Context: an optimization exercise on an open-source flow, tuned for small area. The choices shown serve that exercise and are no tape-out recipe. Only simulation tests tie the RTL to the original design; equivalence was not proved. Some runs may be left out. An edit can pass the tests and still lose a function that they never use.

==> flow/design.v <==
module pe (
    input  signed [7:0]  a,
    input  signed [7:0]  b,
    input  signed [7:0]  k0,
    input  signed [7:0]  k1,
    input  signed [7:0]  k2,
    input                px2,
    output signed [16:0] p0,
    output signed [16:0] p1,
    output signed [16:0] t0,
    output signed [15:0] t1
);
assign t0 = a * k0 + b * k1;
assign t1 = b * k0;
assign p0 = px2 ? a * k2 : t0;
assign p1 = px2 ? a * k1 + b * k2 : t1;
endmodule
module core(
            i_clk,
            i_rst,
            i_data,
            i_valid,
            o_data,
            o_valid
            );
input      i_clk;
input      i_rst;
input      i_valid;
output     o_valid;
input      [15:0] i_data;
output     [ 7:0] o_data;
parameter  idle      = 0;
parameter  kernel_in = 1;
parameter  image_in  = 2;
parameter  mul_plse  = 3;
parameter  linear    = 4;
localparam signed [21:0] MIN = 22'h200000;
reg         [7:0] data_o_w, data_o_r;
reg         o_valid_w, o_valid_r;
reg         [  3:0] channel_count, next_channel_count;
reg         [  1:0] x_axis       , next_x_axis;
reg         [  1:0] y_axis       , next_y_axis;
reg         [  5:0] x_image      , next_x_image;
reg         [  5:0] y_image      , next_y_image;
reg         [  2:0] state        , next_state;
reg  signed [ 21:0] max_out      , next_max;
reg         [  4:0] linear_count , next_linear_count;
reg         [  3:0] outcha_count , next_outcha_count;
reg         [  5:0] layer        , next_layer;
reg         [  3:0] max_new      , next_max_new;
reg         [  3:0] max_before   , next_max_before;
reg  [7:0] kr [0:7][0:8];
reg  [7:0] s0w [0:8];
reg  signed [21:0] P00, P10, P01, P11;
reg  signed [20:0] Q00, Q10, Q01, Q11;
integer i, s;
wire acc       = (state == image_in) && i_valid;
wire px2       = (x_image != 0) || x_axis[1];
wire [1:0] ky0 = y_axis;                
wire [1:0] ky1 = y_axis - 2'd1;         
wire signed [7:0] pa = i_data[15:8];
wire signed [7:0] pb = i_data[ 7:0];
wire signed [7:0] r0k0 = (ky0 == 0) ? kr[0][0] : (ky0 == 1) ? kr[0][1] : kr[0][2];
wire signed [7:0] r0k1 = (ky0 == 0) ? kr[0][3] : (ky0 == 1) ? kr[0][4] : kr[0][5];
wire signed [7:0] r0k2 = (ky0 == 0) ? kr[0][6] : (ky0 == 1) ? kr[0][7] : kr[0][8];
wire signed [7:0] r1k0 = (ky1 == 0) ? kr[0][0] : (ky1 == 1) ? kr[0][1] : kr[0][2];
wire signed [7:0] r1k1 = (ky1 == 0) ? kr[0][3] : (ky1 == 1) ? kr[0][4] : kr[0][5];
wire signed [7:0] r1k2 = (ky1 == 0) ? kr[0][6] : (ky1 == 1) ? kr[0][7] : kr[0][8];
wire signed [16:0] p0_0, p1_0, t0_0, p0_1, p1_1, t0_1;
wire signed [15:0] t1_0, t1_1;
pe PE_R0 (.a(pa), .b(pb), .k0(r0k0), .k1(r0k1), .k2(r0k2), .px2(px2),
          .p0(p0_0), .p1(p1_0), .t0(t0_0), .t1(t1_0));
pe PE_R1 (.a(pa), .b(pb), .k0(r1k0), .k1(r1k1), .k2(r1k2), .px2(px2),
          .p0(p0_1), .p1(p1_1), .t0(t0_1), .t1(t1_1));
wire row0_ok = (y_axis != 2'd3);
wire row1_ok = (y_axis != 2'd0);
wire signed [21:0] conv_out = y_axis[0] ? (x_axis[0] ? P11 : P01)
                                        : (x_axis[0] ? P10 : P00);
wire conv_gt = conv_out > max_out;
assign o_data  = data_o_r;
assign o_valid = o_valid_r;
always @(*)
begin
    next_max        = max_out;
    o_valid_w       = 0;
    data_o_w        = 0;
    next_max_new    = max_new;
    next_max_before = max_before;
    case (state)
        idle:
            next_max = MIN;
        image_in:
        begin
            if (i_valid)
            begin
                if (next_state == mul_plse) next_max = MIN;
                if (linear_count == 1 || linear_count == 11 || linear_count == 21)
                begin
                    next_max        = MIN;
                    next_max_new    = 0;
                    next_max_before = 0;
                end
            end
        end
        mul_plse:
        begin
            if (conv_gt && !conv_out[21]) next_max = conv_out;
            if ((x_axis == 1) && (y_axis == 1))
            begin
                o_valid_w = 1;
                if (layer == 30) data_o_w = {1'b0, next_max[9:3]};
                else             data_o_w = next_max[14:7];
            end
        end
        linear:
        begin
            next_max_new = max_new + 1;
            if (conv_gt)
            begin
                next_max_before = max_new;
                next_max        = conv_out;
            end
            if (linear_count == 10 || linear_count == 20 || linear_count == 30)
            begin
                o_valid_w = 1;
                data_o_w  = next_max_before;
            end
        end
        default: ;
    endcase
end
always@ (*)
begin
    next_x_axis        = x_axis;
    next_y_axis        = y_axis;
    next_state         = state;
    next_x_image       = x_image;
    next_y_image       = y_image;
    next_channel_count = channel_count;
    next_layer         = layer;
    next_linear_count  = linear_count;
    next_outcha_count  = outcha_count;
    case(state)
        idle:
        begin
            next_state            = kernel_in;
            next_x_axis           = 0;
            next_y_axis           = 0;
            next_x_image          = 0;
            next_y_image          = 0;
            next_channel_count    = 1;
            next_outcha_count     = outcha_count+1;
            if (layer == 0)
            begin
                next_layer        = 30;
                next_outcha_count = 0;
            end
            if (layer == 30 && outcha_count == 3)
            begin
                next_layer        = 14;
                next_outcha_count = 0;
            end
            if (layer == 14 && outcha_count == 7)
            begin
                next_layer        = 6;
                next_outcha_count = 0;
            end
            if (layer ==  6 && outcha_count == 3)
            begin
                next_layer        = 1;
                next_outcha_count = 0;
                next_linear_count = 1;
            end
        end
        kernel_in:
        begin
            if (i_valid)
            begin
                next_y_axis = y_axis+1;
                if (y_axis == 2)
                begin
                    next_y_axis = 0;
                    if (x_axis == 2)
                    begin
                        next_x_axis        = 0;
                        next_channel_count = channel_count+1;
                        if (channel_count == 8)
                        begin
                            next_channel_count = 1;
                            next_state         = image_in;
                        end
                    end
                    else
                        next_x_axis = x_axis+1;
                end
            end
        end
        image_in:
        begin
            if (i_valid)
            begin
                next_y_axis = y_axis+1;
                if (y_axis == 3)
                begin
                    next_y_axis = 0;
                    if (x_image == 0 && x_axis != 2)
                        next_x_axis = x_axis+2;
                    else
                    begin
                        next_x_axis        = 0;
                        next_channel_count = channel_count+1;
                        if (channel_count == 8)
                        begin
                            next_channel_count = 1;
                            next_state         = mul_plse;
                            if (x_image == 0 && layer == 1) next_state = linear;
                        end
                    end
                end
            end
        end
        mul_plse:
        begin
            if ((x_axis == 0) && (y_axis == 0))
            begin
                next_x_axis    = 1;
                next_y_axis    = 0;
            end
            else if ((x_axis == 1) && (y_axis == 0))
            begin
                next_x_axis    = 0;
                next_y_axis    = 1;
            end
            else if ((x_axis == 0) && (y_axis == 1))
            begin
                next_x_axis    = 1;
                next_y_axis    = 1;
            end
            else if ((x_axis == 1) && (y_axis == 1))
            begin
                next_x_axis    = 0;
                next_y_axis    = 0;
                next_state     = image_in;
                next_x_image   = x_image+2;
                if (x_image == layer)
                begin
                    next_x_image = 0;
                    next_y_image = y_image+2;
                    if (y_image == layer)
                    begin
                        next_y_image = 0;
                        next_state   = idle;
                    end
                end
            end
        end
        linear:
        begin
            next_state            = image_in;
            next_linear_count     = linear_count+1;
            if (linear_count == 30)
            begin
                next_state        = idle;
                next_linear_count = 0;
            end
        end
        default: ;
    endcase
end
wire wr_k  = (state == kernel_in) && i_valid;
wire rot   = (wr_k && x_axis == 2 && y_axis == 2) ||
             (acc && y_axis == 3 && (x_image != 0 || x_axis == 2));
wire [3:0] kidx = x_axis * 3 + y_axis;
wire tile_end = (state == mul_plse) && x_axis[0] && y_axis[0];
always @(*)
begin
    for (i = 0; i < 9; i = i + 1)
        s0w[i] = (wr_k && kidx == i) ? i_data[7:0] : kr[0][i];
end
always @(posedge i_clk)
begin
    if (rot)
    begin
        for (i = 0; i < 9; i = i + 1)
        begin
            kr[0][i] <= kr[7][i];
            kr[1][i] <= s0w[i];
            for (s = 2; s < 8; s = s + 1)
                kr[s][i] <= kr[s-1][i];
        end
    end
    else
    begin
        for (i = 0; i < 9; i = i + 1)
            kr[0][i] <= s0w[i];
    end
end
always @(posedge i_clk)
begin
    if (state == idle || state == linear)
    begin
        P00 <= 0; P10 <= 0; P01 <= 0; P11 <= 0;
        Q00 <= 0; Q10 <= 0; Q01 <= 0; Q11 <= 0;
    end
    else if (tile_end)
    begin
        if (x_image != layer)
        begin
            P00 <= Q00; P10 <= Q10; P01 <= Q01; P11 <= Q11;
        end
        else
        begin
            P00 <= 0; P10 <= 0; P01 <= 0; P11 <= 0;
        end
        Q00 <= 0; Q10 <= 0; Q01 <= 0; Q11 <= 0;
    end
    else if (acc)
    begin
        if (row0_ok)
        begin
            P00 <= P00 + p0_0;
            P10 <= P10 + p1_0;
            if (px2)
            begin
                Q00 <= Q00 + t0_0;
                Q10 <= Q10 + t1_0;
            end
        end
        if (row1_ok)
        begin
            P01 <= P01 + p0_1;
            P11 <= P11 + p1_1;
            if (px2)
            begin
                Q01 <= Q01 + t0_1;
                Q11 <= Q11 + t1_1;
            end
        end
    end
end
always@(posedge i_clk or negedge i_rst)
begin
    if (!i_rst)
    begin
        data_o_r      <= 0;
        o_valid_r     <= 0;
        state         <= 0;
        x_axis        <= 0;
        y_axis        <= 0;
        x_image       <= 0;
        y_image       <= 0;
        channel_count <= 1;
        max_out       <= 0;
        layer         <= 0;
        linear_count  <= 0;
        outcha_count  <= 0;
        max_new       <= 0;
        max_before    <= 0;
    end
    else
    begin
        data_o_r      <= data_o_w;
        o_valid_r     <= o_valid_w;
        state         <= next_state;
        x_axis        <= next_x_axis;
        y_axis        <= next_y_axis;
        x_image       <= next_x_image;
        y_image       <= next_y_image;
        channel_count <= next_channel_count;
        max_out       <= next_max;
        layer         <= next_layer;
        linear_count  <= next_linear_count;
        outcha_count  <= next_outcha_count;
        max_new       <= next_max_new;
        max_before    <= next_max_before;
    end
end
endmodule
==> flow/run.sh <==
#!/bin/bash
# synth_recipe.tcl (not shown) runs the flow's synth.tcl, then flattens the netlist and writes it again
# the make line also repeats each setting of config.mk as NAME=value (left out here)
make -C /OpenROAD-flow-scripts/flow DESIGN_CONFIG=/design/flow/config.mk WORK_HOME=/design/flow/orfs CLKGATE_MAP_FILE= SYNTH_SCRIPT=/design/flow/synth_recipe.tcl finish
==> flow/config.mk <==
export PLATFORM = sky130hd
export DESIGN_NAME = core
export DESIGN_NICKNAME = core
export VERILOG_FILES = /design/flow/design.v
export SDC_FILE = /design/flow/constraint.sdc
export NUM_CORES = 4
export LEC_CHECK = 0
export CAP_MARGIN = 20
export CORE_MARGIN = 2
export CORE_UTILIZATION = 40
export SLEW_MARGIN = 20
==> flow/constraint.sdc <==
create_clock -name core_clock -period 25.0 [get_ports {i_clk}]
set_input_delay 5.0000 -clock core_clock [delete_from_list [all_inputs] [get_ports {i_clk}]]
set_output_delay 5.0000 -clock core_clock [all_outputs]
set_load 0.01 [all_outputs]
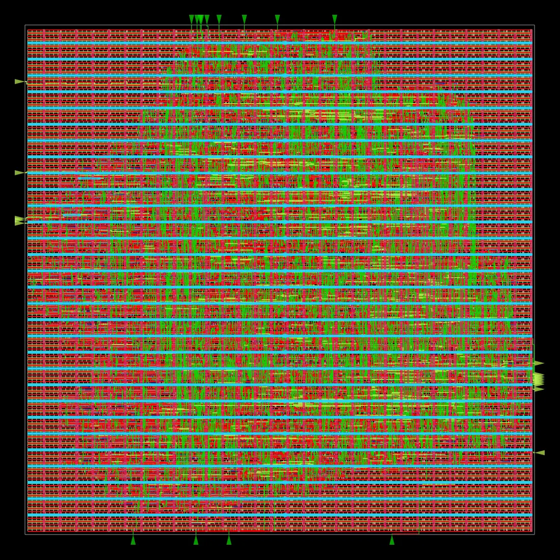
(run_1/chip.png)
cell row count: 154
final WL: 182000 um
non-filler instance count after layout: 9442

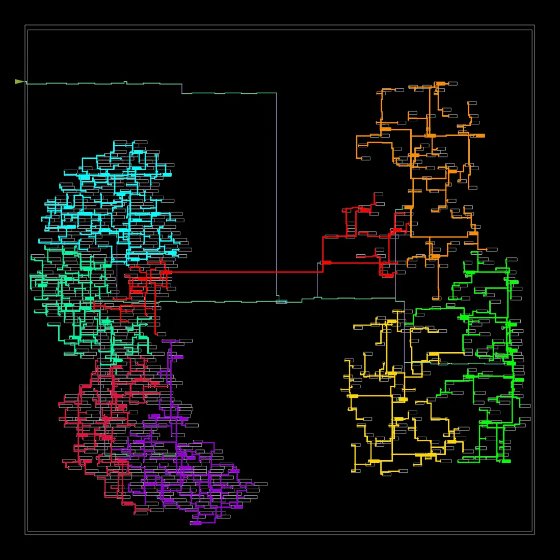
(run_1/clock_tree.png)
H-tree Lvls: 3
CTS Buf Count: 88

==> impl_metrics.ini, run 1 <==
[status]
status = no timing/DRC/antenna violations

[synthesis]
yosysSeqAreaShare_pct = 30.7
synthFlopType = edfxtp_1
yosysTopAreaCell = edfxtp_1
synth_common_cells = 1055 x inv_1, 674 x fa_1, 625 x ha_1
synthesis.area_mm2 = 0.0711
ys_async_sr_fraction_pct = 8.89
synth_edf_count = 504
synth_most_common_cell = inv_1
ys_types = 94
yosys_warnings = 3
synthCells = 7096
synthTopCellsByArea = edfxtp_1 21%, fa_1 19%, ha_1 11%, dfxtp_1 6.9%, inv_1 5.6%
syn_avg_cell_area_um2 = 10.0
synth.top_cell.area_share_pct = 21.3
synth-seq-cells = 821

[grt]
antenna_found_initial = 4
grt-ovfl-total = 0
grt_max_degree = 180
grt_pass1_wl_um = 287000
grt_pass1_vias = 50720

[setup_path]
critPathLaunch = i_data[5]
crit_family = compound AO/OA/AOI/OAI gates
crit_type = input port to register
critPathMaxFanout = 32
timing.rr.start = y_axis[0]$_DFFE_PN0P_
crit_arrival_ns = 13.66
slowest_delay_ns = 0.68
cp-start-kind = input port
endpoint_kind = register
critPathRequiredTime_ns = 25.60
crit_buf_inv = 4
cp_slowest_cell = a21oi_1

[timing]
setup_violations = 0
rsz0062_at_grt = false
fin_crit_sh_pct = 52.2
relSlewSlack_pct = 27.2
fmax_mhz = 76.6
final-hold-violation-count = 0
worst_pin_slew_ns = 1.09
clock_skew_ns = 0.0308
drv_slew = 0
min_period_ns = 13.06
tns_ns = 0

[floorplan]
num_io_pins = 28
fp.dieArea_mm2 = 0.181
dieWidth_um = 426
coreArea_mm2 = 0.176
initial_utilization_pct = 40.3
die_y_um = 426

[clock_network]
root_buffer = clkbuf_16
insertion_delay_ns = 0.73
clockBufferDepth = 3
postCtsResizedCells = 0
postCtsSetupBuffers = 0
clock_sinks = 821
cts.clk_slew.worst_paths_ns = 0.06
cts_tree = done
ctsHoldBuffers = 0

[final_layout]
antenna_cells = 0
layout-drive-gt1-share_pct = 7.73
final_nets = 8345
area_growth_pct = 8.32
final_common_cell = inv_1
mostFrequentLayoutCells = 1055 x inv_1, 674 x fa_1, 622 x ha_1

[placed_design]
dpl.hpwl_um = 136000
gp_congestion = 0.913
io_buffers = 27

[route]
drc = 0
dr.pass1.iters = 5
vias_per_cell = 5.27
drtIter0Drc = 3552
antenna_left = 0

[hold_path]
worstHoldStart = kr[47][1]$_DFFE_PP_
hp-class = register to register

[flow_run]
maxCapViolations = 0
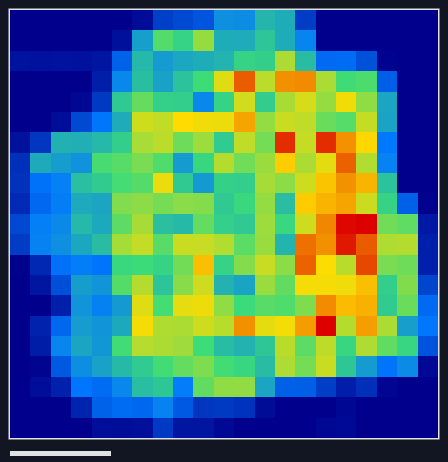
(run_1/metal_density.png)
The bar under the picture is 100 um long. 21 x 21 tiles, from dark blue (low) to red (high), scaled to the fullest tile. Values are wire area over tile area, all layers added.
emptiest ninth of the die: north-west
tiles over half the peak: 37%
mean over tiles: 0.16
nearly empty tiles: 20%
fullest tile: 0.43
mean routed wirelength per cell: 19.3 um
total number of vias: 49774
Global Route Usage Sum: 20.3%

## run 1: metrics by stage
step	cells	utilization, %	setup slack (ns)	cell area, um^2	hold slack, ns
2_1_floorplan	7096	-	3.34	71100	0.400
3_3_place_gp	9275	41.9	11.54	74000	0.400
3_5_place_dp	9275	41.9	11.34	74000	0.405
4_1_cts	9440	43.6	12.09	77000	0.396
5_1_grt	9442	43.7	11.58	77000	0.412
6_report	9442	43.7	11.94	77000	0.406
## run 1: flip-flops by register name, summed over array words and instances, names as in the netlist, 5 cells and up
name	flops
x_image	5
P11	22
P10	22
Q01	21
Q11	21
kr	576
Q10	21
y_image	5
Q00	21
linear_count	5
P00	22
max_out	22
data_o_r	8
P01	22
## run 1: routing by layer
metal / part of all wire, % / global-route usage, % / wire length, um / up-vias
met4: 4.4 / 8.43 / 7930 / 4
li1: - / - / - / 23458
met3: 5.1 / 3.03 / 9320 / 320
met2: 45 / 32.7 / 82700 / 1160
met1: 45 / 27.2 / 81900 / 24832
met5: 0.016 / 0 / 29 / -
## run 1: area by class of cell
| class | instances | area [um^2] |
|---|---|---|
| tap | 2340 | 2930 |
| sequential | 821 | 21800 |
| timing repair buffer | 119 | 923 |
| fill | 16950 | 99500 |
| inverter | 1056 | 3960 |
| clock buffer | 129 | 2560 |
| multi-input combinational | 4941 | 44400 |
| clock inverter | 36 | 462 |
## run 1: worst paths after layout
path | slack, ns | endpoint | depth (start not counted)
worst max-delay path | 11.94 | P01[18]$_SDFFE_PP0P_ | 31
worst min-delay path | 0.41 | kr[56][1]$_DFFE_PP_ | 0
worst max register to register | 14.42 | P00[21]$_SDFFE_PP0P_ | 38
worst min register to register | 0.41 | kr[56][1]$_DFFE_PP_ | 0
max in group asynchronous | 19.94 | x_axis[0]$_DFFE_PN0P_ | 1
min in group asynchronous | 4.43 | layer[4]$_DFFE_PN0P_ | 1
## run 1: logic make-up after synthesis
kind of cell | after synthesis | share of synthesized area, %
flops | 821 | 30.7
fa+ha+maj | 1299 | 30.0
simple gates | 1787 | 12.3
mux | 248 | 4.21
compound gates | 1218 | 10.9
xor+xnor | 389 | 4.79
buf+inv | 1334 | 7.13
--- run 2: outline of the changes from run 1 ---
flow/design.v: 378 -> 3120 lines; modules unchanged: 0
  fa_c: new, 4 lines
  ha_c: new, 4 lines
  core: edited, 361 -> 3112 lines
  removed: pe
==> module fa_c as of run 2 <==
module fa_c(input a, input b, input c, output s, output co);
assign s  = a ^ b ^ c;
assign co = (a & b) | (a & c) | (b & c);
endmodule
==> module ha_c as of run 2 <==
module ha_c(input a, input b, output s, output co);
assign s  = a ^ b;
assign co = a & b;
endmodule
--- a/flow/config.mk
+++ b/flow/config.mk
@@ -6,6 +6,9 @@
 export NUM_CORES = 4
 export LEC_CHECK = 0
+export ABC_AREA = 1
 export CAP_MARGIN = 20
 export CORE_MARGIN = 2
 export CORE_UTILIZATION = 40
 export SLEW_MARGIN = 20
+export SYNTH_HIERARCHICAL = 1
+export SYNTH_MINIMUM_KEEP_SIZE = 0
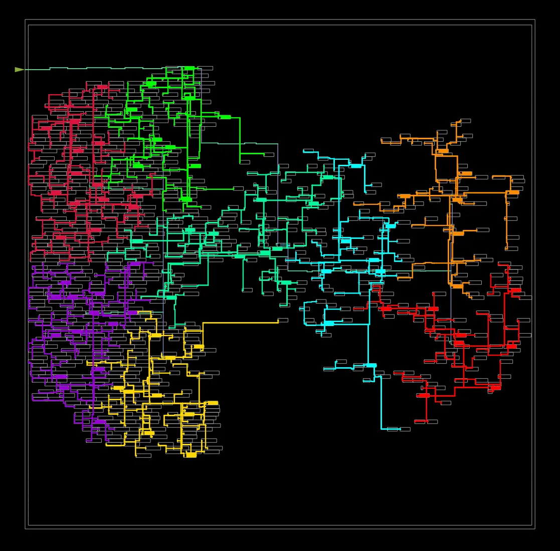
(run_2/clock_tree.png)
CTS Buf Count: 83
FF+latch count: 819
TritonCTS sink count: 819
root buffer cell: clkbuf_16

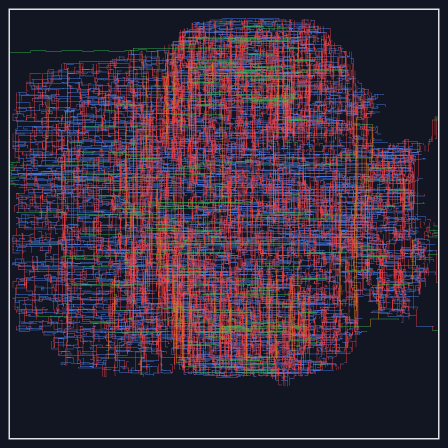
(run_2/wires.png)
[blue] metal 1 | wire length: 58.6 mm
[orange] metal 4 | wire length: 4820 um
[green] metal 3 | wire length: 9260 um
[red] metal 2 | wire length: 62.3 mm

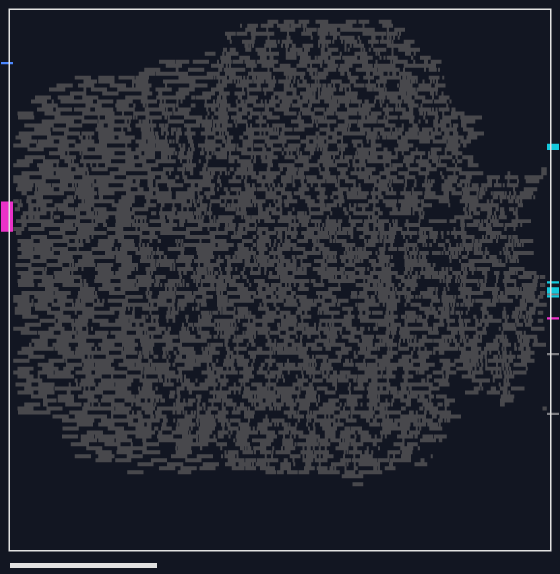
(run_2/io_placement.png)
The bar under the picture is 100 um long. Pins as bars across the die edge, other pins in grey.
[cyan] o_data | pins: 8 | direction: output | edge: east
[blue] i_clk | pins: 1 | direction: input | edge: west
[magenta] i_data | pins: 16 | direction: input | edge: 15 west, 1 east
all pins by edge: 16 west, 12 east

==> impl_metrics.ini, run 2 <==
[status]
status = no timing/DRC/antenna violations

[floorplan]
dieWidth_um = 368
num_io_pins = 28
die_y_um = 368

[clock_network]
postCtsSetupBuffers = 0
ctsHoldBuffers = 0
clockBufferDepth = 3
insertion_delay_ns = 0.67
postCtsResizedCells = 0
cts.clk_slew.worst_paths_ns = 0.07

[route]
dr.pass1.iters = 6
vias = 33998
drc = 0
wire_per_inst_um = 20.5

[placed_design]
dpl.hpwl_um = 94900
gp_congestion = 0.881
dp.cells = 6415
place_area_mm2 = 0.0553

[grt]
grt_max_degree = 164
antenna_found_initial = 0

[final_layout]
mostFrequentLayoutCells = 1320 x nand2_1, 864 x fa_1, 504 x edfxtp_1
area_growth_pct = 9.44
final_nets = 5690
fin_cells = 6571
postLayoutCellArea_mm2 = 0.0581
largest_reg_flops = 576

[synthesis]
ys_async_sr_fraction_pct = 8.91
yosysTopAreaCell = fa_1
synth_most_common_cell = nand2_1
ys_types = 56
synthTopCellsByArea = fa_1 33%, edfxtp_1 28%, nand2_1 9.3%, dfxtp_1 9.1%, dfrtp_1 3.4%
synthFlopType = edfxtp_1
synthCells = 4741
synth.top_cell.area_share_pct = 32.6
synth_common_cells = 1321 x nand2_1, 864 x fa_1, 504 x edfxtp_1
syn_avg_cell_area_um2 = 11.2

[setup_path]
crit_end = nP01[21]$_SDFF_PP1_
worstReg2RegEnd = nP00[21]$_SDFF_PP1_
reg2regPathDepth = 35
critPathRequiredTime_ns = 25.55
slowest_delay_ns = 0.61
cp_slowest_cell = clkdlybuf4s50_1
endpoint_kind = register

[timing]
rsz0062_at_grt = false
drv_slew = 0
fmax_mhz = 61.1
min_period_ns = 16.35
tns_ns = 0
clock_skew_ns = 0.0413
fin_crit_sh_pct = 65.4
setup_violations = 0
[run 2: routing by layer]
layer	global-route usage (%)	vias to the layer above	wire, um	part of all wire [%]
met1	28.4	17484	58600	43
met5	0	-	0	0
met4	6.79	0	4820	3.6
met3	3.52	228	9260	6.9
li1	-	15102	-	-
met2	31.4	1184	62300	46
[run 2: final cells by class]
type	count	area, um^2
multi-input combinational	3393	29200
timing repair buffer	99	848
fill	12099	73500
clock inverter	42	500
inverter	351	1330
sequential	819	21800
clock buffer	112	2240
tap	1755	2200
[run 2: critical path, delay by kind of cell]
kind,cells,cell delay [ns]
AND/OR/NAND/NOR,4,0.77
AO/OA/AOI/OAI,2,0.26
XOR/XNOR,1,0.15
buffers and inverters,5,1.62
adder cells (fa/ha/maj),22,9.09
[run 2: cells by family (layout without fill, tap and decap cells)]
kind of cell | Yosys count | in the layout | share of synthesized area [%]
AND/OR/NAND/NOR | 1892 | 1892 | 14.7
adder cells (fa/ha/maj) | 924 | 924 | 34.0
flip-flops | 819 | 819 | 41.0
buffers and inverters | 608 | 604 | 4.56
AO/OA/AOI/OAI | 473 | 473 | 5.35
XOR/XNOR | 22 | 22 | 0.363
multiplexers | 2 | 2 | 0.0424
other | 1 | 80 | 0.00706
[run 2: how the worst min path moves through the flow]
| stage | slack (ns) | cells past startpoint | endpoint | from |
|---|---|---|---|---|
| after floorplan | 0.40 | 0 | kr[18][0]$_DFFE_PP_ | kr[9][0]$_DFFE_PP_ |
| after global placement | 0.40 | 0 | kr[39][4]$_DFFE_PP_ | kr[30][4]$_DFFE_PP_ |
| after detailed placement | 0.40 | 0 | kr[19][4]$_DFFE_PP_ | kr[10][4]$_DFFE_PP_ |
| after CTS | 0.41 | 0 | kr[18][5]$_DFFE_PP_ | kr[9][5]$_DFFE_PP_ |
| after global routing | 0.42 | 0 | kr[34][3]$_DFFE_PP_ | kr[25][3]$_DFFE_PP_ |
| final | 0.41 | 0 | kr[69][5]$_DFFE_PP_ | kr[60][5]$_DFFE_PP_ |
[run 2: Yosys stat by module (local to each module, per instance)]
module  area [um^2]  flops+latches
core          35700            819
fa_c           20.0              0
ha_c           12.5              0
==> inputs of run 3 (changes only) <==
--- a/flow/design.v
+++ b/flow/design.v
@@ -32,6 +32,10 @@
 reg         [  1:0] x_axis       , next_x_axis;
 reg         [  1:0] y_axis       , next_y_axis;
-reg         [  5:0] x_image      , next_x_image;
-reg         [  5:0] y_image      , next_y_image;
+reg         [  5:0] next_x_image;
+reg         [  4:0] x_half;                        
+wire        [  5:0] x_image = {x_half, 1'b0};
+reg         [  5:0] next_y_image;
+reg         [  4:0] y_half;
+wire        [  5:0] y_image = {y_half, 1'b0};
 reg         [  2:0] state        , next_state;
 reg  signed [ 21:0] max_out      , next_max;
@@ -49,4 +53,5 @@
 wire acc       = (state == image_in) && i_valid;
 wire px2       = (x_image != 0) || x_axis[1];
+wire qen       = px2 && (x_image != layer);   
 wire [1:0] ky0 = y_axis;                
 wire [1:0] ky1 = y_axis - 2'd1;         
@@ -2251,6 +2256,6 @@
 assign s0_m0 = px2 ? {s0_U0[15], s0_U0} : s0_T0;
 assign s0_m1 = px2 ? s0_U1 : {s0_T1[15], s0_T1};
-assign s0_q0 = s0_T0 | {17{~px2}};
-assign s0_q1 = s0_T1 | {16{~px2}};
+assign s0_q0 = s0_T0 | {17{~qen}};
+assign s0_q1 = s0_T1 | {16{~qen}};
 fa_c u355 (.a(nP00[16]), .b(~s0_m0[16]), .c(1'b1), .s(n721), .co(n722));
 assign n723 = ~nP00[17];
@@ -2724,6 +2729,6 @@
 assign s1_m0 = px2 ? {s1_U0[15], s1_U0} : s1_T0;
 assign s1_m1 = px2 ? s1_U1 : {s1_T1[15], s1_T1};
-assign s1_q0 = s1_T0 | {17{~px2}};
-assign s1_q1 = s1_T1 | {16{~px2}};
+assign s1_q0 = s1_T0 | {17{~qen}};
+assign s1_q1 = s1_T1 | {16{~qen}};
 fa_c u794 (.a(nP01[16]), .b(~s1_m0[16]), .c(1'b1), .s(n1633), .co(n1634));
 assign n1635 = ~nP01[17];
@@ -2836,5 +2841,13 @@
                              : (x_axis[0] ? nP10 : nP00);
 wire signed [21:0] conv_out = ~nsel;
-wire conv_gt = conv_out > max_out;
+wire [21:0] cmp_y = {~max_out[21], max_out[20:0]};
+wire [21:0] cmp_x = {~nsel[21], nsel[20:0]};
+wire [22:0] cmp_c;
+assign cmp_c[0] = 1'b1;
+genvar gi;
+generate for (gi = 0; gi < 22; gi = gi + 1) begin : g_cmp
+    assign cmp_c[gi+1] = (cmp_y[gi] & cmp_x[gi]) | (cmp_y[gi] & cmp_c[gi]) | (cmp_x[gi] & cmp_c[gi]);
+end endgenerate
+wire conv_gt = ~cmp_c[22];
 assign o_data  = data_o_r;
 assign o_valid = o_valid_r;
@@ -3064,13 +3077,6 @@
     else if (tile_end)
     begin
-        if (x_image != layer)
-        begin
-            nP00 <= {nQ00[20], nQ00};      nP01 <= {nQ01[20], nQ01};
-            nP10 <= {{2{nQ10[19]}}, nQ10}; nP11 <= {{2{nQ11[19]}}, nQ11};
-        end
-        else
-        begin
-            nP00 <= {22{1'b1}}; nP10 <= {22{1'b1}}; nP01 <= {22{1'b1}}; nP11 <= {22{1'b1}};
-        end
+        nP00 <= {nQ00[20], nQ00};      nP01 <= {nQ01[20], nQ01};
+        nP10 <= {{2{nQ10[19]}}, nQ10}; nP11 <= {{2{nQ11[19]}}, nQ11};
         nQ00 <= {21{1'b1}}; nQ01 <= {21{1'b1}}; nQ10 <= {20{1'b1}}; nQ11 <= {20{1'b1}};
     end
@@ -3085,36 +3091,28 @@
     if (!i_rst)
     begin
-        data_o_r      <= 0;
         o_valid_r     <= 0;
         state         <= 0;
-        x_axis        <= 0;
-        y_axis        <= 0;
-        x_image       <= 0;
-        y_image       <= 0;
-        channel_count <= 1;
-        max_out       <= 0;
         layer         <= 0;
-        linear_count  <= 0;
-        outcha_count  <= 0;
-        max_new       <= 0;
-        max_before    <= 0;
     end
     else
     begin
-        data_o_r      <= data_o_w;
         o_valid_r     <= o_valid_w;
         state         <= next_state;
-        x_axis        <= next_x_axis;
-        y_axis        <= next_y_axis;
-        x_image       <= next_x_image;
-        y_image       <= next_y_image;
-        channel_count <= next_channel_count;
-        max_out       <= next_max;
         layer         <= next_layer;
-        linear_count  <= next_linear_count;
-        outcha_count  <= next_outcha_count;
-        max_new       <= next_max_new;
-        max_before    <= next_max_before;
     end
 end
+always@(posedge i_clk)
+begin
+    data_o_r      <= data_o_w;
+    x_axis        <= next_x_axis;
+    y_axis        <= next_y_axis;
+    x_half        <= next_x_image[5:1];
+    y_half        <= next_y_image[5:1];
+    channel_count <= next_channel_count;
+    max_out       <= next_max;
+    linear_count  <= next_linear_count;
+    outcha_count  <= next_outcha_count;
+    max_new       <= next_max_new;
+    max_before    <= next_max_before;
+end
 endmodule
--- a/flow/config.mk
+++ b/flow/config.mk
@@ -10,4 +10,6 @@
 export CORE_MARGIN = 2
 export CORE_UTILIZATION = 40
+export CTS_CLUSTER_DIAMETER = 70
+export CTS_CLUSTER_SIZE = 32
 export SLEW_MARGIN = 20
 export SYNTH_HIERARCHICAL = 1
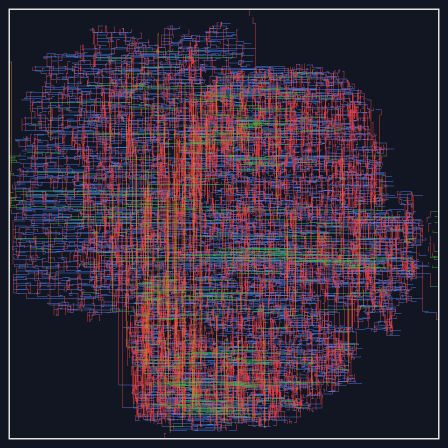
(run_3/wires.png)
[green] metal 3 | wire length: 9630 um
[orange] metal 4 | wire length: 5480 um
[red] metal 2 | wire length: 59.5 mm
[blue] metal 1 | wire length: 58.1 mm

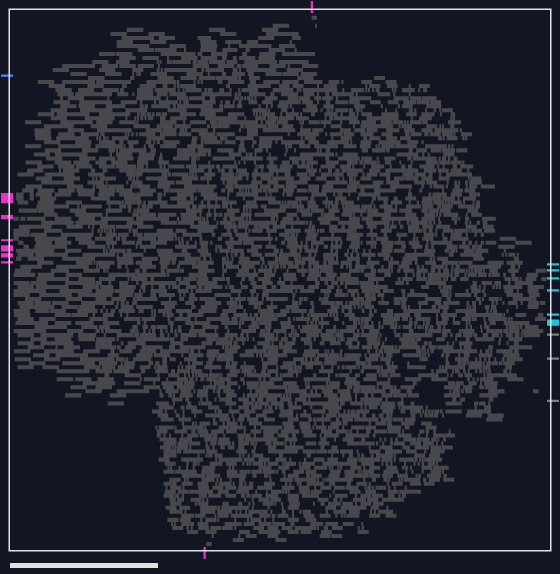
(run_3/io_placement.png)
The bar under the picture is 100 um long. Pins as bars across the die edge, other pins in grey.
[cyan] o_data | pins: 8 | direction: output | edge: east
[blue] i_clk | pins: 1 | direction: input | edge: west
[magenta] i_data | pins: 16 | direction: input | edge: 14 west, 1 north, 1 south
all pins by edge: 15 west, 11 east, 1 north, 1 south

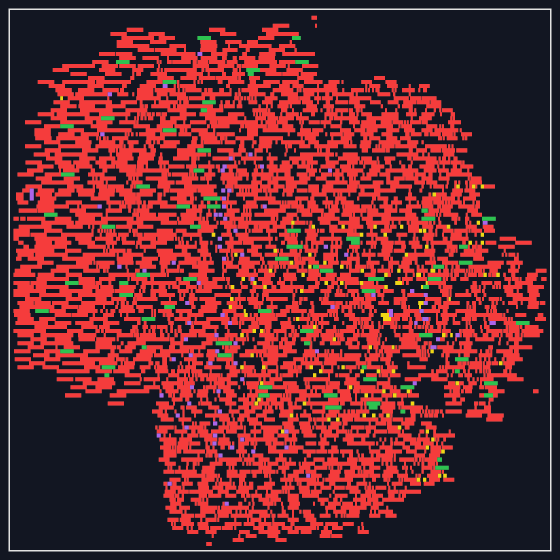
(run_3/sizes.png)
[red] _0 and _1 cells | cells: 4438 | most used: nand2_1
[purple] _3 and _4 cells | cells: 84 | most used: buf_4
[green] _6 and larger | cells: 74 | most used: clkbuf_16
[yellow] _2 cells | cells: 108 | most used: or2_2
post-route setup slack: 8.67 ns
area grow syn2layout: 7.77%
final instance area: 0.0564 mm^2
bufs w/o clock: 106

==> impl_metrics.ini, run 3 <==
[synthesis]
synthTopCellsByArea = fa_1 33%, edfxtp_1 32%, nand2_1 9.9%, dfxtp_1 9.6%, inv_1 2.3%
synth_adder_area_share_pct = 34.0
synthCells = 4681
synth_top_family_by_area = adder cells
synth_most_common_cell = nand2_1
syn_avg_cell_area_um2 = 11.2
ys_types = 46
synthFlopType = edfxtp_1
synth.top_cell.area_share_pct = 33.1
synth_mux_area_share_pct = 0
yosysTopAreaCell = fa_1
synth_compound_area_share_pct = 3.86
ys_async_sr_fraction_pct = 0.977
synth_xor_area_share_pct = 0.435

[timing]
rsz0062_at_grt = false
clock_skew_ns = 0.0762
fmax_mhz = 61.2
drv_slew = 0
tns_ns = 0
setup_violations = 0
min_period_ns = 16.33
fin_crit_sh_pct = 65.3

[placed_design]
gp_congestion = 0.879
place_area_mm2 = 0.0548
dpl.hpwl_um = 94800

[clock_network]
ctsHoldBuffers = 0
cts_inserted_buffers = 46
postCtsSetupBuffers = 0
postCtsResizedCells = 0
root_buffer = clkbuf_16
clock_sinks = 819
cts.clk_slew.worst_paths_ns = 0.12
clockBufferDepth = 3
insertion_delay_ns = 0.68

[final_layout]
seq_cell_count = 819
multi_input_area_mm2 = 0.0284
clk_share_pct = 2.91
fill_cells = 12090
n_all_inverters = 332
seq_area_share_pct = 39.1
clkbuf_count = 53
mostFrequentLayoutCells = 1373 x nand2_1, 864 x fa_1, 561 x edfxtp_1
seq_area_mm2 = 0.0221
buf_share_pct = 1.58
largest_reg_flops = 576
final_nets = 5589
multi_input_area_share_pct = 50.3
largest_class = multi-input combinational cells

[grt]
met1_usage_pct = 28.8
grt_use_total_pct = 20.0
grt_max_degree = 195
grtUsageMet2_pct = 30.3
antenna_found_initial = 0
grtUsageMet3_pct = 3.53

[setup_path]
reg2regPathDepth = 37
cp_slowest_cell = clkdlybuf4s50_1
slowest_delay_ns = 0.74
worstReg2RegEnd = nP00[21]$_SDFF_PP1_

[route]
vias = 32941
drc = 0
dr.pass1.iters = 6
wire_per_inst_um = 20.6

[floorplan]
die_y_um = 366
taps = 1742
dieWidth_um = 366

[hold_path]
worstHoldStart = kr[61][4]$_DFFE_PP_
hold_depth = 0

[status]
status = no timing/DRC/antenna violations
==> run 3: cell count changes after synthesis, sizes merged, moves of 21 or more <==
cell	change
nand3	+76
buf	-68
o32a	-66
dfrtp	-64
clkbuf	+58
edfxtp	+57
nand2	+56
a21oi	-35
nand4	-29
ha	-21
==> run 3: cells by family (layout without fill, tap and decap cells) <==
| group | after synthesis | after routing |
|---|---|---|
| XOR/XNOR | 26 | 26 |
| adder cells (fa/ha/maj) | 903 | 903 |
| buffers and inverters | 579 | 523 |
| AO/OA/AOI/OAI | 374 | 374 |
| AND/OR/NAND/NOR | 1979 | 1979 |
| flip-flops | 819 | 819 |
| other | 1 | 80 |
==> run 3: worst max-delay path by stage <==
stage | startpoint | end | slack (ns) | cells after the start
finish | i_valid | nP00[21]$_SDFF_PP1_ | 8.67 | 34
global route | i_valid | nP00[21]$_SDFF_PP1_ | 8.34 | 34
CTS | i_valid | nP00[21]$_SDFF_PP1_ | 8.77 | 34
detailed placement | i_valid | nP00[21]$_SDFF_PP1_ | 8.11 | 34
global placement | i_valid | nP00[21]$_SDFF_PP1_ | 8.30 | 34
floorplan | i_valid | kr[10][0]$_DFFE_PP_ | 4.41 | 6
==> run 3: stage by stage <==
| step | hold slack (ns) | utilization (%) | worst slack, ns | instances |
|---|---|---|---|---|
| floorplan | 0.400 | - | 4.41 | 4760 |
| global placement | 0.400 | 42.2 | 8.30 | 6361 |
| detailed placement | 0.405 | 42.2 | 8.11 | 6361 |
| CTS | 0.391 | 43.5 | 8.77 | 6446 |
| global route | 0.388 | 43.5 | 8.34 | 6446 |
| finish | 0.395 | 43.5 | 8.67 | 6446 |
==> run 3: modules after synthesis (local to each module, per instance) <==
module / cells / area [um^2] / flip-flops and latches
core: 3803 / 34900 / 819
fa_c: 1 / 20.0 / 0
ha_c: 1 / 12.5 / 0
==> run 3: layer usage <==
layer,wire length [um],vias up
met5,0,-
met3,9630,188
met2,59500,1184
met1,58100,16907
li1,-,14662
met4,5480,0
==> inputs of run 4 (changes only) <==
==> flow/flow/run.sh (new file) <==
#!/bin/bash
# Own layout flow: the standard synthesis, its glue logic mapped again by
# ABC (flow/untie.py, flow/remap.ys), then the standard layout with a
# clock tree built without dummy loads.  Each tool's output goes to a log
# file in the work folder.
set -euo pipefail
W=$PWD
R=$W/orfs/results/${FLOW_PLATFORM:-sky130hd}/core/base
LIB=$FLOW_HOME/platforms/sky130hd/lib/sky130_fd_sc_hd__tt_025C_1v80.lib
YOSYS=$FLOW_HOME/../tools/install/yosys/bin/yosys
[[ -x $YOSYS ]] || YOSYS=yosys

bash standard.sh synth > log_1_synth.txt 2>&1

cp "$R/1_2_yosys.v" std_synth.v
python3 flow/untie.py std_synth.v std_untied.v 2> log_2_untie.txt
sed -e "s#@LIB@#$LIB#g" -e "s#@FLOW@#$W/flow#g" flow/remap.ys > remap.ys
"$YOSYS" -s remap.ys > log_2_remap.txt 2>&1
cp remapped.v "$R/1_2_yosys.v"
rm -f "$R/1_synth.odb" "$R/1_synth.sdc"

bash standard.sh \
  "CTS_ARGS=-sink_clustering_enable -repair_clock_nets -dont_use_dummy_load -sink_clustering_size 30 -sink_clustering_max_diameter 70" \
  finish > log_3_layout.txt 2>&1
==> flow/flow/abc.constr (new file) <==
set_driving_cell sky130_fd_sc_hd__buf_1
set_load 5
==> flow/flow/abc.script (new file) <==
strash
&get -n
&fraig -x
&put
scorr
dc2
dretime
strash
&get -n
&dch -f
&nf
&put
buffer -c
upsize -c
dnsize -c
==> flow/flow/remap.ys (new file) <==
# Re-maps the glue logic of the standard synthesis netlist (std_untied.v, the
# standard netlist with its tied full adders opened up by untie.py) with ABC.  Registers, full/half adders and tie cells are
# kept as they are (same instances and names); everything else is flattened
# to logic and mapped again.  Writes the netlist to remapped.v.
read_liberty -ignore_miss_func @LIB@
read_verilog std_untied.v
hierarchy -top core
setattr -mod -set keep_hierarchy 1 sky130_fd_sc_hd__*df* sky130_fd_sc_hd__*dl* sky130_fd_sc_hd__fa_* sky130_fd_sc_hd__ha_* sky130_fd_sc_hd__conb_*
flatten
techmap
opt -fast
opt_clean -purge
abc -script @FLOW@/abc.script -constr @FLOW@/abc.constr -D 25000 -liberty @LIB@ -dont_use sky130_fd_sc_hd__probe_p_8 -dont_use sky130_fd_sc_hd__probec_p_8 -dont_use sky130_fd_sc_hd__lpflow_bleeder_1 -dont_use sky130_fd_sc_hd__lpflow_clkbufkapwr_1 -dont_use sky130_fd_sc_hd__lpflow_clkbufkapwr_16 -dont_use sky130_fd_sc_hd__lpflow_clkbufkapwr_2 -dont_use sky130_fd_sc_hd__lpflow_clkbufkapwr_4 -dont_use sky130_fd_sc_hd__lpflow_clkbufkapwr_8 -dont_use sky130_fd_sc_hd__lpflow_clkinvkapwr_1 -dont_use sky130_fd_sc_hd__lpflow_clkinvkapwr_16 -dont_use sky130_fd_sc_hd__lpflow_clkinvkapwr_2 -dont_use sky130_fd_sc_hd__lpflow_clkinvkapwr_4 -dont_use sky130_fd_sc_hd__lpflow_clkinvkapwr_8 -dont_use sky130_fd_sc_hd__lpflow_decapkapwr_12 -dont_use sky130_fd_sc_hd__lpflow_decapkapwr_3 -dont_use sky130_fd_sc_hd__lpflow_decapkapwr_4 -dont_use sky130_fd_sc_hd__lpflow_decapkapwr_6 -dont_use sky130_fd_sc_hd__lpflow_decapkapwr_8 -dont_use sky130_fd_sc_hd__lpflow_inputiso0n_1 -dont_use sky130_fd_sc_hd__lpflow_inputiso0p_1 -dont_use sky130_fd_sc_hd__lpflow_inputiso1n_1 -dont_use sky130_fd_sc_hd__lpflow_inputiso1p_1 -dont_use sky130_fd_sc_hd__lpflow_inputisolatch_1 -dont_use sky130_fd_sc_hd__lpflow_isobufsrc_1 -dont_use sky130_fd_sc_hd__lpflow_isobufsrc_16 -dont_use sky130_fd_sc_hd__lpflow_isobufsrc_2 -dont_use sky130_fd_sc_hd__lpflow_isobufsrc_4 -dont_use sky130_fd_sc_hd__lpflow_isobufsrc_8 -dont_use sky130_fd_sc_hd__lpflow_isobufsrckapwr_16 -dont_use sky130_fd_sc_hd__lpflow_lsbuf_lh_hl_isowell_tap_1 -dont_use sky130_fd_sc_hd__lpflow_lsbuf_lh_hl_isowell_tap_2 -dont_use sky130_fd_sc_hd__lpflow_lsbuf_lh_hl_isowell_tap_4 -dont_use sky130_fd_sc_hd__lpflow_lsbuf_lh_isowell_4 -dont_use sky130_fd_sc_hd__lpflow_lsbuf_lh_isowell_tap_1 -dont_use sky130_fd_sc_hd__lpflow_lsbuf_lh_isowell_tap_2 -dont_use sky130_fd_sc_hd__lpflow_lsbuf_lh_isowell_tap_4 
opt_clean -purge
hilomap -singleton -hicell sky130_fd_sc_hd__conb_1 HI -locell sky130_fd_sc_hd__conb_1 LO
select core
write_verilog -noattr -noexpr -nohex -nodec -selected remapped.v
==> flow/flow/untie.py (new file) <==
#!/usr/bin/env python3
"""Replaces each full adder cell with an input tied to 1 by a tie cell by the
two gates it computes (x + y + 1: sum ~(x^y), carry x|y), and drops the tie
cell, so that ABC maps them in the remap step.  usage: untie.py IN OUT"""
import re, sys
txt = open(sys.argv[1]).read()
cell_re = re.compile(r'^\s*(sky130_fd_sc_hd__\w+)\s+(\S+)\s*\((.*?)\);\n', re.S | re.M)
pin_re = re.compile(r'\.(\w+)\(\s*([^()]*?)\s*\)')
cells = [(m, m.group(1), dict(pin_re.findall(m.group(3)))) for m in cell_re.finditer(txt)]
hi = {}
for m, t, p in cells:
    if t == 'sky130_fd_sc_hd__conb_1' and 'HI' in p and 'LO' not in p:
        hi[p['HI']] = m
uses = {}
for m, t, p in cells:
    for k, v in p.items():
        if v in hi and t != 'sky130_fd_sc_hd__conb_1':
            uses.setdefault(v, []).append((m, t, k))
edits = []
n = 0
for net, lst in uses.items():
    done = 0
    for m, t, k in lst:
        if t != 'sky130_fd_sc_hd__fa_1': continue
        p = dict(pin_re.findall(m.group(3)))
        xs = [p[x] for x in ('A', 'B', 'CIN') if x != k]
        if any(x in hi for x in xs): continue
        rep = (f"  assign {p['SUM']} = ~( {xs[0]} ^ {xs[1]} ) ;\n"
               f"  assign {p['COUT']} = {xs[0]} | {xs[1]} ;\n")
        edits.append((m.start(), m.end(), rep))
        done += 1
    n += done
    if done == len(lst):
        hm = hi[net]
        edits.append((hm.start(), hm.end(), ""))
for s, e, r in sorted(edits, reverse=True):
    txt = txt[:s] + r + txt[e:]
open(sys.argv[2], 'w').write(txt)
print(f"untied {n} full adders", file=sys.stderr)
==> flow/standard.sh (new file) <==
#!/bin/bash
# synth_recipe.tcl (not shown) runs the flow's synth.tcl, then flattens the netlist and writes it again
# the make line also repeats each setting of config.mk as NAME=value (left out here)
make -C /OpenROAD-flow-scripts/flow DESIGN_CONFIG=/design/flow/config.mk WORK_HOME=/design/flow/orfs CLKGATE_MAP_FILE= SYNTH_SCRIPT=/design/flow/synth_recipe.tcl "${@:-finish}"
--- a/flow/config.mk
+++ b/flow/config.mk
@@ -10,6 +10,4 @@
 export CORE_MARGIN = 2
 export CORE_UTILIZATION = 40
-export CTS_CLUSTER_DIAMETER = 70
-export CTS_CLUSTER_SIZE = 32
 export SLEW_MARGIN = 20
 export SYNTH_HIERARCHICAL = 1
removed: flow/run.sh
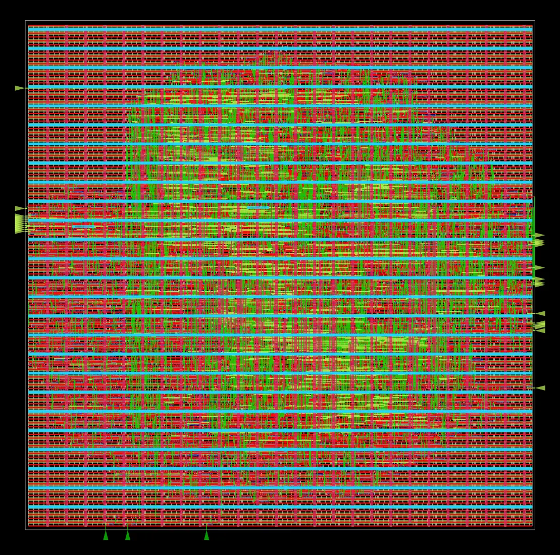
(run_4/chip.png)
final WL: 139000 um
Die H: 363 um
cell row count: 131

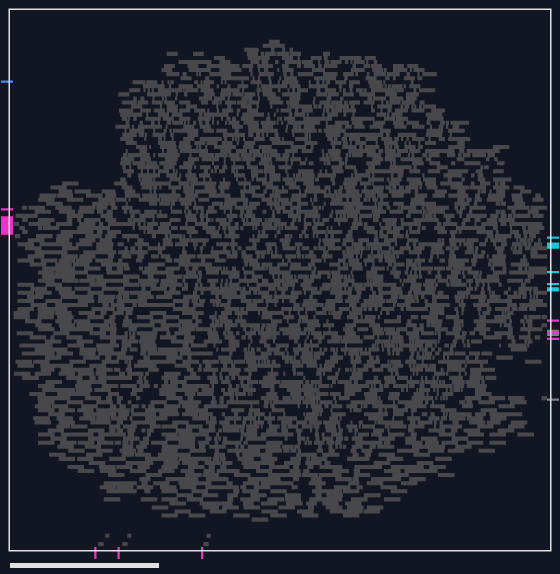
(run_4/io_placement.png)
The bar under the picture is 100 um long. Pins as bars across the die edge, other pins in grey.
[blue] i_clk | pins: 1 | direction: input | edge: west
[magenta] i_data | pins: 16 | direction: input | edge: 10 west, 3 east, 3 south
[cyan] o_data | pins: 8 | direction: output | edge: east
port bufs: 27
Die W: 363 um

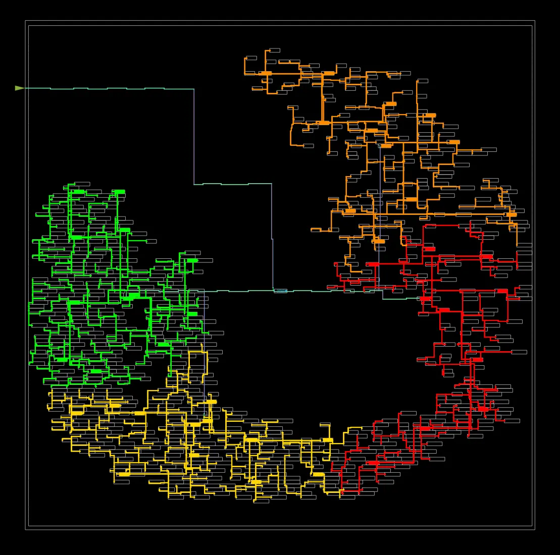
(run_4/clock_tree.png)
CTS Buf Count: 47
H-tree Lvls: 2

==> impl_metrics.ini, run 4 <==
[status]
status = no timing/DRC/antenna violations

[setup_path]
timing.rr.start = y_axis[0]$_DFFE_PP_
reg2regPathDepth = 37
critPathLaunch = i_valid
endpoint_kind = register
slowest_delay_ns = 0.83
cp_slowest_cell = and2_1

[timing]
min_period_ns = 16.51
tns_ns = 0
drv_slew = 0
rsz0062_at_grt = false
timing.final.ws_setup_ns = 8.49
fmax_mhz = 60.6
clock_skew_ns = 0.0690
fin_crit_sh_pct = 66.0
setup_violations = 0

[final_layout]
final_nets = 4873
final_common_cell = nand2_1
antenna_cells = 0
area_growth_pct = 6.47
fin_util_pct = 42.9
postLayoutCellArea_mm2 = 0.0548
mostFrequentLayoutCells = 904 x nand2_1, 784 x fa_1, 561 x edfxtp_1
largest_reg_flops = 576

[placed_design]
pre_cts_slack_ns = 7.97
gp_congestion = 0.953
place_area_mm2 = 0.0536
dpl.hpwl_um = 101000

[grt]
grt_use_total_pct = 21.5
grt_pass1_wl_um = 213000
grt_max_degree = 176
antenna_found_initial = 2

[clock_network]
ctsHoldBuffers = 0
cts.clk_slew.worst_paths_ns = 0.11
postCtsResizedCells = 0
root_buffer = clkbuf_16
clock_sinks = 819
insertion_delay_ns = 0.64
clockBufferDepth = 3
postCtsSetupBuffers = 0

[hold_path]
hp-class = register to register
hold_depth = 0
worstHoldStart = kr[43][5]$_DFFE_PP_

[floorplan]
fp.dieArea_mm2 = 0.132
initial_utilization_pct = 40.3

[route]
dr.pass1.iters = 6
wire_per_inst_um = 24.4
antenna_left = 0
drc = 0
vias = 32027

[synthesis]
syn_avg_cell_area_um2 = 12.5
synthCells = 4120
-- run 4: critical path, delay by kind of cell --
family,cells,cell delay [ns]
simple gates,6,1.50
fa+ha+maj,22,9.03
buf+inv,3,1.15
compound gates,1,0.09
xor+xnor,1,0.15
-- run 4: how the worst max path moves through the flow --
stage	end	slack [ns]	depth (start not counted)
after floorplan	kr[4][0]$_DFF_P_	3.39	6
after global placement	nP11[21]$_SDFF_PP1_	8.10	33
after detailed placement	nP11[21]$_SDFF_PP1_	7.97	33
after CTS	nP11[21]$_SDFF_PP1_	8.63	33
after global routing	nP11[21]$_SDFF_PP1_	8.06	33
final	nP11[21]$_SDFF_PP1_	8.49	33
-- run 4: cell type report --
class	count	area (um^2)
Fill cell	11720	72900
Multi-Input combinational cell	2972	28200
Inverter	62	233
Sequential cell	819	22100
Tap cell	1662	2080
Timing Repair Buffer	129	1050
Clock buffer	47	1180
-- run 4: metrics by stage --
stage / hold slack, ns / std cells
after floorplan: 0.400 / 4120
after global placement: 0.400 / 5643
after detailed placement: 0.405 / 5644
after CTS: 0.384 / 5691
after global routing: 0.387 / 5691
final: 0.381 / 5691
-- run 4: routing by layer --
layer / routed length, um / GRT usage (%)
met5: 27 / 0
met2: 60400 / 32.0
met3: 12400 / 4.65
met1: 59100 / 30.4
met4: 6740 / 9.16
==> inputs of run 5 (changes only) <==
--- a/flow/design.v
+++ b/flow/design.v
@@ -27,5 +27,4 @@
 parameter  linear    = 4;
 localparam signed [21:0] MIN = 22'h200000;
-reg         [7:0] data_o_w, data_o_r;
 reg         o_valid_w, o_valid_r;
 reg         [  3:0] channel_count, next_channel_count;
@@ -2850,5 +2849,6 @@
 end endgenerate
 wire conv_gt = ~cmp_c[22];
-assign o_data  = data_o_r;
+assign o_data  = (layer == 1)  ? {4'b0, max_before} :
+                 (layer == 30) ? {1'b0, max_out[9:3]} : max_out[14:7];
 assign o_valid = o_valid_r;
 always @(*)
@@ -2856,5 +2856,4 @@
     next_max        = max_out;
     o_valid_w       = 0;
-    data_o_w        = 0;
     next_max_new    = max_new;
     next_max_before = max_before;
@@ -2881,6 +2880,4 @@
             begin
                 o_valid_w = 1;
-                if (layer == 30) data_o_w = {1'b0, next_max[9:3]};
-                else             data_o_w = next_max[14:7];
             end
         end
@@ -2896,5 +2893,4 @@
             begin
                 o_valid_w = 1;
-                data_o_w  = next_max_before;
             end
         end
@@ -3104,5 +3100,4 @@
 always@(posedge i_clk)
 begin
-    data_o_r      <= data_o_w;
     x_axis        <= next_x_axis;
     y_axis        <= next_y_axis;
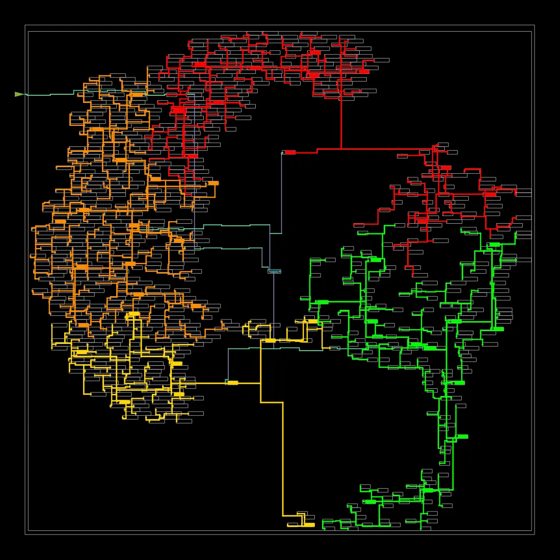
(run_5/clock_tree.png)
FF+latch count: 811
CTS Buf Count: 48
TritonCTS sink count: 811

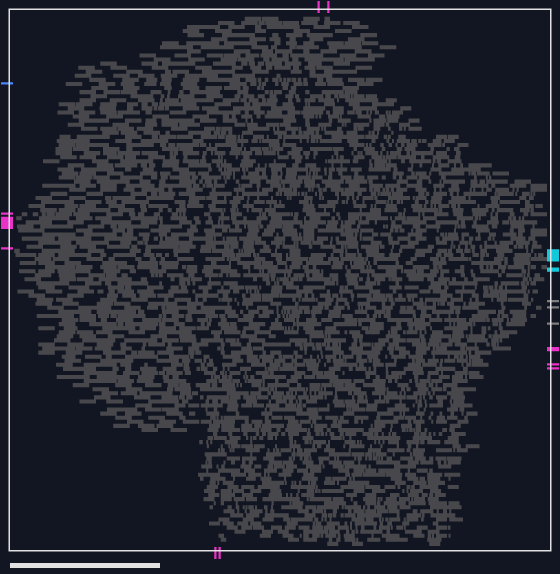
(run_5/io_placement.png)
The bar under the picture is 100 um long. Pins as bars across the die edge, other pins in grey.
[cyan] o_data | pins: 8 | direction: output | edge: east
[blue] i_clk | pins: 1 | direction: input | edge: west
[magenta] i_data | pins: 16 | direction: input | edge: 8 west, 4 east, 2 north, 2 south
all pins by edge: 15 east, 9 west, 2 north, 2 south
Die W: 361 um
Die H: 361 um

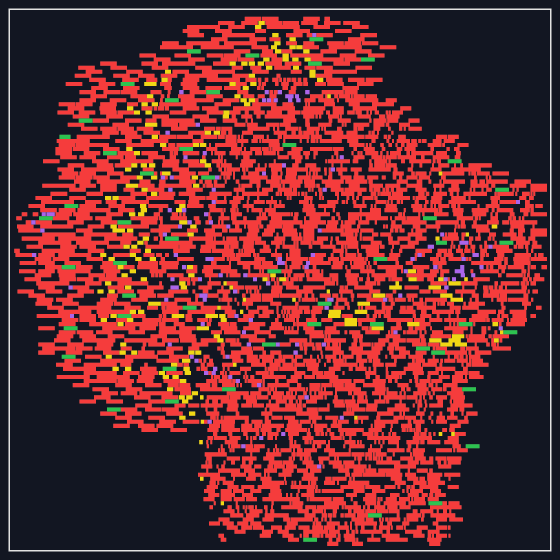
(run_5/sizes.png)
[red] _0 and _1 cells | cells: 3650 | most used: nand2_1
[green] _6 and larger | cells: 50 | most used: clkbuf_16
[purple] _3 and _4 cells | cells: 118 | most used: buf_4
[yellow] _2 cells | cells: 198 | most used: mux2_2

==> impl_metrics.ini, run 5 <==
[timing]
fmax_mhz = 58.3
worst_pin_slew_ns = 1.10
relSlewSlack_pct = 26.4
fin_crit_sh_pct = 68.7
min_period_ns = 17.17
tns_ns = 0
clock_skew_ns = 0.104
setup_violations = 0
final-hold-violation-count = 0
rsz0062_at_grt = false
drv_slew = 0

[route]
vias = 31230
wire_per_inst_um = 23.4
drtIter0Drc = 2910
dr.pass1.iters = 6
antenna_left = 0
wl_um = 132000
drc = 0

[setup_path]
cp_slowest_cell = and2_1
cp-start-kind = input port
slowest_delay_ns = 0.92
critPathRequiredTime_ns = 25.49
reg2regPathDepth = 34
worstReg2RegEnd = nP00[21]$_SDFF_PP1_
endpoint_kind = register
crit_top_cell = fa_1
r2r_slack_ns = 11.45
critPathMaxFanout = 60
timing.rr.start = state[1]$_DFF_PN0_
crit_type = input port to register

[clock_network]
clockBufferDepth = 3
cts_tree = done
root_buffer = clkbuf_16
h-tree-depth = 2
ctsHoldBuffers = 0
cts.clk_slew.worst_paths_ns = 0.10
postCtsResizedCells = 0
insertion_delay_ns = 0.68
postCtsSetupBuffers = 0

[grt]
grt_pass1_wl_um = 201000
antenna_found_initial = 7
grt_use_total_pct = 20.5
grt_max_degree = 198
grt_pass1_vias = 32083

[final_layout]
fill_cells = 11438
final_common_cell = nand2_1
final_nets = 4860
largest_reg_flops = 576
mostFrequentLayoutCells = 921 x nand2_1, 784 x fa_1, 561 x edfxtp_1
layout-drive-gt1-share_pct = 9.11
fin_cells = 5668
area_growth_pct = 6.89

[placed_design]
dp.cells = 5618
dpl.hpwl_um = 96000
gp_congestion = 0.928
io_buffers = 27

[floorplan]
initial_utilization_pct = 40.4
row_count = 130
num_io_pins = 28
fp.dieArea_mm2 = 0.130

[hold_path]
hold_depth = 0
worstHoldEndpoint = kr[64][4]$_DFFE_PP_
worstHoldStart = kr[55][4]$_DFFE_PP_
hp-class = register to register

[synthesis]
yosys_warnings = 9
syn_avg_cell_area_um2 = 12.5
synthCells = 4085
synthesis.area_mm2 = 0.0509

[flow_run]
maxCapViolations = 0

[status]
status = no timing/DRC/antenna violations
## run 5: layout make-up
type / count / area [um^2] / area share [%]
antenna: 2 / 5.00 / 0.00919
clock buffer: 48 / 1200 / 2.21
inverter: 46 / 173 / 0.317
multi-input combinational: 2970 / 28000 / 51.4
sequential: 811 / 21900 / 40.2
tap: 1650 / 2060 / 3.79
timing repair buffer: 141 / 1150 / 2.11
## run 5: worst max-delay path by stage
stage	end	startpoint	cells past startpoint
floorplan	nP01[21]$_SDFF_PP1_	i_valid	34
global placement	nP00[21]$_SDFF_PP1_	i_valid	33
detailed placement	nP00[21]$_SDFF_PP1_	i_valid	33
CTS	nP00[21]$_SDFF_PP1_	i_valid	33
global route	nP00[21]$_SDFF_PP1_	i_valid	33
finish	nP00[21]$_SDFF_PP1_	i_valid	33
## run 5: per-layer routing
metal	track usage, %	up-vias	wire (um)
met1	28.8	16115	56100
met3	3.97	292	10600
li1	-	13513	-
met4	9.07	6	6770
met2	30.9	1304	58800
met5	0	-	39
## run 5: worst max-delay path, delay by kind of cell
| family | cells | cell delay [ns] |
|---|---|---|
| AO/OA/AOI/OAI | 1 | 0.08 |
| buffers and inverters | 2 | 1.34 |
| XOR/XNOR | 2 | 0.33 |
| AND/OR/NAND/NOR | 6 | 1.73 |
| adder cells (fa/ha/maj) | 22 | 9.11 |
## run 5: metrics by stage
step / hold WS [ns] / utilization [%] / setup WS [ns] / area [um^2]
6_report: 0.351 / 43.2 / 7.83 / 54500
5_1_grt: 0.351 / 43.2 / 7.40 / 54400
4_1_cts: 0.355 / 43.2 / 7.92 / 54400
3_5_place_dp: 0.405 / 42.2 / 7.28 / 53200
3_3_place_gp: 0.400 / 42.2 / 7.53 / 53200
2_1_floorplan: 0.400 / - / 9.37 / 50900
==> inputs of run 6 (changes only) <==
--- a/flow/flow/remap.ys
+++ b/flow/flow/remap.ys
@@ -1,4 +1,5 @@
 # Re-maps the glue logic of the standard synthesis netlist (std_untied.v, the
-# standard netlist with its tied full adders opened up by untie.py) with ABC.  Registers, full/half adders and tie cells are
+# standard netlist with its tied full adders opened up by untie.py) with ABC.
+# Registers, full adders and tie cells are
 # kept as they are (same instances and names); everything else is flattened
 # to logic and mapped again.  Writes the netlist to remapped.v.
@@ -6,5 +7,5 @@
 read_verilog std_untied.v
 hierarchy -top core
-setattr -mod -set keep_hierarchy 1 sky130_fd_sc_hd__*df* sky130_fd_sc_hd__*dl* sky130_fd_sc_hd__fa_* sky130_fd_sc_hd__ha_* sky130_fd_sc_hd__conb_*
+setattr -mod -set keep_hierarchy 1 sky130_fd_sc_hd__*df* sky130_fd_sc_hd__*dl* sky130_fd_sc_hd__fa_* sky130_fd_sc_hd__conb_*
 flatten
 techmap
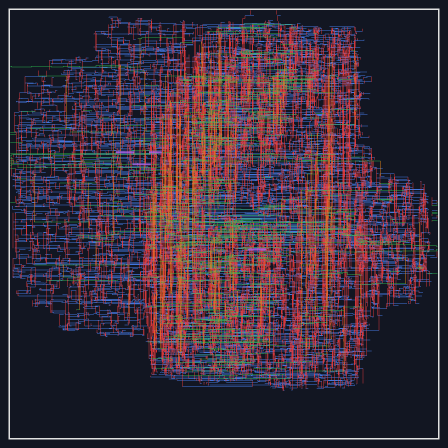
(run_6/wires.png)
[red] metal 2 | wire length: 61.3 mm
[green] metal 3 | wire length: 11900 um
[orange] metal 4 | wire length: 6800 um
[blue] metal 1 | wire length: 58.5 mm
[purple] metal 5 | wire length: 50.6 um
mean routed wirelength per cell: 24.7 um
Global Route Usage Sum: 21.6%
final WL: 139000 um
total number of vias: 31506

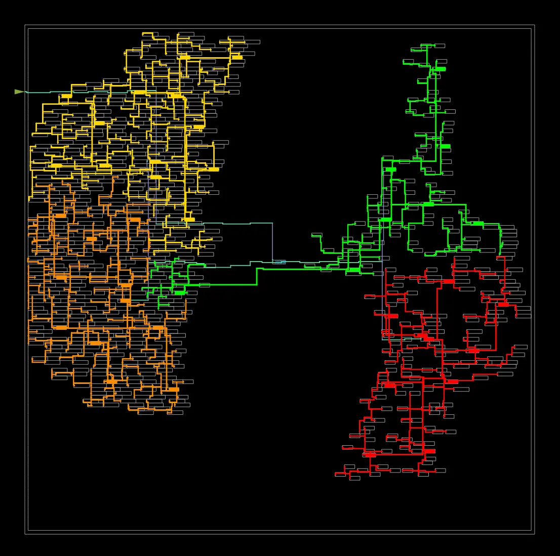
(run_6/clock_tree.png)
CTS Buf Count: 43

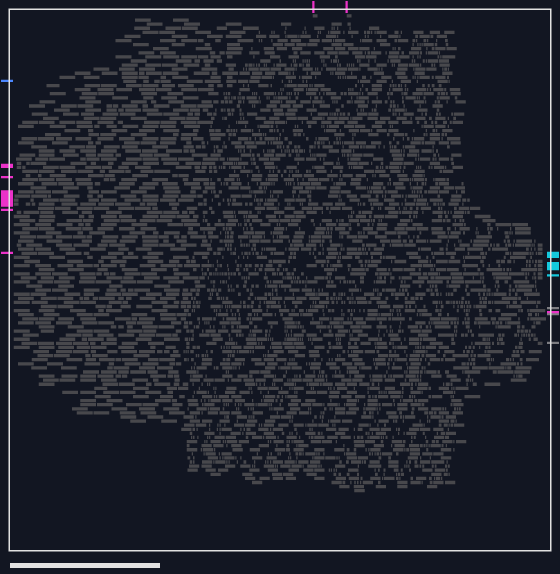
(run_6/io_placement.png)
The bar under the picture is 100 um long. Pins as bars across the die edge, other pins in grey.
[blue] i_clk | pins: 1 | direction: input | edge: west
[cyan] o_data | pins: 8 | direction: output | edge: east
[magenta] i_data | pins: 16 | direction: input | edge: 13 west, 2 north, 1 east
all pins by edge: 14 west, 12 east, 2 north

==> impl_metrics.ini, run 6 <==
[status]
status = no timing/DRC/antenna violations

[final_layout]
fin_cells = 5616
multi_input_area_mm2 = 0.0275
area_growth_pct = 6.14
final_common_cell = nand2_1
seq_area_mm2 = 0.0219
largest_reg_flops = 576
fin_util_pct = 42.7
mostFrequentLayoutCells = 985 x nand2_1, 784 x fa_1, 561 x edfxtp_1
fill_cells = 11544
layout-drive-gt1-share_pct = 8.05
final_nets = 4770
top_register = kr

[timing]
min_period_ns = 16.51
final-hold-violation-count = 0
worst_pin_slew_ns = 1.15
relSlewSlack_pct = 23.4
fin_crit_sh_pct = 66.0
setup_violations = 0
fmax_mhz = 60.6
tns_ns = 0
rsz0062_at_grt = false
clock_skew_ns = 0.0697
drv_slew = 0

[floorplan]
num_io_pins = 28
die_y_um = 359
coreArea_mm2 = 0.125
dieWidth_um = 359
initial_utilization_pct = 40.2
row_count = 130
fp.dieArea_mm2 = 0.129

[route]
dr.max_layer_used = met5
wl_met1_um = 58500
drc = 0
vias_per_cell = 5.61
wl_met3_um = 11900
antenna_left = 0
drtIter0Drc = 3480
dr.pass1.iters = 7
met2_length_um = 61300

[clock_network]
cts.clk_slew.worst_paths_ns = 0.10
postCtsResizedCells = 0
ctsHoldBuffers = 0
clockBufferDepth = 3
clock_sinks = 811
insertion_delay_ns = 0.65
cts_tree = done
h-tree-depth = 2
root_buffer = clkbuf_16
postCtsSetupBuffers = 0

[synthesis]
syn_avg_cell_area_um2 = 12.4
yosys_warnings = 9
synthesis.area_mm2 = 0.0504
synthCells = 4071

[setup_path]
critPathRequiredTime_ns = 25.46
slowest_delay_ns = 0.76
crit_top_cell = fa_1
cp-start-kind = input port
critPathMaxFanout = 22
crit_type = input port to register
cp_slowest_cell = nand2_1
crit_arrival_ns = 16.97
endpoint_kind = register

[hold_path]
hp-class = register to register

[placed_design]
io_buffers = 27
dpl.hpwl_um = 102000
gp_congestion = 0.944
dp.cells = 5572

[grt]
grt_pass1_vias = 32138
antenna_found_initial = 6
grt_max_degree = 200
grt-ovfl-total = 0
grt_pass1_wl_um = 208000

[flow_run]
maxCapViolations = 0
[run 6: cell type report]
class	count	share of cell area (%)
inverters	37	0.274
diodes	1	0.00468
clock buffers	43	2.01
well taps	1650	3.86
multi-input cells	2971	51.3
repair buffers	103	1.60
flip-flops and latches	811	40.9
[run 6: per-layer routing]
| metal | up-vias | GRT usage, % |
|---|---|---|
| li1 | 13352 | - |
| met4 | 8 | 8.83 |
| met1 | 16374 | 30.7 |
| met5 | - | 0 |
| met3 | 330 | 3.99 |
| met2 | 1442 | 32.7 |
[run 6: final timing paths]
| path | startpoint | to | slack, ns | depth (start not counted) |
|---|---|---|---|---|
| max | i_valid | nP10[21]$_SDFF_PP1_ | 8.49 | 33 |
| min | kr[27][2]$_DFFE_PP_ | kr[36][2]$_DFFE_PP_ | 0.36 | 0 |
| max reg2reg | state[2]$_DFF_PN0_ | nP10[21]$_SDFF_PP1_ | 11.99 | 33 |
| min reg2reg | kr[27][2]$_DFFE_PP_ | kr[36][2]$_DFFE_PP_ | 0.36 | 0 |
| max in group asynchronous | i_rst | state[0]$_DFF_PN0_ | 20.04 | 1 |
| min in group asynchronous | i_rst | layer[3]$_DFFE_PN0P_ | 4.68 | 1 |
[run 6: worst max-delay path, delay by kind of cell]
family | cells | cell delay, ns
simple gates | 4 | 1.11
fa+ha+maj | 20 | 8.33
buf+inv | 3 | 0.81
xor+xnor | 1 | 0.15
compound gates | 5 | 1.54
[run 6: per-stage QoR]
stage,hold WS [ns],instance area [um^2],setup WS [ns]
6_report,0.356,53500,8.49
5_1_grt,0.351,53500,8.13
4_1_cts,0.360,53500,8.71
3_5_place_dp,0.405,52400,8.07
3_3_place_gp,0.400,52400,8.20
2_1_floorplan,0.400,50400,8.57
==> inputs of run 7 (changes only) <==
--- a/flow/design.v
+++ b/flow/design.v
@@ -52,5 +52,5 @@
 wire acc       = (state == image_in) && i_valid;
 wire px2       = (x_image != 0) || x_axis[1];
-wire qen       = px2 && (x_image != layer);   
+wire qen       = px2 && (x_image != layer) && (layer != 1);   
 wire [1:0] ky0 = y_axis;                
 wire [1:0] ky1 = y_axis - 2'd1;         
@@ -3064,20 +3064,23 @@
     end
 end
+wire p_acc = (state == image_in) || ((state == mul_plse) && !tile_end);
+wire q_clr = (state == idle) || (state == linear) || tile_end;
 always @(posedge i_clk)
 begin
-    if (state == idle || state == linear)
+    if (p_acc)
     begin
-        nP00 <= {22{1'b1}}; nP10 <= {22{1'b1}}; nP01 <= {22{1'b1}}; nP11 <= {22{1'b1}};
-        nQ00 <= {21{1'b1}}; nQ01 <= {21{1'b1}}; nQ10 <= {20{1'b1}}; nQ11 <= {20{1'b1}};
+        nP00 <= n770; nP10 <= n820; nP01 <= n1682; nP11 <= n1732;
     end
-    else if (tile_end)
+    else
     begin
         nP00 <= {nQ00[20], nQ00};      nP01 <= {nQ01[20], nQ01};
         nP10 <= {{2{nQ10[19]}}, nQ10}; nP11 <= {{2{nQ11[19]}}, nQ11};
+    end
+    if (q_clr)
+    begin
         nQ00 <= {21{1'b1}}; nQ01 <= {21{1'b1}}; nQ10 <= {20{1'b1}}; nQ11 <= {20{1'b1}};
     end
     else
     begin
-        nP00 <= n770; nP10 <= n820; nP01 <= n1682; nP11 <= n1732;
         nQ00 <= n867; nQ10 <= n912; nQ01 <= n1779; nQ11 <= n1824;
     end
--- a/flow/flow/run.sh
+++ b/flow/flow/run.sh
@@ -2,5 +2,5 @@
 # Own layout flow: the standard synthesis, its glue logic mapped again by
 # ABC (flow/untie.py, flow/remap.ys), then the standard layout with a
-# clock tree built without dummy loads.  Each tool's output goes to a log
+# clock tree built without dummy loads and the smallest buffer on each port.  Each tool's output goes to a log
 # file in the work folder.
 set -euo pipefail
@@ -22,3 +22,4 @@
 bash standard.sh \
   "CTS_ARGS=-sink_clustering_enable -repair_clock_nets -dont_use_dummy_load -sink_clustering_size 30 -sink_clustering_max_diameter 70" \
+  "BUFFER_PORTS_ARGS=-buffer_cell sky130_fd_sc_hd__buf_1" \
   finish > log_3_layout.txt 2>&1
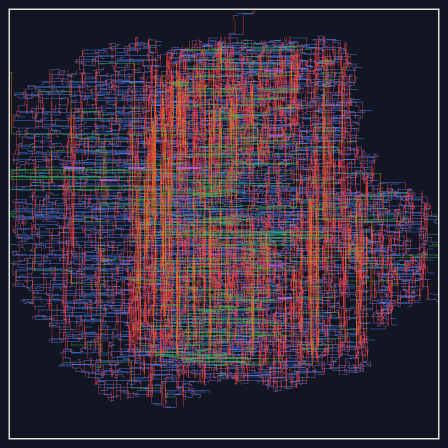
(run_7/wires.png)
[red] metal 2 | wire length: 59.1 mm
[green] metal 3 | wire length: 12600 um
[orange] metal 4 | wire length: 7170 um
[purple] metal 5 | wire length: 106 um
[blue] metal 1 | wire length: 56.8 mm

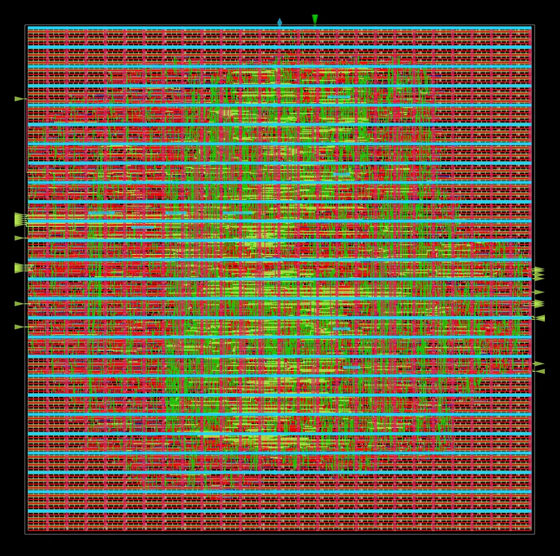
(run_7/chip.png)
final instance area: 0.0534 mm^2
final WL: 136000 um
die area: 0.128 mm^2

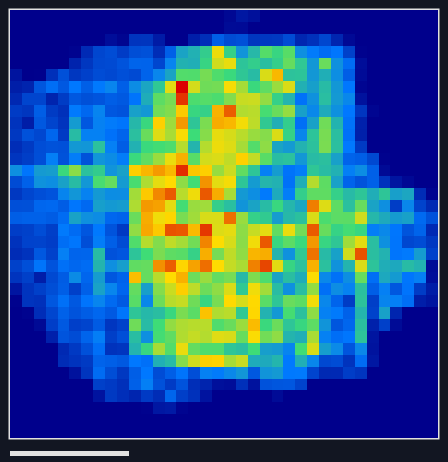
(run_7/metal_density.png)
The bar under the picture is 100 um long. 36 x 36 tiles, from dark blue (low) to red (high), scaled to the fullest tile. Values are wire area over tile area, all layers added.
mean over tiles: 0.18
densest ninth of the die: centre
fullest tile: 0.66
tiles over half the peak: 23%
nearly empty tiles: 28%
mean routed wirelength per cell: 24.1 um
Global Route Usage Sum: 21.5%

==> impl_metrics.ini, run 7 <==
[status]
status = no timing/DRC/antenna violations

[timing]
drv_slew = 0
final-hold-violation-count = 0
setup_violations = 0
tns_ns = 0
relSlewSlack_pct = 26.6
worst_pin_slew_ns = 1.10
rsz0062_at_grt = false
clock_skew_ns = 0.111
fin_crit_sh_pct = 65.5
min_period_ns = 16.36
fmax_mhz = 61.1

[placed_design]
place_area_mm2 = 0.0522
gp_congestion = 0.942
dp.cells = 5573
io_buffers = 27
dpl.hpwl_um = 101000

[grt]
antenna_found_initial = 13
grt_max_degree = 192
grt_pass1_vias = 31444
grt-ovfl-total = 0
grt_pass1_wl_um = 204000

[synthesis]
yosys_warnings = 9
syn_avg_cell_area_um2 = 12.4
synthesis.area_mm2 = 0.0503
synthCells = 4047

[final_layout]
layout-drive-gt1-share_pct = 8.47
largest_reg_flops = 576
final_nets = 4774
top_register = kr
area_growth_pct = 6.18
fin_cells = 5624
final_common_cell = nand2_1
mostFrequentLayoutCells = 1051 x nand2_1, 784 x fa_1, 561 x edfxtp_1

[hold_path]
hp-class = register to register
worstHoldEndpoint = kr[52][2]$_DFFE_PP_
worstHoldStart = kr[43][2]$_DFFE_PP_
hold_depth = 0

[clock_network]
root_buffer = clkbuf_16
clockBufferDepth = 3
insertion_delay_ns = 0.66
cts_tree = done
ctsHoldBuffers = 0
postCtsResizedCells = 0
postCtsSetupBuffers = 0
clock_sinks = 811
h-tree-depth = 2
cts_inserted_buffers = 46
cts.clk_slew.worst_paths_ns = 0.10

[route]
vias_per_cell = 5.46
drtIter0Drc = 3230
drc = 0
vias = 30721
dr.pass1.iters = 7
antenna_left = 0

[setup_path]
endpoint_kind = register
reg2regPathDepth = 34
crit_arrival_ns = 16.82
timing.rr.start = y_axis[1]$_DFFE_PP_
cp_slowest_cell = and2_1
slowest_delay_ns = 0.70
r2r_slack_ns = 11.94
cp-start-kind = input port
crit_top_cell = fa_1
critPathMaxFanout = 32
crit_type = input port to register
critPathRequiredTime_ns = 25.45
worstReg2RegEnd = nP11[21]$_DFF_P_

[floorplan]
row_count = 130
coreArea_mm2 = 0.125
dieWidth_um = 358
initial_utilization_pct = 40.2
num_io_pins = 28
die_y_um = 358

[flow_run]
maxCapViolations = 0
## run 7: worst max path at each step
stage          startpoint                  end  slack [ns]  depth (start not counted)
3_5_place_dp      i_valid     nP01[21]$_DFF_P_        8.16                         33
6_report          i_valid     nP01[21]$_DFF_P_        8.64                         33
2_1_floorplan     i_valid  kr[10][0]$_DFFE_PP_        8.37                          7
5_1_grt           i_valid     nP01[21]$_DFF_P_        8.13                         33
3_3_place_gp      i_valid     nP01[21]$_DFF_P_        8.29                         33
4_1_cts           i_valid     nP01[21]$_DFF_P_        8.79                         33
## run 7: metal layers
layer | vias to the layer above | share of wire (%) | wire (um) | GRT usage, %
li1 | 13183 | - | - | -
met2 | 1347 | 44 | 59100 | 31.5
met5 | - | 0.077 | 105 | 0
met1 | 15844 | 42 | 56800 | 30.3
met4 | 16 | 5.3 | 7170 | 9.66
met3 | 331 | 9.2 | 12600 | 5.12
## run 7: through the flow
stage	setup slack (ns)	hold slack [ns]	utilization, %
3_5_place_dp	8.16	0.405	41.7
4_1_cts	8.79	0.378	42.7
6_report	8.64	0.380	42.7
2_1_floorplan	8.37	0.400	-
5_1_grt	8.13	0.382	42.7
3_3_place_gp	8.29	0.400	41.7
## run 7: critical path: cells and delay by family
kind | cells | cell delay, ns
fa+ha+maj | 21 | 8.93
simple gates | 6 | 1.69
buf+inv | 2 | 0.68
xor+xnor | 2 | 0.33
compound gates | 2 | 0.16
## run 7: layout make-up
type / count / area (um^2)
inverters: 40 / 158
fillers: 11525 / 71700
diodes: 5 / 12.5
multi-input cells: 2962 / 27300
well taps: 1650 / 2060
clock buffers: 46 / 1150
repair buffers: 110 / 737
flip-flops and latches: 811 / 21900

[separate check: timing with driven ports]
The flow's constraints put no driver on any port. The routed layouts listed below were extracted and timed again, unchanged, in two steps.
Step 1 sets driving cells, clkbuf_16 on the clock port and buf_2 on the other inputs (assumed; they add their load-dependent delay and slew).
Step 2 times the ports against the registers' clock, not the clock port: input delays grow and output delays shrink by t, the midpoint of the rising clock arrivals with the driver on.
Slacks: ideal ports / drivers / drivers and shift; pairs: ideal ports / drivers.
| run | t, ns | setup slack, ns | slew at the worst register clock pin (ns) |
|---|---|---|---|
| run 1 | 0.794 | 11.939 / 12.000 / 11.206 | 0.06 / 0.06 |
| run 2 | 0.725 | 8.647 / 8.679 / 7.954 | 0.07 / 0.07 |
| run 3 | 0.708 | 8.672 / 8.681 / 7.973 | 0.12 / 0.12 |
| run 4 | 0.684 | 8.488 / 8.540 / 7.855 | 0.11 / 0.11 |
| run 5 | 0.696 | 7.833 / 7.854 / 7.158 | 0.11 / 0.11 |
| run 6 | 0.690 | 8.488 / 8.510 / 7.820 | 0.11 / 0.11 |
| run 7 | 0.678 | 8.636 / 8.637 / 7.959 | 0.11 / 0.11 |
After both steps every run listed still meets setup and hold. For run 1, which loses most, drivers alone change the setup slack by +0.061 ns; drivers and shift together by -0.733 ns.
